What follows belongs to an exercise in optimizing a design on an open flow for small area; a production flow would make more cautious choices.
Function was checked by simulation only, so behaviour that the tests miss may differ from the original.
The series may have gaps, and a smaller design here may also do less where the tests do not look.
Power is estimated from default activity; no workload was simulated.

`flow/run.sh`:
```
#!/bin/bash
# synth_recipe.tcl (not shown) runs the flow's synth.tcl, then flattens the netlist and writes it again
# the make line also repeats each setting of config.mk as NAME=value (left out here)
make -C /OpenROAD-flow-scripts/flow DESIGN_CONFIG=/design/flow/config.mk WORK_HOME=/design/flow/orfs CLKGATE_MAP_FILE= SYNTH_SCRIPT=/design/flow/synth_recipe.tcl finish
```
`flow/config.mk`:
```
export PLATFORM = sky130hd
export DESIGN_NAME = io_architecture
export DESIGN_NICKNAME = io_architecture
export VERILOG_FILES = /design/flow/design.v
export SDC_FILE = /design/flow/constraint.sdc
export NUM_CORES = 4
export LEC_CHECK = 0
export CAP_MARGIN = 20
export CORE_MARGIN = 2
export CORE_UTILIZATION = 40
export SLEW_MARGIN = 20
```
`flow/constraint.sdc`:
```
create_clock -name core_clock -period 5.0 [get_ports {CLK}]
set_input_delay 1.0000 -clock core_clock [delete_from_list [all_inputs] [get_ports {CLK}]]
set_output_delay 1.0000 -clock core_clock [all_outputs]
set_load 0.01 [all_outputs]
```
`flow/design.v`:
```
module io_architecture(
    input CLK, RESET,  
    input [7:0] DATA_IN,  
    input [7:0] IO_ADDR,  
    input [7:0] MEM_ADDR,  
    input [7:0] DMA_DATA,  
    input PIO_READ, PIO_WRITE,  
    input DMA_REQUEST, DMA_ACK,  
    output reg [7:0] DATA_OUT,  
    output reg [7:0] MEM_OUT,  
    output reg PIO_STATUS,  
    output reg DMA_STATUS  
);
reg [7:0] io_device [15:0];  
always @(posedge CLK or posedge RESET) begin
    if (RESET) begin
        PIO_STATUS <= 0;
        DATA_OUT <= 8'b00000000;
    end else begin
        if (PIO_WRITE) begin
            if (IO_ADDR < 8'd16) io_device[IO_ADDR[3:0]] <= DATA_IN;  
            PIO_STATUS <= 1;  
        end else if (PIO_READ) begin
            DATA_OUT <= (IO_ADDR < 8'd16) ? io_device[IO_ADDR[3:0]] : 8'h00;  
            PIO_STATUS <= 1;  
        end else begin
            PIO_STATUS <= 0;  
        end
    end
end
reg [7:0] memory [31:0];  
reg [7:0] dma_buffer;  
always @(posedge CLK or posedge RESET) begin
    if (RESET) begin
        DMA_STATUS <= 0;
        MEM_OUT <= 8'b00000000;
        dma_buffer <= 8'b00000000;
    end else begin
        if (DMA_REQUEST && !DMA_ACK) begin
            dma_buffer <= DMA_DATA;  
            if (MEM_ADDR < 8'd32) memory[MEM_ADDR[4:0]] <= dma_buffer;  
            DMA_STATUS <= 1;  
        end else if (DMA_ACK) begin
            MEM_OUT <= (MEM_ADDR < 8'd32) ? memory[MEM_ADDR[4:0]] : 8'h00;  
            DMA_STATUS <= 0;  
        end else begin
            DMA_STATUS <= 0;  
        end
    end
end
endmodule
```
Run 1, routing congestion map:
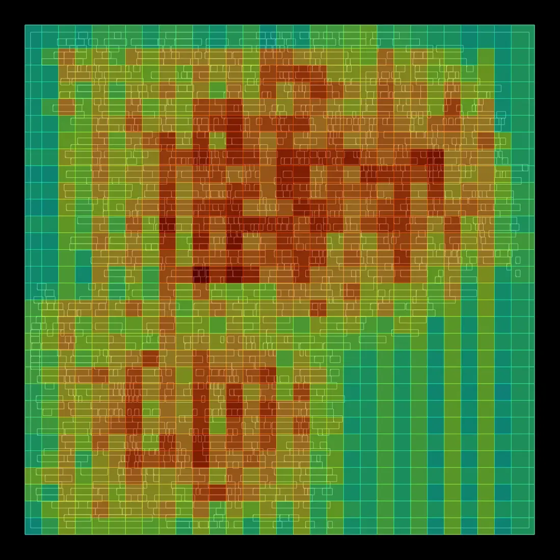
GRT busiest layer: met1
post-detailed-route wirelength per cell: 29.6 um
GR Util met3: 7.78%
met1 GRT Util: 35.2%
Final Util: 46.9%

Run 1, I/O pins on the die edge:
Pins as bars across the die edge, other pins in gray.
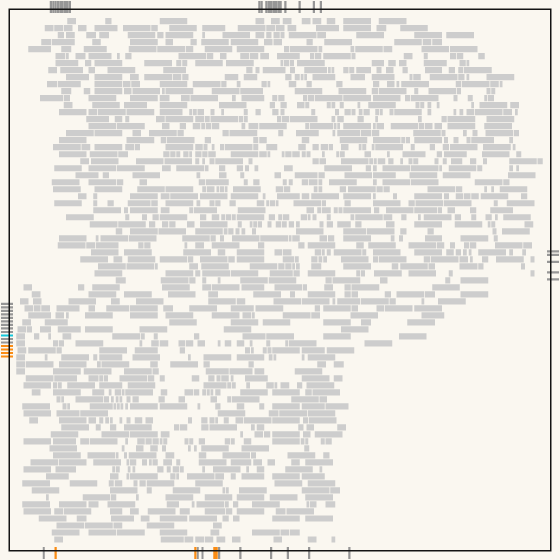
DATA_IN: drawn in orange, pins 8, direction input, edge 4 west, 4 south. RESET: drawn in cyan, pins 1, direction input, edge west.
All pins by edge: 22 north, 16 west, 13 south, 5 east.

==> impl_metrics.ini, run 1 <==
[worst_setup_path]
worstPathArrival_ns = 3.56
r2r_setup_slack_ns = 3.03
start_kind = input port
critPathCapture = io_device[0][6]

[floorplanning]
die_h_um = 210
io_pins = 56

[power_and_ir_drop]
seqPwrFrac_pct = 50.6
p_clk_uw = 3210
seq-power_uw = 3860
maxPowerGroup = sequential cells
p_clk_share_pct = 42.2
p_comb_uw = 547
ir_worst_vdd_mv = 0.259

[yosys]
synth_most_common_cell = edfxtp_1
synthFlopType = edfxtp_1

[layout]
clockNetworkAreaShare_pct = 7.18
bufAreaShareNonClock_pct = 5.53
clockBufferCount = 62
finalNetCount = 1252
drive_gt1_share_pct = 15.8

[place]
dp_hpwl_mm = 35.3

[clocking]
cts_resized = 0
cts_made_buffers = 44

[global_route]
grt_start_max_net_pins = 39

[outcome]
status = timing/DRC/antenna clean
Run 1, the metal 2 layer:
Scale bar: 50 um. Cells faint in the background.
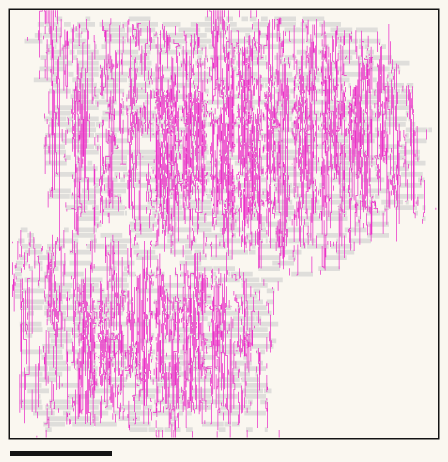
1081 nets have wire on it. The longest straight run is 84.3 um.

Run 1, signal wires by layer:
Only two layers are drawn.
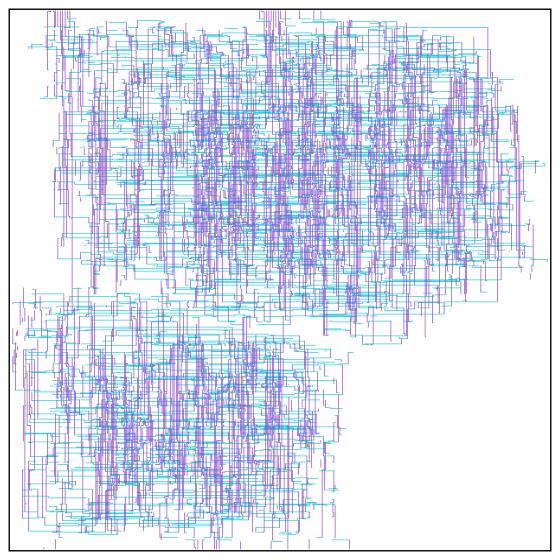
met2: drawn in purple, wire length 22.9 mm. met1: drawn in cyan, wire length 22.2 mm.

## run 1: metrics by stage
| stage | setup WS (ns) | cell area, um^2 |
|---|---|---|
| finish | 1.64 | 19600 |
| floorplan | 1.79 | 16900 |
| detailed placement | 1.17 | 18200 |
| global route | 1.56 | 19600 |
| CTS | 1.77 | 19600 |
| global placement | 1.16 | 18200 |
## run 1: worst reg2reg max path, delay by kind of cell, from the launching register on
family / cells / cell delay (ns)
and+or+nand+nor: 3 / 0.86
DFF: 1 / 0.34
AOI/OAI and AO/OA: 2 / 0.64
## run 1: state kept, by name, summed over array words and instances (netlist names)
name,count
memory,256
io_device,128
DATA_OUT,8
MEM_OUT,8
dma_buffer,8
DMA_STATUS,1
PIO_STATUS,1
## run 1: worst min-delay path by stage
stage,start,endpoint,cells after the start
floorplan,io_device[0][0],DATA_OUT[0],2
global placement,dma_buffer[7],dma_buffer[7],1
detailed placement,DATA_OUT[0],DATA_OUT[0],2
CTS,dma_buffer[3],dma_buffer[3],1
global route,dma_buffer[7],dma_buffer[7],1
finish,dma_buffer[1],dma_buffer[1],1
## run 1: layer usage
layer,vias up,wire [um]
met5,-,0
met4,0,1160
met3,81,6590
met2,739,22900
met1,5644,22200
li1,4646,-
--- run 2 (changed files replaced; the others as in run 1) ---
==> flow/design.v <==
module io_word8 (
    input            clk,
    input            we,
    input            wen,
    input      [7:0] d,
    output reg [7:0] q
);
always @(posedge clk)
    q <= (d & {8{we}}) | (q & {8{wen}});
endmodule
module io_word8r (
    input            clk,
    input            rst,
    input            we,
    input            wen,
    input      [7:0] d,
    output reg [7:0] q
);
always @(posedge clk or posedge rst)
    if (rst) q <= 8'h00;
    else     q <= (d & {8{we}}) | (q & {8{wen}});
endmodule
module io_reg8r (
    input            clk,
    input            rst,
    input      [7:0] d,
    output reg [7:0] q
);
always @(posedge clk or posedge rst)
    if (rst) q <= 8'h00;
    else     q <= d;
endmodule
module io_sel3 (
    input  [2:0] s,
    input  [7:0] a0,
    input  [7:0] a1,
    input  [7:0] a2,
    output [7:0] yn
);
assign yn = ~((a0 & {8{s[0]}}) | (a1 & {8{s[1]}}) | (a2 & {8{s[2]}}));
endmodule
module io_sel2 (
    input  [1:0] s,
    input  [7:0] a0,
    input  [7:0] a1,
    output [7:0] yn
);
assign yn = ~((a0 & {8{s[0]}}) | (a1 & {8{s[1]}}));
endmodule
module io_architecture(
    input CLK, RESET,  
    input [7:0] DATA_IN,  
    input [7:0] IO_ADDR,  
    input [7:0] MEM_ADDR,  
    input [7:0] DMA_DATA,  
    input PIO_READ, PIO_WRITE,  
    input DMA_REQUEST, DMA_ACK,  
    output [7:0] DATA_OUT,  
    output [7:0] MEM_OUT,  
    output reg PIO_STATUS,  
    output reg DMA_STATUS  
);
wire pio_in  = (IO_ADDR[7:4] == 4'd0);           
wire pio_wr  = PIO_WRITE & pio_in & ~RESET;               
wire pio_rd  = ~PIO_WRITE & PIO_READ;             
wire pio_rds = pio_rd & pio_in;                   
wire [15:0] pio_we, pio_wen, pio_rs;
wire [7:0]  io_q [15:0];
genvar i;
generate for (i = 0; i < 16; i = i + 1) begin : pio
    assign pio_we[i]  = pio_wr  & (IO_ADDR[3:0] == i);
    assign pio_wen[i] = ~pio_we[i];
    assign pio_rs[i]  = pio_rds & (IO_ADDR[3:0] == i);
    io_word8 dev (.clk(CLK), .we(pio_we[i]), .wen(pio_wen[i]), .d(DATA_IN), .q(io_q[i]));
end endgenerate
wire [7:0] pio_n0, pio_n1, pio_n2, pio_n3, pio_n4, pio_n5;
io_sel3 prd0 (.s(pio_rs[2:0]),   .a0(io_q[0]),  .a1(io_q[1]),  .a2(io_q[2]),  .yn(pio_n0));
io_sel3 prd1 (.s(pio_rs[5:3]),   .a0(io_q[3]),  .a1(io_q[4]),  .a2(io_q[5]),  .yn(pio_n1));
io_sel3 prd2 (.s(pio_rs[8:6]),   .a0(io_q[6]),  .a1(io_q[7]),  .a2(io_q[8]),  .yn(pio_n2));
io_sel3 prd3 (.s(pio_rs[11:9]),  .a0(io_q[9]),  .a1(io_q[10]), .a2(io_q[11]), .yn(pio_n3));
io_sel3 prd4 (.s(pio_rs[14:12]), .a0(io_q[12]), .a1(io_q[13]), .a2(io_q[14]), .yn(pio_n4));
io_sel2 prd5 (.s({~pio_rd, pio_rs[15]}), .a0(io_q[15]), .a1(DATA_OUT), .yn(pio_n5));
wire [7:0] pio_d = ~(pio_n0 & pio_n1 & pio_n2 & pio_n3 & pio_n4 & pio_n5);
io_reg8r dout (.clk(CLK), .rst(RESET), .d(pio_d), .q(DATA_OUT));
always @(posedge CLK or posedge RESET)
    if (RESET) PIO_STATUS <= 1'b0;
    else       PIO_STATUS <= PIO_WRITE | PIO_READ;
wire dma_in  = (MEM_ADDR[7:5] == 3'd0);           
wire dma_req = DMA_REQUEST & ~DMA_ACK;            
wire dma_wr  = dma_req & dma_in & ~RESET;                 
wire dma_rds = DMA_ACK & dma_in;                  
wire [7:0] dma_buffer;
io_word8r dbuf (.clk(CLK), .rst(RESET), .we(dma_req), .wen(~dma_req), .d(DMA_DATA), .q(dma_buffer));
wire [31:0] mem_we, mem_wen, mem_rs;
wire [7:0]  mem_q [31:0];
generate for (i = 0; i < 32; i = i + 1) begin : mem
    assign mem_we[i]  = dma_wr  & (MEM_ADDR[4:0] == i);
    assign mem_wen[i] = ~mem_we[i];
    assign mem_rs[i]  = dma_rds & (MEM_ADDR[4:0] == i);
    io_word8 word (.clk(CLK), .we(mem_we[i]), .wen(mem_wen[i]), .d(dma_buffer), .q(mem_q[i]));
end endgenerate
wire [7:0] dma_n [10:0];
generate for (i = 0; i < 10; i = i + 1) begin : mrd
    io_sel3 s (.s(mem_rs[3*i+2:3*i]), .a0(mem_q[3*i]), .a1(mem_q[3*i+1]), .a2(mem_q[3*i+2]), .yn(dma_n[i]));
end endgenerate
io_sel3 mrd10 (.s({~DMA_ACK, mem_rs[31:30]}), .a0(mem_q[30]), .a1(mem_q[31]), .a2(MEM_OUT), .yn(dma_n[10]));
wire [7:0] mem_d = ~(dma_n[0] & dma_n[1] & dma_n[2] & dma_n[3] & dma_n[4] & dma_n[5] &
                     dma_n[6] & dma_n[7] & dma_n[8] & dma_n[9] & dma_n[10]);
io_reg8r mout (.clk(CLK), .rst(RESET), .d(mem_d), .q(MEM_OUT));
always @(posedge CLK or posedge RESET)
    if (RESET) DMA_STATUS <= 1'b0;
    else       DMA_STATUS <= dma_req;
endmodule
==> flow/config.mk <==
export PLATFORM = sky130hd
export DESIGN_NAME = io_architecture
export DESIGN_NICKNAME = io_architecture
export VERILOG_FILES = /design/flow/design.v
export SDC_FILE = /design/flow/constraint.sdc
export NUM_CORES = 4
export LEC_CHECK = 0
export CAP_MARGIN = 20
export CORE_MARGIN = 2
export CORE_UTILIZATION = 60
export CTS_BUF_LIST = sky130_fd_sc_hd__clkbuf_4
export SLEW_MARGIN = 20
export SYNTH_HIERARCHICAL = 1
export SYNTH_MINIMUM_KEEP_SIZE = 0
Run 2, I/O pins on the die edge:
Pins as bars across the die edge, other pins in gray.
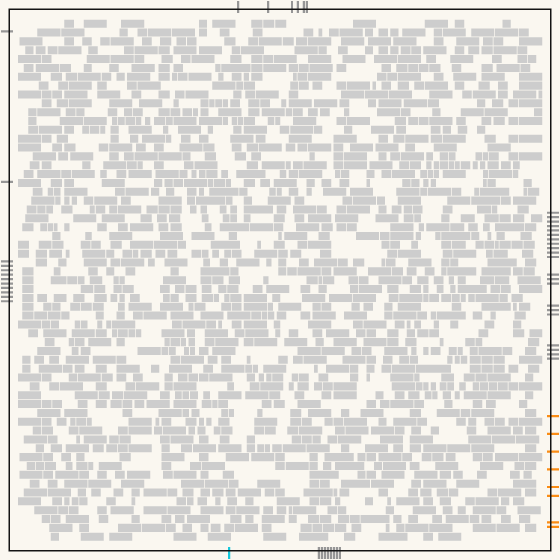
RESET: drawn in cyan, pins 1, direction input, edge south. DATA_IN: drawn in orange, pins 8, direction input, edge east.
All pins by edge: 29 east, 12 west, 9 south, 6 north.

Run 2, routing congestion map:
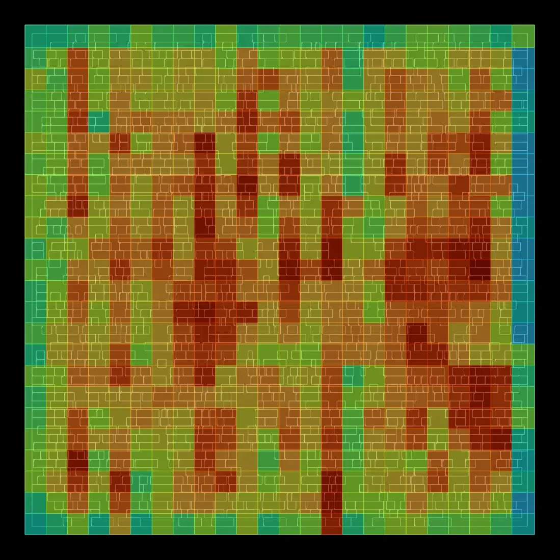
met2 Use GR: 48.7%
GRT Util Overall: 32.1%
met1 GRT Util: 43.1%
GRT busiest layer: met2

Run 2, nets reached from selected ports:
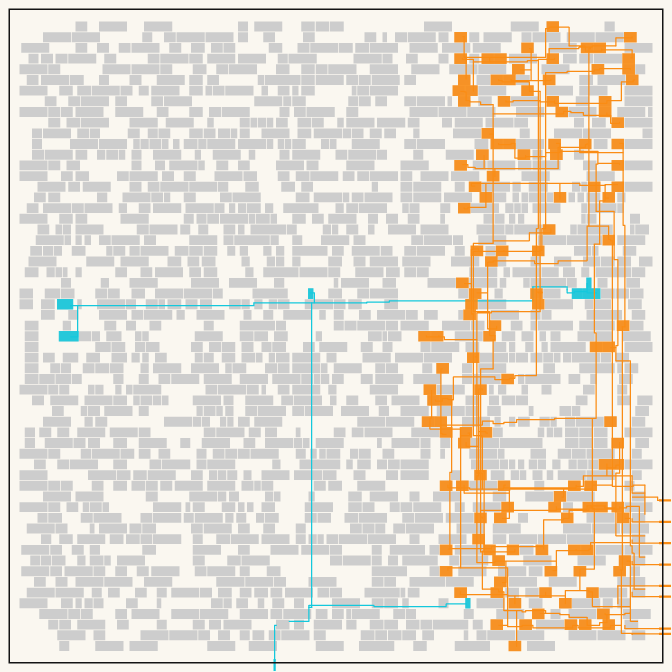
DATA_IN: drawn in orange, direction input, edge east, end cells 128, buffers 8, wire 2370 um. RESET: drawn in cyan, direction input, edge south, end cells 8, buffers 1, wire 295 um.

Run 2, the metal 2 layer:
Scale bar: 50 um. Cells faint in the background.
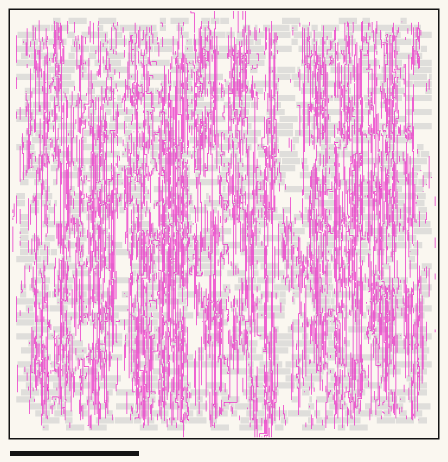
The layer holds 45% of the routed length. The layer carries 20.5 mm of wire. The wires run mostly vertical. The longest straight run is 68.3 um. 1236 nets have wire on it.

==> run 2 against run 1 <==
Critical endpoint is now mout.q[7]. Clock power shrank 17%. Utilization grew 19 points. Largest power group unchanged. Still clean on timing, DRC and antenna. Fmax fell by 4.9%. Worst setup slack got worse by 0.17 ns. Die area decreased by 37%. Sequential cell count unchanged. Critical path type unchanged.
==> impl_metrics.ini, run 2 <==
[floorplanning]
die_h_um = 166

[layout]
clockBufferCount = 142
largest_reg_flops = 256
area_dominant_class = sequential cells
n_all_buffers = 77
final_util_pct = 65.5
fillers = 2128
finalNetCount = 1391

[min_path]
whs_endpoint = pio[5].dev.q[1]
hold_start = pio[5].dev.q[1]
whs_path_depth = 1

[power_and_ir_drop]
maxPowerGroup = sequential cells
ir_worst_vdd_mv = 0.232
p_clk_share_pct = 41.9
seqPwrFrac_pct = 53.2
p_clk_uw = 2660
seq-power_uw = 3380

[clocking]
cts_resized = 0
cts_made_buffers = 101

[routing]
drt-wirelength-per-cell_um = 26.0

[outcome]
status = timing/DRC/antenna clean

[yosys]
synthFlopType = dfxtp_1
synth_most_common_cell = a22o_1
syn_area_um2 = 15800

[worst_setup_path]
critPathCapture = mout.q[7]
worstSetupPathDepth = 7
critPathKind = input port to flop
worstPathArrival_ns = 4.15
start_kind = input port

[sta]
hold_viol_final = 0
fin_ws_ns = 1.47

[global_route]
grt_start_max_net_pins = 65

[place]
pre_cts_ws_ns = 0.713
[run 2: cell types whose count changed in the layout (fill, tap and decap cells not counted), moves of 61 or more]
cell,delta
dfxtp_1,+384
edfxtp_1,-384
a22o_1,+380
clkbuf_4,+142
a222oi_1,+127
nand2_1,-61
[run 2: Yosys stat by module (local to each module, per instance)]
module           times used  flops+latches  cells inside
io_sel2                   1              0            10
io_sel3                  16              0            10
io_architecture           1              2           269
io_reg8r                  2              8             9
io_word8r                 1              8            19
io_word8                 48              8            18
[run 2: worst reg2reg max path: cells and delay by family, from the launching register on]
kind | cells | cell delay, ns
AOI/OAI and AO/OA | 1 | 0.55
DFF | 1 | 0.33
and+or+nand+nor | 2 | 0.79
[run 2: cells by family (layout without fill, tap and decap cells)]
group	count (synthesis)	in the layout	synth area share, %
AO/OA/AOI/OAI	528	528	30.6
AND/OR/NAND/NOR	228	228	8.94
flip-flops	410	410	52.9
buffers and inverters	174	256	7.59
other	0	2	0
[run 2: routing by layer]
metal	wire (um)	track usage [%]
met1	19400	43.1
met5	0	0
met3	3720	6.41
met4	2250	17.8
met2	20500	48.7
==> run 2 -> run 3 <==
--- a/flow/config.mk
+++ b/flow/config.mk
@@ -10,3 +10,4 @@
 export CORE_UTILIZATION = 60
-export CTS_BUF_LIST = sky130_fd_sc_hd__clkbuf_4
+export CTS_BUF_LIST = sky130_fd_sc_hd__clkbuf_8
+export CTS_CLUSTER_SIZE = 30
 export SLEW_MARGIN = 20
Run 3, I/O pins on the die edge:
Pins as bars across the die edge, other pins in gray.
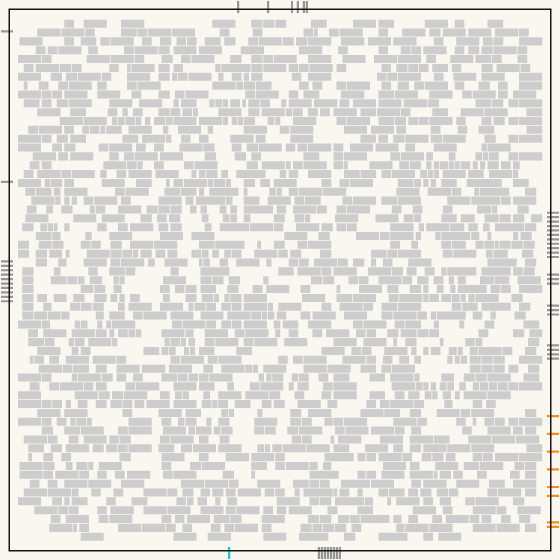
RESET: drawn in cyan, pins 1, direction input, edge south. DATA_IN: drawn in orange, pins 8, direction input, edge east.

Run 3, the metal 2 layer:
Scale bar: 50 um. Cells faint in the background.
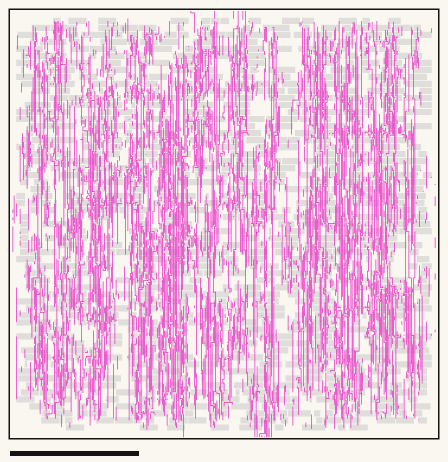
The layer holds 45% of the routed length. The wires run mostly vertical. 1198 nets have wire on it. The longest straight run is 79.6 um. The layer carries 20.5 mm of wire.

Run 3, signal wires by layer:
Only two layers are drawn.
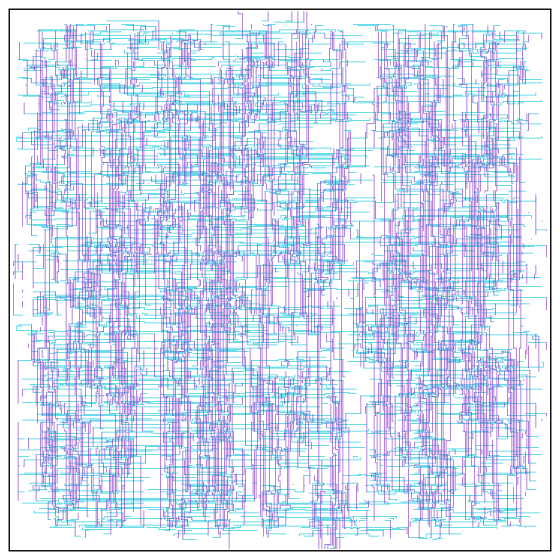
met1: drawn in cyan, wire length 19200 um. met2: drawn in purple, wire length 20.5 mm.

Run 3, nets reached from selected ports:
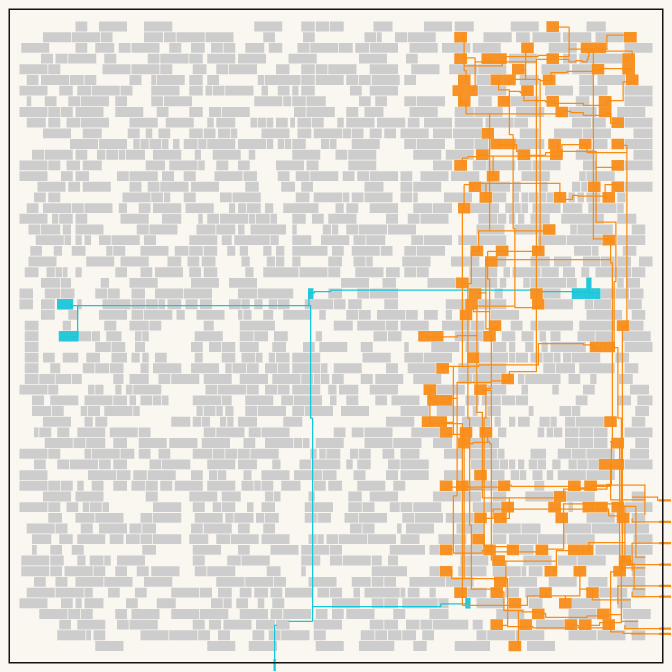
RESET: drawn in cyan, direction input, edge south, end cells 8, buffers 1, wire 289 um. DATA_IN: drawn in orange, direction input, edge east, end cells 128, buffers 8, wire 2360 um.

==> run 3 against run 2 <==
Total power is 3.3% higher. Via count is 1.5% lower. Still clean on timing, DRC and antenna. Largest power group unchanged. Largest cell class unchanged. Highest routed layer unchanged. Sequential power hardly changed. Register-to-register slack better by 0.06 ns. Clock-buffer cell count is 57 lower. Combinational power hardly changed. Design area is 0.60% higher.
==> impl_metrics.ini, run 3 <==
[routing]
top_layer = met4
vias_per_cell = 7.25
route.met2.wl_mm = 20.5
drt-wirelength-per-cell_um = 26.9
met1_length_mm = 19.2
routed-wl-met3_mm = 3.90

[power_and_ir_drop]
p_clk_uw = 2870
seq-power_uw = 3380
ir_worst_vdd_mv = 0.394
p_clk_share_pct = 43.7
p_sw_share_pct = 23.7
seqPwrFrac_pct = 51.5
p_comb_uw = 316
leakage_uw = 0.00631

[layout]
stdcell_area_um2 = 17100
n_all_buffers = 77
multiInputCombCellCount = 756
clockNetworkAreaShare_pct = 7.79
drive_gt1_share_pct = 10.0
finalNetCount = 1358
final_util_pct = 65.9
fillers = 2049
largest_reg_flops = 256
layoutNonFillerInstCount = 1700
clockBufferCount = 85
seq_share_pct = 48.9
area_dominant_class = sequential cells

[worst_setup_path]
worstPathArrival_ns = 4.17
cpLargestDelayFamily = simple AND/OR/NAND/NOR gates
cp_slowest_stage_delay_ns = 0.75
critPathKind = input port to flop
start_kind = input port
path_buf_inv = 2

[outcome]
status = timing/DRC/antenna clean

[global_route]
grt_start_max_net_pins = 65
grt.met2_usage_pct = 49.3
busiest_layer = met2
met3_usage_pct = 6.24
grt_use_total_pct = 32.0
use_met1_pct = 43.4

[clocking]
cts_resized = 0
cts_made_buffers = 68

[yosys]
synth_most_common_cell = a22o_1
synth_cells = 1340
syn_area_um2 = 15800
synthFlopType = dfxtp_1
synthTopCellsByCount = a22o_1, dfxtp_1, a222oi_1

[floorplanning]
io_pins = 56
die_h_um = 166
start_util_pct = 60.8

[place]
dp_hpwl_mm = 29.8
pre_cts_ws_ns = 0.713
place_area_um2 = 15700

[sta]
fin_ws_ns = 1.33
hold_viol_final = 0
-- run 3: cell types whose count changed in the layout (fill, tap and decap cells not counted), sizes merged --
cell      before  now
clkbuf       142   85
clkinv        26   10
inv           10   24
clkinvlp       0    2
diode          2    0
-- run 3: path summary, 6_finish.rpt --
| check | start | end | slack [ns] | cells past startpoint |
|---|---|---|---|---|
| setup / recovery | DMA_ACK | mout.q[7] | 1.33 | 7 |
| hold / removal | pio[5].dev.q[1] | pio[5].dev.q[1] | 0.47 | 1 |
| setup reg to reg | mem[6].word.q[7] | mout.q[7] | 3.23 | 3 |
| hold reg to reg | pio[5].dev.q[1] | pio[5].dev.q[1] | 0.47 | 1 |
| max in group asynchronous | RESET | mout.q[0] | 3.45 | 2 |
| min in group asynchronous | RESET | PIO_STATUS | 1.08 | 2 |
-- run 3: kinds of logic (layout without fill, tap and decap cells) --
| family | after synthesis | count (layout) | share of synthesized area [%] |
|---|---|---|---|
| flops | 410 | 410 | 52.9 |
| buf+inv | 174 | 199 | 7.59 |
| compound gates | 528 | 528 | 30.6 |
| simple gates | 228 | 228 | 8.94 |
==> run 3 -> run 4 <==
--- a/flow/config.mk
+++ b/flow/config.mk
@@ -9,5 +9,3 @@
 export CORE_MARGIN = 2
-export CORE_UTILIZATION = 60
-export CTS_BUF_LIST = sky130_fd_sc_hd__clkbuf_8
-export CTS_CLUSTER_SIZE = 30
+export CORE_UTILIZATION = 40
 export SLEW_MARGIN = 20
Run 4, signal wires by layer:
Only two layers are drawn.
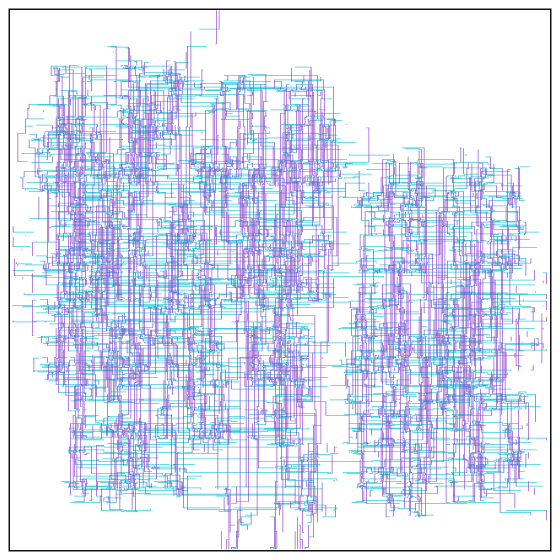
met1: drawn in cyan, wire length 19900 um. met2: drawn in purple, wire length 21.1 mm.

Run 4, the metal 2 layer:
Scale bar: 50 um. Cells faint in the background.
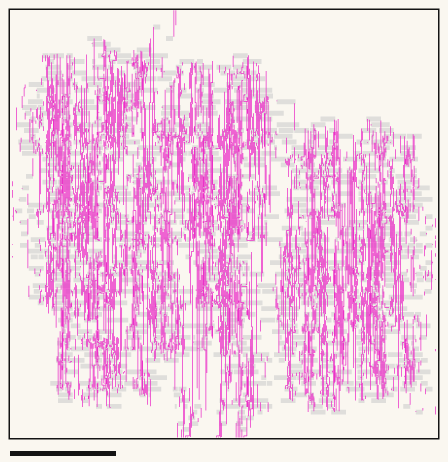
The layer carries 21.1 mm of wire. The longest straight run is 76.2 um. The layer holds 45% of the routed length. The wires run mostly vertical.

Run 4, I/O pins on the die edge:
Pins as bars across the die edge, other pins in gray.
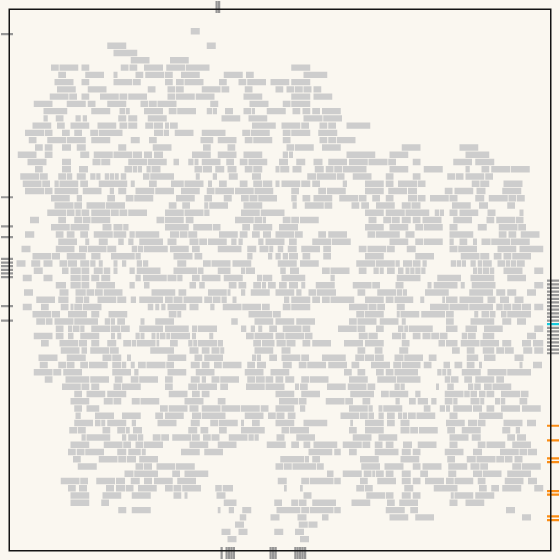
RESET: drawn in cyan, pins 1, direction input, edge east. DATA_IN: drawn in orange, pins 8, direction input, edge east.

Run 4, routing congestion map:
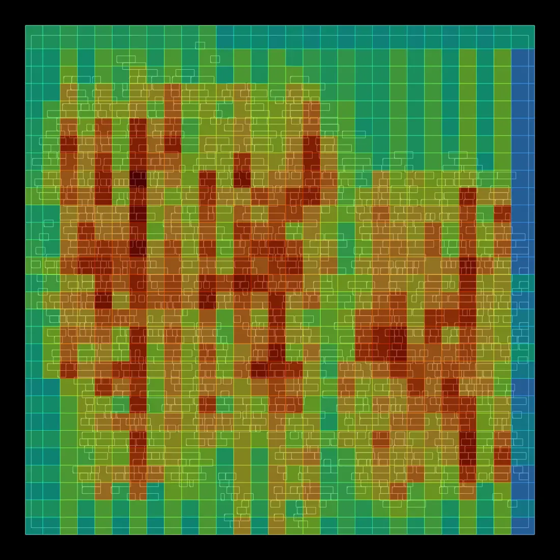
met2 Use GR: 35.9%
GRT Util Overall: 22.1%

==> run 4 against run 3 <==
Still clean on timing, DRC and antenna. Utilization fell by 21 points. Register-to-register slack got worse by 0.06 ns. Fmax rose by 0.79%. Largest cell class unchanged. Highest routed layer unchanged.
==> impl_metrics.ini, run 4 <==
[clocking]
cts_made_buffers = 42
cts_resized = 0

[power_and_ir_drop]
maxPowerGroup = sequential cells
seq-power_uw = 3370
p_comb_uw = 333
p_clk_uw = 3180
seqPwrFrac_pct = 49.0
leakage_uw = 0.00625
ir_worst_vdd_mv = 0.239

[routing]
met1_length_mm = 19.9
top_layer = met4
vias_per_cell = 6.64
route.met2.wl_mm = 21.1
drt-wirelength-per-cell_um = 25.3
routed-wl-met3_mm = 3.31

[global_route]
use_met1_pct = 28.8
met3_usage_pct = 3.71
grt_start_max_net_pins = 49

[layout]
final_util_pct = 44.8
drive_gt1_share_pct = 7.62
largest_reg_flops = 256
finalNetCount = 1330
stdcell_area_um2 = 17300
layoutNonFillerInstCount = 1843

[min_path]
whs_endpoint = pio[14].dev.q[3]
whs_path_depth = 1
hold_start = pio[14].dev.q[3]

[yosys]
syn_area_um2 = 15800
synthFlopType = dfxtp_1
synthTopCellsByCount = a22o_1, dfxtp_1, a222oi_1
synth_cells = 1340

[sta]
hold_viol_final = 0
fin_ws_ns = 1.36

[floorplanning]
io_pins = 56
start_util_pct = 40.7

[worst_setup_path]
r2r_setup_slack_ns = 3.17
cp_slowest_stage_delay_ns = 0.64
reg2reg_from = mem[0].word.q[7]
rr_endpoint = mout.q[7]
worstPathArrival_ns = 4.07
start_kind = input port
path_buf_inv = 2
r2r_cells = 3
cpLargestDelayFamily = simple AND/OR/NAND/NOR gates

[outcome]
status = timing/DRC/antenna clean

[place]
dp_hpwl_mm = 30.3
pre_cts_ws_ns = 0.929
place_area_um2 = 15900
[run 4: cell count changes in the layout (fill, tap and decap cells not counted), moves of 11 or more]
cell and change:
clkbuf_8 -78, inv_1 -17, clkbuf_16 +46, clkbuf_1 +11
[run 4: worst max path at each step]
stage / startpoint / endpoint / slack [ns] / depth (start not counted)
after floorplan: IO_ADDR[5] / dout.q[0] / 2.07 / 6
after global placement: DMA_ACK / mout.q[7] / 1.02 / 7
after detailed placement: DMA_ACK / mout.q[7] / 0.93 / 7
after CTS: DMA_ACK / mout.q[7] / 1.51 / 7
after global routing: DMA_ACK / mout.q[7] / 1.21 / 7
final: DMA_ACK / mout.q[7] / 1.36 / 7
[run 4: cell type report]
cell class,instances,area [um^2]
Fill cell,3607,21400
Sequential cell,410,8340
Tap cell,518,648
Clock inverter,13,119
Timing Repair Buffer,75,701
Clock buffer,64,1290
Inverter,7,26.3
Multi-Input combinational cell,756,6220
[run 4: logic make-up (layout without fill, tap and decap cells)]
group | after synthesis | after routing | share of synthesized area (%)
AO/OA/AOI/OAI | 528 | 528 | 30.6
AND/OR/NAND/NOR | 228 | 228 | 8.94
buffers and inverters | 174 | 159 | 7.59
flip-flops | 410 | 410 | 52.9
==> run 5: a larger rewrite; changed files in full <==
removed: flow/run.sh
==> flow/design.v <==
module io_word8 (
    input            clk,
    input            we,
    input            wen,
    input      [7:0] d,
    output reg [7:0] q
);
always @(posedge clk)
    q <= (d & {8{we}}) | (q & {8{wen}});
endmodule
module io_word8r (
    input            clk,
    input            rst,
    input            we,
    input            wen,
    input      [7:0] d,
    output reg [7:0] q
);
always @(posedge clk or posedge rst)
    if (rst) q <= 8'h00;
    else     q <= (d & {8{we}}) | (q & {8{wen}});
endmodule
module io_reg8r (
    input            clk,
    input            rst,
    input      [7:0] d,
    output reg [7:0] q
);
always @(posedge clk or posedge rst)
    if (rst) q <= 8'h00;
    else     q <= d;
endmodule
module io_wsel (
    input  la,     
    input  la_n,   
    input  hw,     
    input  hw_n,   
    input  hr_n,   
    output we,
    output wen,
    output rs
);
assign we  = ~(la_n | hw_n);
assign wen = ~(la & hw);
assign rs  = ~(la_n | hr_n);
endmodule
module io_sel3 (
    input  [2:0] s,
    input  [7:0] a0,
    input  [7:0] a1,
    input  [7:0] a2,
    output [7:0] yn
);
assign yn = ~((a0 & {8{s[0]}}) | (a1 & {8{s[1]}}) | (a2 & {8{s[2]}}));
endmodule
module io_inv #(parameter N = 8) (
    input  [N-1:0] a,
    output [N-1:0] y
);
assign y = ~a;
endmodule
module io_pre2 (
    input  [1:0] a,
    input  [1:0] an,
    output [3:0] y,
    output [3:0] yn
);
assign y  = {~(an[1] | an[0]), ~(an[1] | a[0]), ~(a[1] | an[0]), ~(a[1] | a[0])};
assign yn = {~(a[1] & a[0]), ~(a[1] & an[0]), ~(an[1] & a[0]), ~(an[1] & an[0])};
endmodule
module io_pre2en (
    input        en,
    input  [1:0] a,
    input  [1:0] an,
    output [3:0] yn
);
assign yn = {~(en & a[1] & a[0]), ~(en & a[1] & an[0]), ~(en & an[1] & a[0]), ~(en & an[1] & an[0])};
endmodule
module io_pre3en (
    input        en,
    input  [2:0] a,
    input  [2:0] an,
    output [7:0] yn
);
genvar k;
generate for (k = 0; k < 8; k = k + 1) begin : g
    assign yn[k] = ~(en & (k[2] ? a[2] : an[2]) & (k[1] ? a[1] : an[1]) & (k[0] ? a[0] : an[0]));
end endgenerate
endmodule
module io_or5s2 (
    input  [7:0] n0, n1, n2, n3, n4,
    input  [1:0] s,
    input  [7:0] a0,
    input  [7:0] a1,
    output [7:0] y
);
assign y = ~(n0 & n1 & n2 & n3 & n4) | (a0 & {8{s[0]}}) | (a1 & {8{s[1]}});
endmodule
module io_or11 (
    input  [7:0] n0, n1, n2, n3, n4, n5, n6, n7, n8, n9, n10,
    output [7:0] y
);
assign y = ~(n0 & n1 & n2 & n3 & n4 & n5 & n6 & n7 & n8 & n9 & n10);
endmodule
module io_architecture(
    input CLK, RESET,  
    input [7:0] DATA_IN,  
    input [7:0] IO_ADDR,  
    input [7:0] MEM_ADDR,  
    input [7:0] DMA_DATA,  
    input PIO_READ, PIO_WRITE,  
    input DMA_REQUEST, DMA_ACK,  
    output [7:0] DATA_OUT,  
    output [7:0] MEM_OUT,  
    output reg PIO_STATUS,  
    output reg DMA_STATUS  
);
wire pio_in  = (IO_ADDR[7:4] == 4'd0);           
wire pio_wr  = PIO_WRITE & pio_in & ~RESET;               
wire pio_rd  = ~PIO_WRITE & PIO_READ;             
wire pio_rds = pio_rd & pio_in;                   
wire [7:0] pan;
wire [3:0] pla, pla_n, phw, phw_n, phr_n;
io_inv #(8) pinv (.a({phw_n, IO_ADDR[3:0]}), .y({phw, pan[3:0]}));
io_pre2   ppl  (.a(IO_ADDR[1:0]), .an(pan[1:0]), .y(pla), .yn(pla_n));
io_pre2en pphw (.en(pio_wr),  .a(IO_ADDR[3:2]), .an(pan[3:2]), .yn(phw_n));
io_pre2en pphr (.en(pio_rds), .a(IO_ADDR[3:2]), .an(pan[3:2]), .yn(phr_n));
genvar i;
wire [15:0] pio_we, pio_wen, pio_rs;
wire [7:0]  io_q [15:0];
generate for (i = 0; i < 16; i = i + 1) begin : pio
    io_wsel sel (.la(pla[i%4]), .la_n(pla_n[i%4]), .hw(phw[i/4]), .hw_n(phw_n[i/4]), .hr_n(phr_n[i/4]),
                 .we(pio_we[i]), .wen(pio_wen[i]), .rs(pio_rs[i]));
    io_word8 dev (.clk(CLK), .we(pio_we[i]), .wen(pio_wen[i]), .d(DATA_IN), .q(io_q[i]));
end endgenerate
wire [7:0] pio_n0, pio_n1, pio_n2, pio_n3, pio_n4;
io_sel3 prd0 (.s(pio_rs[2:0]),   .a0(io_q[0]),  .a1(io_q[1]),  .a2(io_q[2]),  .yn(pio_n0));
io_sel3 prd1 (.s(pio_rs[5:3]),   .a0(io_q[3]),  .a1(io_q[4]),  .a2(io_q[5]),  .yn(pio_n1));
io_sel3 prd2 (.s(pio_rs[8:6]),   .a0(io_q[6]),  .a1(io_q[7]),  .a2(io_q[8]),  .yn(pio_n2));
io_sel3 prd3 (.s(pio_rs[11:9]),  .a0(io_q[9]),  .a1(io_q[10]), .a2(io_q[11]), .yn(pio_n3));
io_sel3 prd4 (.s(pio_rs[14:12]), .a0(io_q[12]), .a1(io_q[13]), .a2(io_q[14]), .yn(pio_n4));
wire [7:0] pio_d;
io_or5s2 prdo (.n0(pio_n0), .n1(pio_n1), .n2(pio_n2), .n3(pio_n3), .n4(pio_n4),
               .s({~pio_rd, pio_rs[15]}), .a0(io_q[15]), .a1(DATA_OUT), .y(pio_d));
io_reg8r dout (.clk(CLK), .rst(RESET), .d(pio_d), .q(DATA_OUT));
always @(posedge CLK or posedge RESET)
    if (RESET) PIO_STATUS <= 1'b0;
    else       PIO_STATUS <= PIO_WRITE | PIO_READ;
wire dma_in  = (MEM_ADDR[7:5] == 3'd0);           
wire dma_req = DMA_REQUEST & ~DMA_ACK;            
wire dma_wr  = dma_req & dma_in & ~RESET;                 
wire dma_rds = DMA_ACK & dma_in;                  
wire [7:0] dma_buffer;
io_word8r dbuf (.clk(CLK), .rst(RESET), .we(dma_req), .wen(~dma_req), .d(DMA_DATA), .q(dma_buffer));
wire [4:0] man;
wire [3:0] mla, mla_n;
wire [7:0] mhw, mhw_n, mhr_n;
io_inv #(13) minv (.a({mhw_n, MEM_ADDR[4:0]}), .y({mhw, man}));
io_pre2   mpl   (.a(MEM_ADDR[1:0]), .an(man[1:0]), .y(mla), .yn(mla_n));
io_pre3en mphw  (.en(dma_wr),  .a(MEM_ADDR[4:2]), .an(man[4:2]), .yn(mhw_n));
io_pre3en mphr  (.en(dma_rds), .a(MEM_ADDR[4:2]), .an(man[4:2]), .yn(mhr_n));
wire [31:0] mem_we, mem_wen, mem_rs;
wire [7:0]  mem_q [31:0];
generate for (i = 0; i < 32; i = i + 1) begin : mem
    io_wsel sel (.la(mla[i%4]), .la_n(mla_n[i%4]), .hw(mhw[i/4]), .hw_n(mhw_n[i/4]), .hr_n(mhr_n[i/4]),
                 .we(mem_we[i]), .wen(mem_wen[i]), .rs(mem_rs[i]));
    io_word8 word (.clk(CLK), .we(mem_we[i]), .wen(mem_wen[i]), .d(dma_buffer), .q(mem_q[i]));
end endgenerate
wire [7:0] dma_n [10:0];
generate for (i = 0; i < 10; i = i + 1) begin : mrd
    io_sel3 s (.s(mem_rs[3*i+2:3*i]), .a0(mem_q[3*i]), .a1(mem_q[3*i+1]), .a2(mem_q[3*i+2]), .yn(dma_n[i]));
end endgenerate
io_sel3 mrd10 (.s({~DMA_ACK, mem_rs[31:30]}), .a0(mem_q[30]), .a1(mem_q[31]), .a2(MEM_OUT), .yn(dma_n[10]));
wire [7:0] mem_d;
io_or11 mrdo (.n0(dma_n[0]), .n1(dma_n[1]), .n2(dma_n[2]), .n3(dma_n[3]), .n4(dma_n[4]), .n5(dma_n[5]),
              .n6(dma_n[6]), .n7(dma_n[7]), .n8(dma_n[8]), .n9(dma_n[9]), .n10(dma_n[10]), .y(mem_d));
io_reg8r mout (.clk(CLK), .rst(RESET), .d(mem_d), .q(MEM_OUT));
always @(posedge CLK or posedge RESET)
    if (RESET) DMA_STATUS <= 1'b0;
    else       DMA_STATUS <= dma_req;
endmodule
==> flow/flow/run.sh <==
#!/bin/bash
# The standard layout (standard.sh, unchanged synthesis, floorplan,
# power grid and tap cells), with two settings passed to ORFS:
#  - port buffers use the smallest buffer cell, buf_1;
#  - the clock tree uses clkbuf_4 buffers on small sink clusters and no
#    dummy loads.
set -euo pipefail
export BUFFER_PORTS_ARGS="-buffer_cell sky130_fd_sc_hd__buf_1"
export CTS_ARGS="-sink_clustering_enable -repair_clock_nets -dont_use_dummy_load -buf_list sky130_fd_sc_hd__clkbuf_4 -sink_clustering_size 10 -sink_clustering_max_diameter 40"
bash standard.sh > standard.log 2>&1
==> flow/standard.sh <==
#!/bin/bash
# synth_recipe.tcl (not shown) runs the flow's synth.tcl, then flattens the netlist and writes it again
# the make line also repeats each setting of config.mk as NAME=value (left out here)
make -C /OpenROAD-flow-scripts/flow DESIGN_CONFIG=/design/flow/config.mk WORK_HOME=/design/flow/orfs CLKGATE_MAP_FILE= SYNTH_SCRIPT=/design/flow/synth_recipe.tcl "${@:-finish}"
==> flow/config.mk <==
export PLATFORM = sky130hd
export DESIGN_NAME = io_architecture
export DESIGN_NICKNAME = io_architecture
export VERILOG_FILES = /design/flow/design.v
export SDC_FILE = /design/flow/constraint.sdc
export NUM_CORES = 4
export LEC_CHECK = 0
export CAP_MARGIN = 20
export CORE_MARGIN = 2
export CORE_UTILIZATION = 50
export SLEW_MARGIN = 20
export SYNTH_HIERARCHICAL = 1
export SYNTH_MINIMUM_KEEP_SIZE = 0
Run 5, nets reached from selected ports:
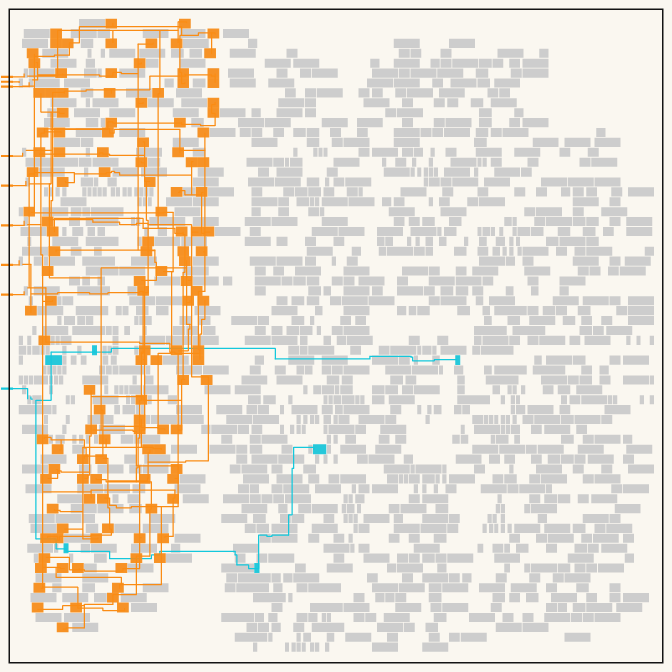
DATA_IN: drawn in orange, direction input, edge west, end cells 128, buffers 8, wire 2440 um. RESET: drawn in cyan, direction input, edge west, end cells 6, buffers 2, wire 305 um.

Run 5, the metal 2 layer:
Scale bar: 50 um. Cells faint in the background.
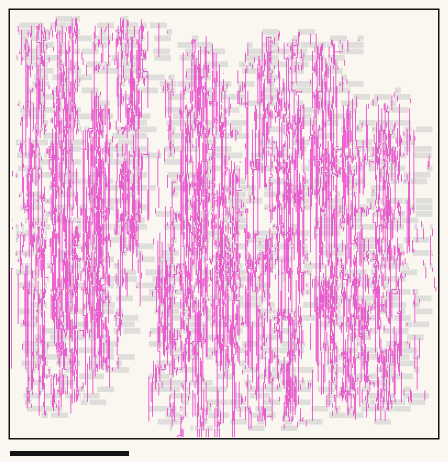
The layer holds 46% of the routed length. The layer carries 20.9 mm of wire.

Run 5, signal wires by layer:
Only two layers are drawn.
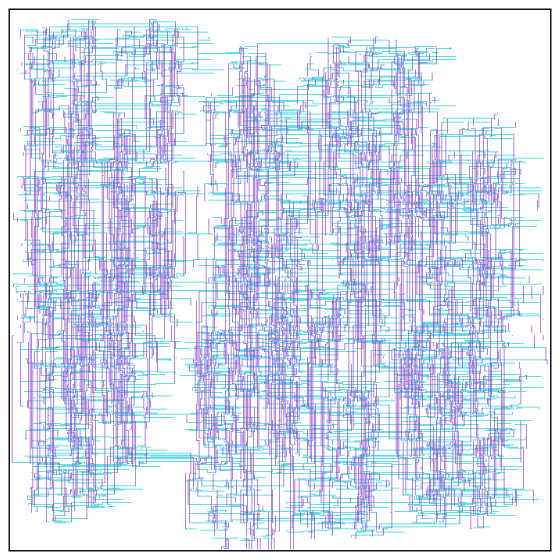
met2: drawn in purple, wire length 20.9 mm. met1: drawn in cyan, wire length 19400 um.

Run 5, routing congestion map:
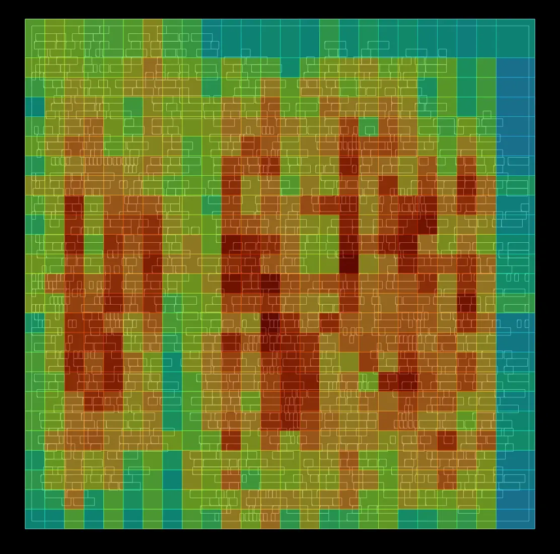
GR Util met3: 4.58%
met1 GRT Util: 37.1%
GRT Util Overall: 28.2%

==> run 5 against run 4 <==
Register-to-register slack gained 0.03 ns. Worst hold slack lost 0.11 ns. Sequential power is essentially flat. Total power shrank 25%. Clock power shrank 53%. Die area shrank 22%. Clock skew grew 0.068 ns. Highest routed layer unchanged. Cell count shrank 6.2%. Utilization grew 6.2 points. Worst setup slack gained 0.63 ns. Area after synthesis shrank 2.6%.
==> impl_metrics.ini, run 5 <==
[layout]
bufAreaShareNonClock_pct = 1.91
multiInputCombCellCount = 777
clockNetworkAreaShare_pct = 2.47
multi_input_area_um2 = 5900
layoutNonFillerInstCount = 1729
largest_reg_flops = 256
fillers = 2790
multi_input_area_share_pct = 38.0
final_util_pct = 51.0
ff_latch_area_um2 = 8340
nFlopsAndLatches = 410
n_all_buffers = 67
drive_gt1_share_pct = 5.11
clockBufferCount = 51
seq_share_pct = 53.7

[worst_setup_path]
cpLargestDelayFamily = simple AND/OR/NAND/NOR gates
path_buf_inv = 1
start_kind = input port
cp-startpoint = MEM_ADDR[6]
critPathKind = input port to flop
r2r_cells = 3
worstSetupPathDepth = 8

[yosys]
syn_area_um2 = 15300
synth_cells = 1348
synth_most_common_cell = a22o_1
synthTopCellsByCount = a22o_1, dfxtp_1, a222oi_1

[routing]
route.met2.wl_mm = 20.9
met1_length_mm = 19.4
vias_per_cell = 6.90
routed-wl-met3_mm = 3.18
drt-wirelength-per-cell_um = 26.3
top_layer = met4

[place]
dp_hpwl_mm = 30.3

[floorplanning]
n_tap_cell = 396
start_util_pct = 50.4
io_pins = 56
die_h_um = 179

[clocking]
cts_resized = 0

[power_and_ir_drop]
ir_worst_vdd_mv = 0.186
seqPwrFrac_pct = 65.7
p_comb_uw = 269
p_clk_uw = 1500

[global_route]
busiest_layer = met2
grt_start_max_net_pins = 34
grt.met2_usage_pct = 46.1

[outcome]
status = timing/DRC/antenna clean

[sta]
hold_viol_final = 0
run 5: cell types whose count changed after synthesis, moves of 8 or more:
cell and delta:
a22oi_2 -8, nand4_1 +15, clkbuf_1 -23, or3_1 -39
and4_1 -8, nor3_1 -91, nand2_1 +63, inv_1 +20
nor2_1 +106, a22o_1 +8
run 5: modules after synthesis, one instance, submodules excluded, excerpt:
| module | copies in the design | cells | cell area [um^2] |
|---|---|---|---|
| io_pre3en | 2 | 9 | 61.3 |
| io_architecture | 1 | 14 | 123 |
| io_word8 | 48 | 18 | 246 |
| io_word8r | 1 | 19 | 297 |
| io_sel3 | 16 | 10 | 90.1 |
| io_pre2en | 2 | 4 | 20.0 |
| io_reg8r | 2 | 9 | 204 |
| io_wsel | 48 | 3 | 11.3 |
| io_or11 | 1 | 32 | 190 |
| io_or5s2 | 1 | 34 | 213 |
| io_pre2 | 2 | 8 | 30.0 |
run 5: logic make-up (layout without fill, tap and decap cells):
kind of cell | after synthesis | after routing | synth area share, %
AOI/OAI and AO/OA | 528 | 528 | 31.2
buffers and inverters | 161 | 145 | 7.23
DFF | 410 | 410 | 54.3
and+or+nand+nor | 249 | 249 | 7.25
other | 0 | 1 | 0
==> run 5 -> run 6 <==
--- a/flow/design.v
+++ b/flow/design.v
@@ -103,2 +103,32 @@
 assign y = ~(n0 & n1 & n2 & n3 & n4 & n5 & n6 & n7 & n8 & n9 & n10);
+endmodule
+module io_ctl (
+    input  [3:0] io_hi,      
+    input  [2:0] mem_hi,     
+    input        pio_write,
+    input        pio_read,
+    input        dma_request,
+    input        dma_ack,
+    input        reset,
+    output       pio_wr,     
+    output       pio_rds,    
+    output       pio_hold,   
+    output       pio_st,     
+    output       dma_req,    
+    output       dma_reqn,
+    output       dma_wr,     
+    output       dma_rds,    
+    output       dma_hold    
+);
+wire pio_in = ~|io_hi;
+wire dma_in = ~|mem_hi;
+assign pio_wr   = pio_write & pio_in & ~reset;
+assign pio_hold = pio_write | ~pio_read;
+assign pio_rds  = ~pio_hold & pio_in;
+assign pio_st   = pio_write | pio_read;
+assign dma_req  = dma_request & ~dma_ack;
+assign dma_reqn = ~dma_req;
+assign dma_wr   = dma_req & dma_in & ~reset;
+assign dma_rds  = dma_ack & dma_in;
+assign dma_hold = ~dma_ack;
 endmodule
@@ -117,6 +147,7 @@
 );
-wire pio_in  = (IO_ADDR[7:4] == 4'd0);           
-wire pio_wr  = PIO_WRITE & pio_in & ~RESET;               
-wire pio_rd  = ~PIO_WRITE & PIO_READ;             
-wire pio_rds = pio_rd & pio_in;                   
+wire pio_wr, pio_rds, pio_hold, pio_st, dma_req, dma_reqn, dma_wr, dma_rds, dma_hold;
+io_ctl ctl (.io_hi(IO_ADDR[7:4]), .mem_hi(MEM_ADDR[7:5]), .pio_write(PIO_WRITE), .pio_read(PIO_READ),
+            .dma_request(DMA_REQUEST), .dma_ack(DMA_ACK), .reset(RESET),
+            .pio_wr(pio_wr), .pio_rds(pio_rds), .pio_hold(pio_hold), .pio_st(pio_st),
+            .dma_req(dma_req), .dma_reqn(dma_reqn), .dma_wr(dma_wr), .dma_rds(dma_rds), .dma_hold(dma_hold));
 wire [7:0] pan;
@@ -143,3 +174,3 @@
 io_or5s2 prdo (.n0(pio_n0), .n1(pio_n1), .n2(pio_n2), .n3(pio_n3), .n4(pio_n4),
-               .s({~pio_rd, pio_rs[15]}), .a0(io_q[15]), .a1(DATA_OUT), .y(pio_d));
+               .s({pio_hold, pio_rs[15]}), .a0(io_q[15]), .a1(DATA_OUT), .y(pio_d));
 io_reg8r dout (.clk(CLK), .rst(RESET), .d(pio_d), .q(DATA_OUT));
@@ -147,9 +178,5 @@
     if (RESET) PIO_STATUS <= 1'b0;
-    else       PIO_STATUS <= PIO_WRITE | PIO_READ;
-wire dma_in  = (MEM_ADDR[7:5] == 3'd0);           
-wire dma_req = DMA_REQUEST & ~DMA_ACK;            
-wire dma_wr  = dma_req & dma_in & ~RESET;                 
-wire dma_rds = DMA_ACK & dma_in;                  
+    else       PIO_STATUS <= pio_st;
 wire [7:0] dma_buffer;
-io_word8r dbuf (.clk(CLK), .rst(RESET), .we(dma_req), .wen(~dma_req), .d(DMA_DATA), .q(dma_buffer));
+io_word8r dbuf (.clk(CLK), .rst(RESET), .we(dma_req), .wen(dma_reqn), .d(DMA_DATA), .q(dma_buffer));
 wire [4:0] man;
@@ -172,3 +199,3 @@
 end endgenerate
-io_sel3 mrd10 (.s({~DMA_ACK, mem_rs[31:30]}), .a0(mem_q[30]), .a1(mem_q[31]), .a2(MEM_OUT), .yn(dma_n[10]));
+io_sel3 mrd10 (.s({dma_hold, mem_rs[31:30]}), .a0(mem_q[30]), .a1(mem_q[31]), .a2(MEM_OUT), .yn(dma_n[10]));
 wire [7:0] mem_d;
--- a/flow/config.mk
+++ b/flow/config.mk
@@ -7,6 +7,6 @@
 export LEC_CHECK = 0
-export CAP_MARGIN = 20
+export CAP_MARGIN = 5
 export CORE_MARGIN = 2
-export CORE_UTILIZATION = 50
-export SLEW_MARGIN = 20
+export CORE_UTILIZATION = 60
+export SLEW_MARGIN = 5
 export SYNTH_HIERARCHICAL = 1
Run 6, signal wires by layer:
Only two layers are drawn.
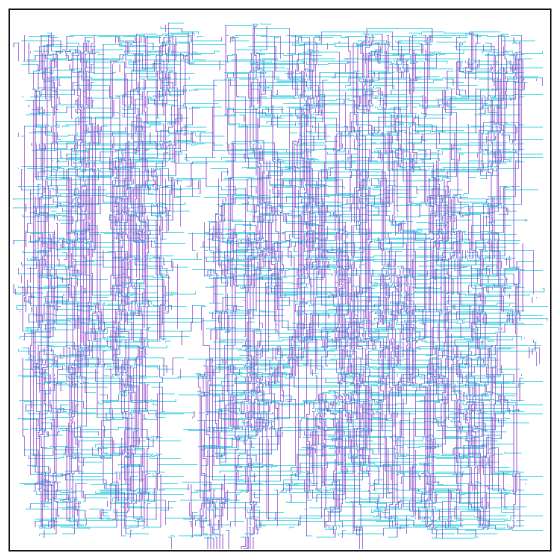
met2: drawn in purple, wire length 19100 um. met1: drawn in cyan, wire length 18500 um.

Run 6, the metal 2 layer:
Scale bar: 50 um. Cells faint in the background.
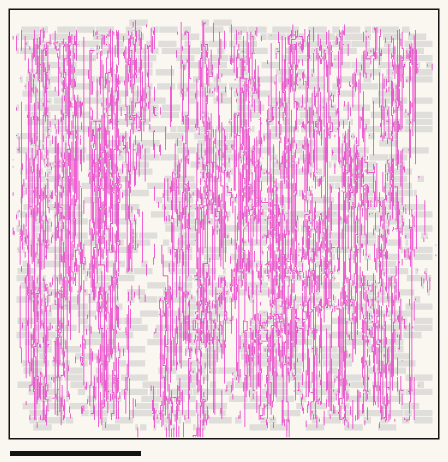
1184 nets have wire on it. The layer carries 19100 um of wire. The wires run mostly vertical.

Run 6, nets reached from selected ports:
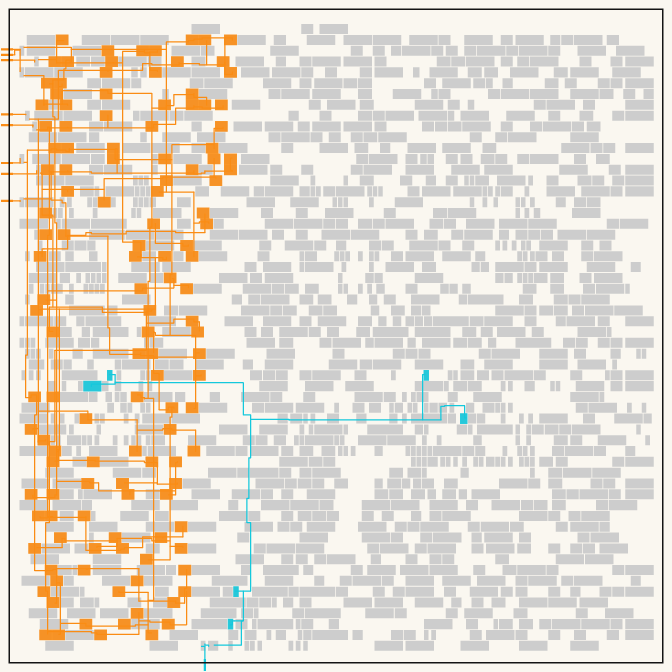
DATA_IN: drawn in orange, direction input, edge west, end cells 128, buffers 8, wire 2260 um. RESET: drawn in cyan, direction input, edge south, end cells 6, buffers 2, wire 207 um.

Run 6, routing congestion map:
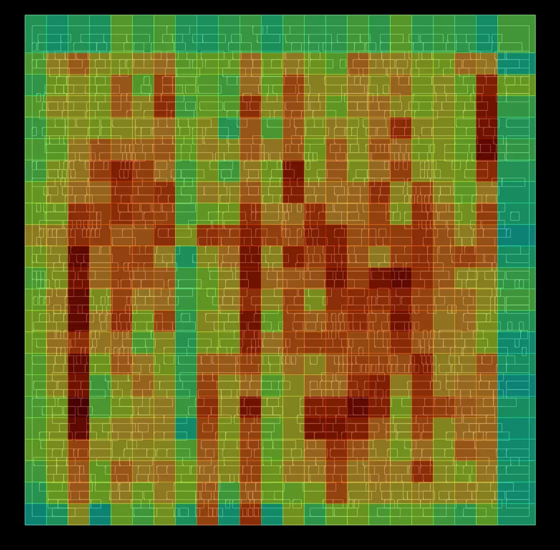
GRT Util Overall: 32.1%
met1 GRT Util: 44.6%

==> run 6 against run 5 <==
Total power is 0.16% lower. Global-route usage is 3.9 points higher. Sequential share of layout area is 0.30 points higher. First-iteration DRC count is 12% higher. Clock skew is 0.019 ns lower. Non-clock buffer count is 1 lower. Die area is 16% lower. Design area is 0.56% lower. Register-to-register slack better by 0.14 ns.
==> impl_metrics.ini, run 6 <==
[outcome]
status = timing/DRC/antenna clean

[clocking]
clk_pin_slew_ns = 0.10
cts_resized = 0
cts_made_buffers = 52

[routing]
top_layer = met4
route.met2.wl_mm = 19.1
drt-wirelength-per-cell_um = 26.2
met1_length_mm = 18.5
vias_per_cell = 7.14

[power_and_ir_drop]
p_comb_uw = 280
p_clk_share_pct = 29.1
seqPwrFrac_pct = 65.4
ir_worst_vdd_mv = 0.204
seq-power_uw = 3370
leakage_uw = 0.00595
p_sw_share_pct = 24.8
maxPowerGroup = sequential cells

[yosys]
syn_area_um2 = 15300
synthFlopType = dfxtp_1
synthTopCellsByCount = a22o_1, dfxtp_1, a222oi_1
synth_cells = 1348
synth_most_common_cell = a22o_1
ys_types = 19

[layout]
stdcell_area_um2 = 15400
drive_gt1_share_pct = 4.95
final_util_pct = 61.3
largest_reg_flops = 256
fillers = 2084

[place]
dp_hpwl_mm = 28.9
place_area_um2 = 15000
pre_cts_ws_ns = 1.43

[worst_setup_path]
cp_slowest_stage_delay_ns = 0.61
r2r_cells = 3
worstPathArrival_ns = 3.64
start_kind = input port
critPathKind = input port to flop

[sta]
fin_ws_ns = 2.02
hold_viol_final = 0

[floorplanning]
die_h_um = 164
start_util_pct = 60.9
io_pins = 56

[global_route]
grt_start_max_net_pins = 34
grt.met2_usage_pct = 49.3
busiest_layer = met2
met3_usage_pct = 5.38
[run 6: cell count changes in the layout (fill, tap and decap cells not counted)]
cell / delta
nor3_2: -1
nor2_2: -1
diode_2: +1
nor2_1: +1
clkbuf_4: +1
buf_4: -1
nor3_1: +1
[run 6: layout make-up]
class	count	share of cell area [%]
clock buffer	52	2.53
sequential	410	54.0
antenna	2	0.0324
inverter	27	0.657
multi-input combinational	777	38.2
tap	330	2.68
timing repair buffer	66	1.87
[run 6: logic make-up after synthesis]
kind of cell	after synthesis	synth area share (%)
AO/OA/AOI/OAI	528	31.2
flip-flops	410	54.3
AND/OR/NAND/NOR	249	7.25
buffers and inverters	161	7.23
[run 6: worst max-delay path: cells and delay by family]
kind	cells	cell delay (ns)
simple gates	6	2.28
compound gates	1	0.29
buf+inv	1	0.06
[run 6: final timing paths]
check                            startpoint                to  slack, ns
max                             MEM_ADDR[6]         mout.q[0]       2.02
min                                   RESET        DMA_STATUS       0.33
max reg2reg                mem[0].word.q[6]         mout.q[6]       3.34
min reg2reg                pio[15].dev.q[5]  pio[15].dev.q[5]       0.48
max in group asynchronous             RESET         mout.q[3]       4.29
min in group core_clock    pio[15].dev.q[5]  pio[15].dev.q[5]       0.48
==> run 6 -> run 7 <==
--- a/flow/config.mk
+++ b/flow/config.mk
@@ -9,3 +9,3 @@
 export CORE_MARGIN = 2
-export CORE_UTILIZATION = 60
+export CORE_UTILIZATION = 70
 export SLEW_MARGIN = 5
Run 7, routing congestion map:
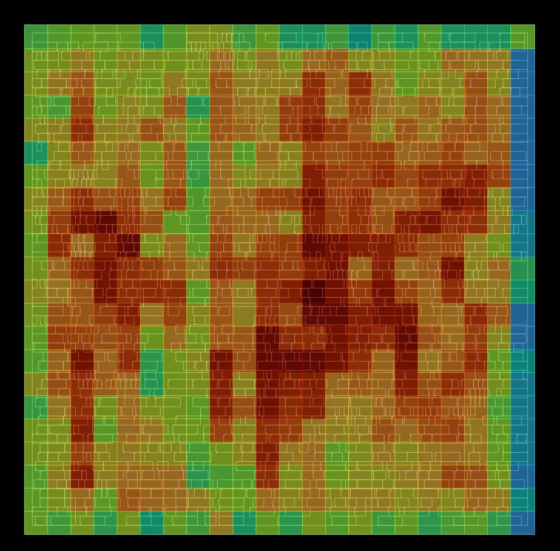
GRT Util Overall: 36.2%
Final Util: 70.8%

Run 7, the metal 2 layer:
Scale bar: 50 um. Cells faint in the background.
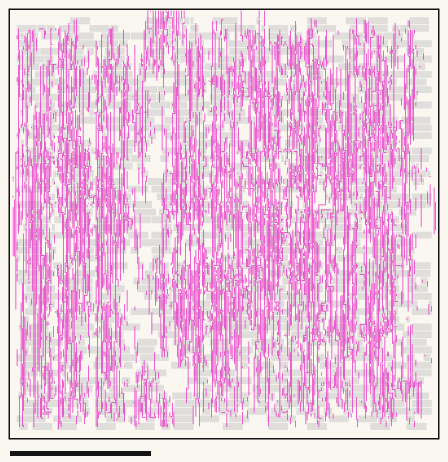
1234 nets have wire on it. The longest straight run is 100 um. The layer carries 19600 um of wire.

Run 7, I/O pins on the die edge:
Pins as bars across the die edge, other pins in gray.
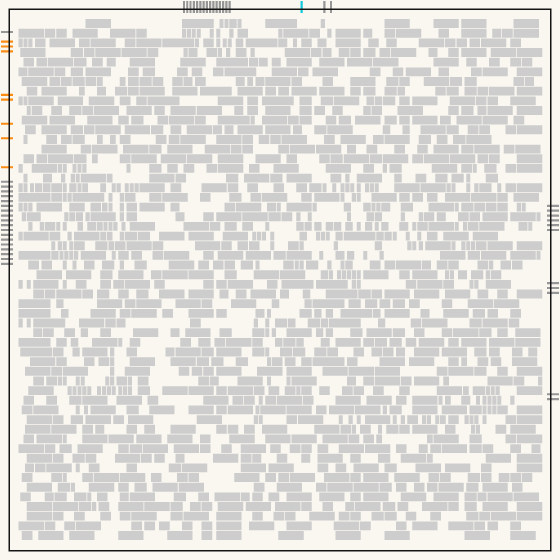
RESET: drawn in cyan, pins 1, direction input, edge north. DATA_IN: drawn in orange, pins 8, direction input, edge west.
All pins by edge: 27 west, 18 north, 11 east.

Run 7, signal wires by layer:
Only two layers are drawn.
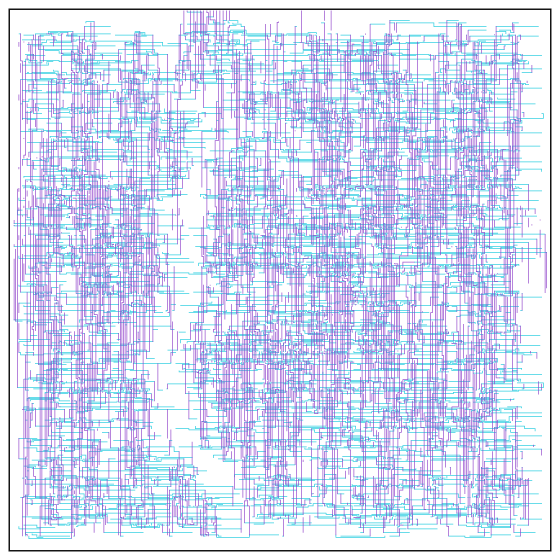
met1: drawn in cyan, wire length 17000 um. met2: drawn in purple, wire length 19600 um.

==> run 7 against run 6 <==
Worst setup slack got worse by 0.11 ns. Synthesized cell count did not move. Register-to-register slack got worse by 0.32 ns. Wire length fell by 0.25%. Sequential share of layout area rose by 0.28 points. Clock skew rose by 0.013 ns. Clock power barely moved. Sequential power barely moved. Largest cell class unchanged.
==> impl_metrics.ini, run 7 <==
[global_route]
grt_start_max_net_pins = 33
busiest_layer = met2
met3_usage_pct = 6.27
use_met1_pct = 48.1

[outcome]
status = timing/DRC/antenna clean

[layout]
stdcell_area_um2 = 15400
ff_latch_area_um2 = 8340
fillers = 1659
largest_reg_flops = 256

[worst_setup_path]
worstSetupPathDepth = 7
cp_slowest_stage_delay_ns = 0.63
critPathCapture = mout.q[0]
r2r_setup_slack_ns = 3.02
rr_endpoint = mout.q[6]
cp-startpoint = MEM_ADDR[1]
critPathKind = input port to flop
path_buf_inv = 2
start_kind = input port
reg2reg_from = mout.q[6]

[power_and_ir_drop]
leakage_uw = 0.00594
seqPwrFrac_pct = 66.4
p_sw_share_pct = 24.6
p_clk_share_pct = 28.8
ir_worst_vdd_mv = 0.235

[place]
place_area_um2 = 15000
pre_cts_ws_ns = 1.43
dp_hpwl_mm = 30.0

[clocking]
cts_resized = 0
clk_pin_slew_ns = 0.10
cts_made_buffers = 51

[yosys]
synth_cells = 1348
synth_most_common_cell = a22o_1
ys_types = 19
synthTopCellsByCount = a22o_1, dfxtp_1, a222oi_1
syn_area_um2 = 15300

[floorplanning]
start_util_pct = 70.8
die_h_um = 152

[routing]
vias_per_cell = 7.58
routed-wl-met3_mm = 4.27
route.met2.wl_mm = 19.6
top_layer = met4
drt-wirelength-per-cell_um = 27.0
met1_length_mm = 17.0

[sta]
fin_ws_ns = 1.92
==> run 7: modules after synthesis, one instance, submodules excluded, a selection <==
module	cells	flip-flops and latches
io_pre2	8	0
io_or5s2	34	0
io_ctl	11	0
io_pre3en	9	0
io_or11	32	0
io_word8	18	8
io_word8r	19	8
io_wsel	3	0
io_sel3	10	0
io_reg8r	9	8
io_pre2en	4	0
io_architecture	3	2
==> run 7: final cells by class <==
cell class	count	area share, %
antenna	1	0.0163
multi-input combinational	777	38.4
sequential	410	54.3
inverter	27	0.660
timing repair buffer	65	1.83
clock buffer	51	2.49
tap	280	2.28
==> run 7: cell families (layout without fill, tap and decap cells) <==
| logic type | Yosys count | count (layout) | share of synthesized area, % |
|---|---|---|---|
| AO/OA/AOI/OAI | 528 | 528 | 31.2 |
| other | 0 | 1 | 0 |
| buffers and inverters | 161 | 143 | 7.23 |
| flip-flops | 410 | 410 | 54.3 |
| AND/OR/NAND/NOR | 249 | 249 | 7.25 |
==> run 7: power groups by stage <==
stage          Combinational, uW  Sequential [uW]  Clock (uW)
6_report                     245             3400        1470
5_1_grt                      255             3410        1610
4_1_cts                      237             3400        1500
3_5_place_dp                 237             3470           0
3_3_place_gp                 232             3470           0
2_1_floorplan               83.8             3480           0

==> notes/layouts.md <==
Pictures saved along the way, in no particular order.

Nets reached from selected ports.
picture 1
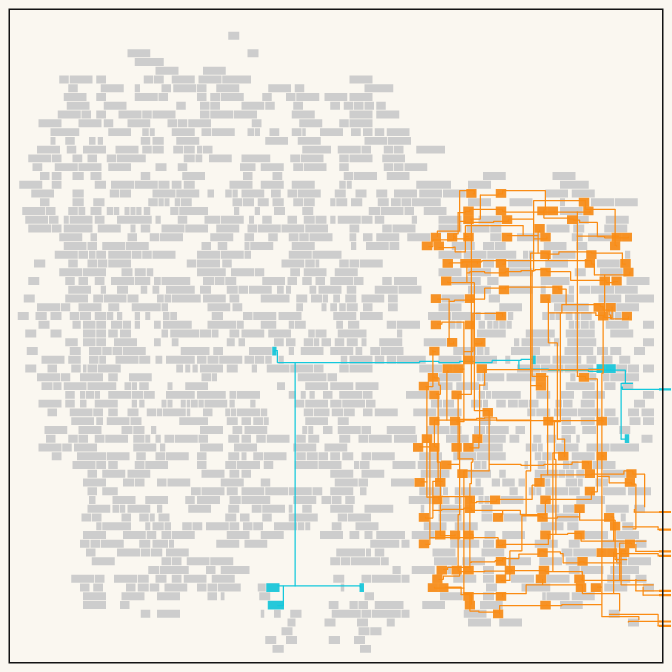
picture 2
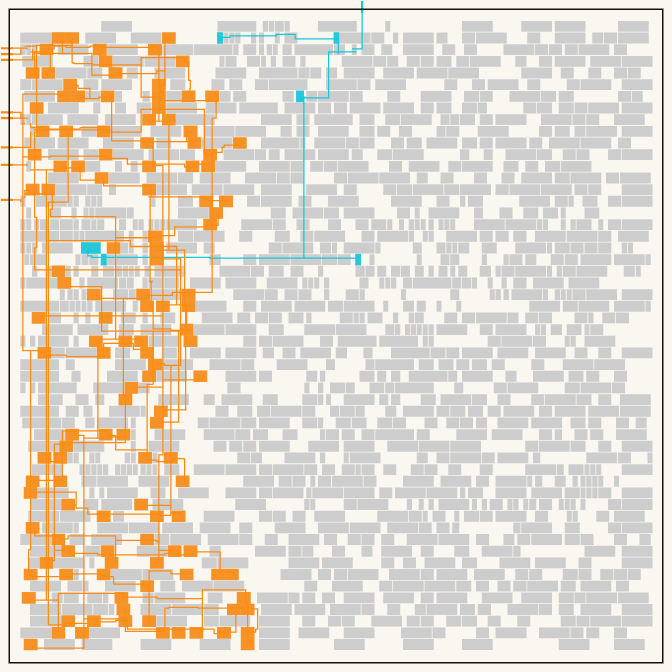
picture 3
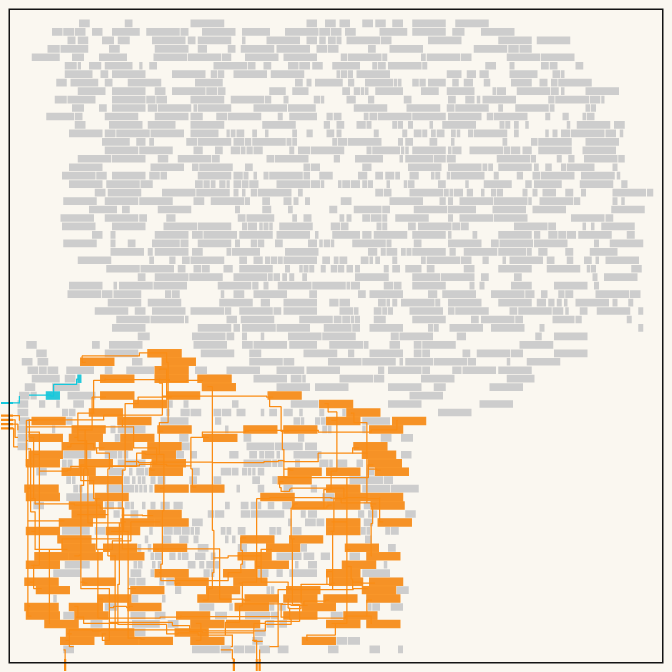
run 4 -> picture 1
run 7 -> picture 2
run 1 -> picture 3

-- re-timing with driven ports --
The flow's constraints put no driver on any port. The routed layouts listed below were extracted and timed again, unchanged, in two steps. Step 1, drivers: a clkbuf_16 drives CLK and a buf_2 each remaining input, both assumed. Step 2 moves the port delays by t, midway between the first and last clock arrival at a register: inputs arrive t later, outputs are due t later. That takes back most of the time a late clock gives input paths. Slacks: ideal ports / drivers / drivers and shift; pairs: ideal ports / drivers.
run	t, ns	setup WS [ns]	worst register clock-pin slew, ns	cell pins on the clock port's net
run 1	0.619	1.643 / 1.676 / 1.057	0.06 / 0.06	1
run 2	0.755	1.471 / 1.491 / 0.736	0.08 / 0.08	1
run 3	0.607	1.332 / 1.355 / 0.748	0.07 / 0.07	1
run 4	0.599	1.361 / 1.393 / 0.795	0.07 / 0.07	1
run 5	0.777	1.991 / 2.020 / 1.243	0.11 / 0.11	1
run 6	0.726	2.024 / 2.048 / 1.322	0.11 / 0.11	1
run 7	0.717	1.916 / 1.935 / 1.218	0.11 / 0.11	1
After both steps every run listed still meets setup and hold. The setup slack of run 5, which loses most, moves by +0.029 ns with the drivers and by -0.748 ns with both steps.
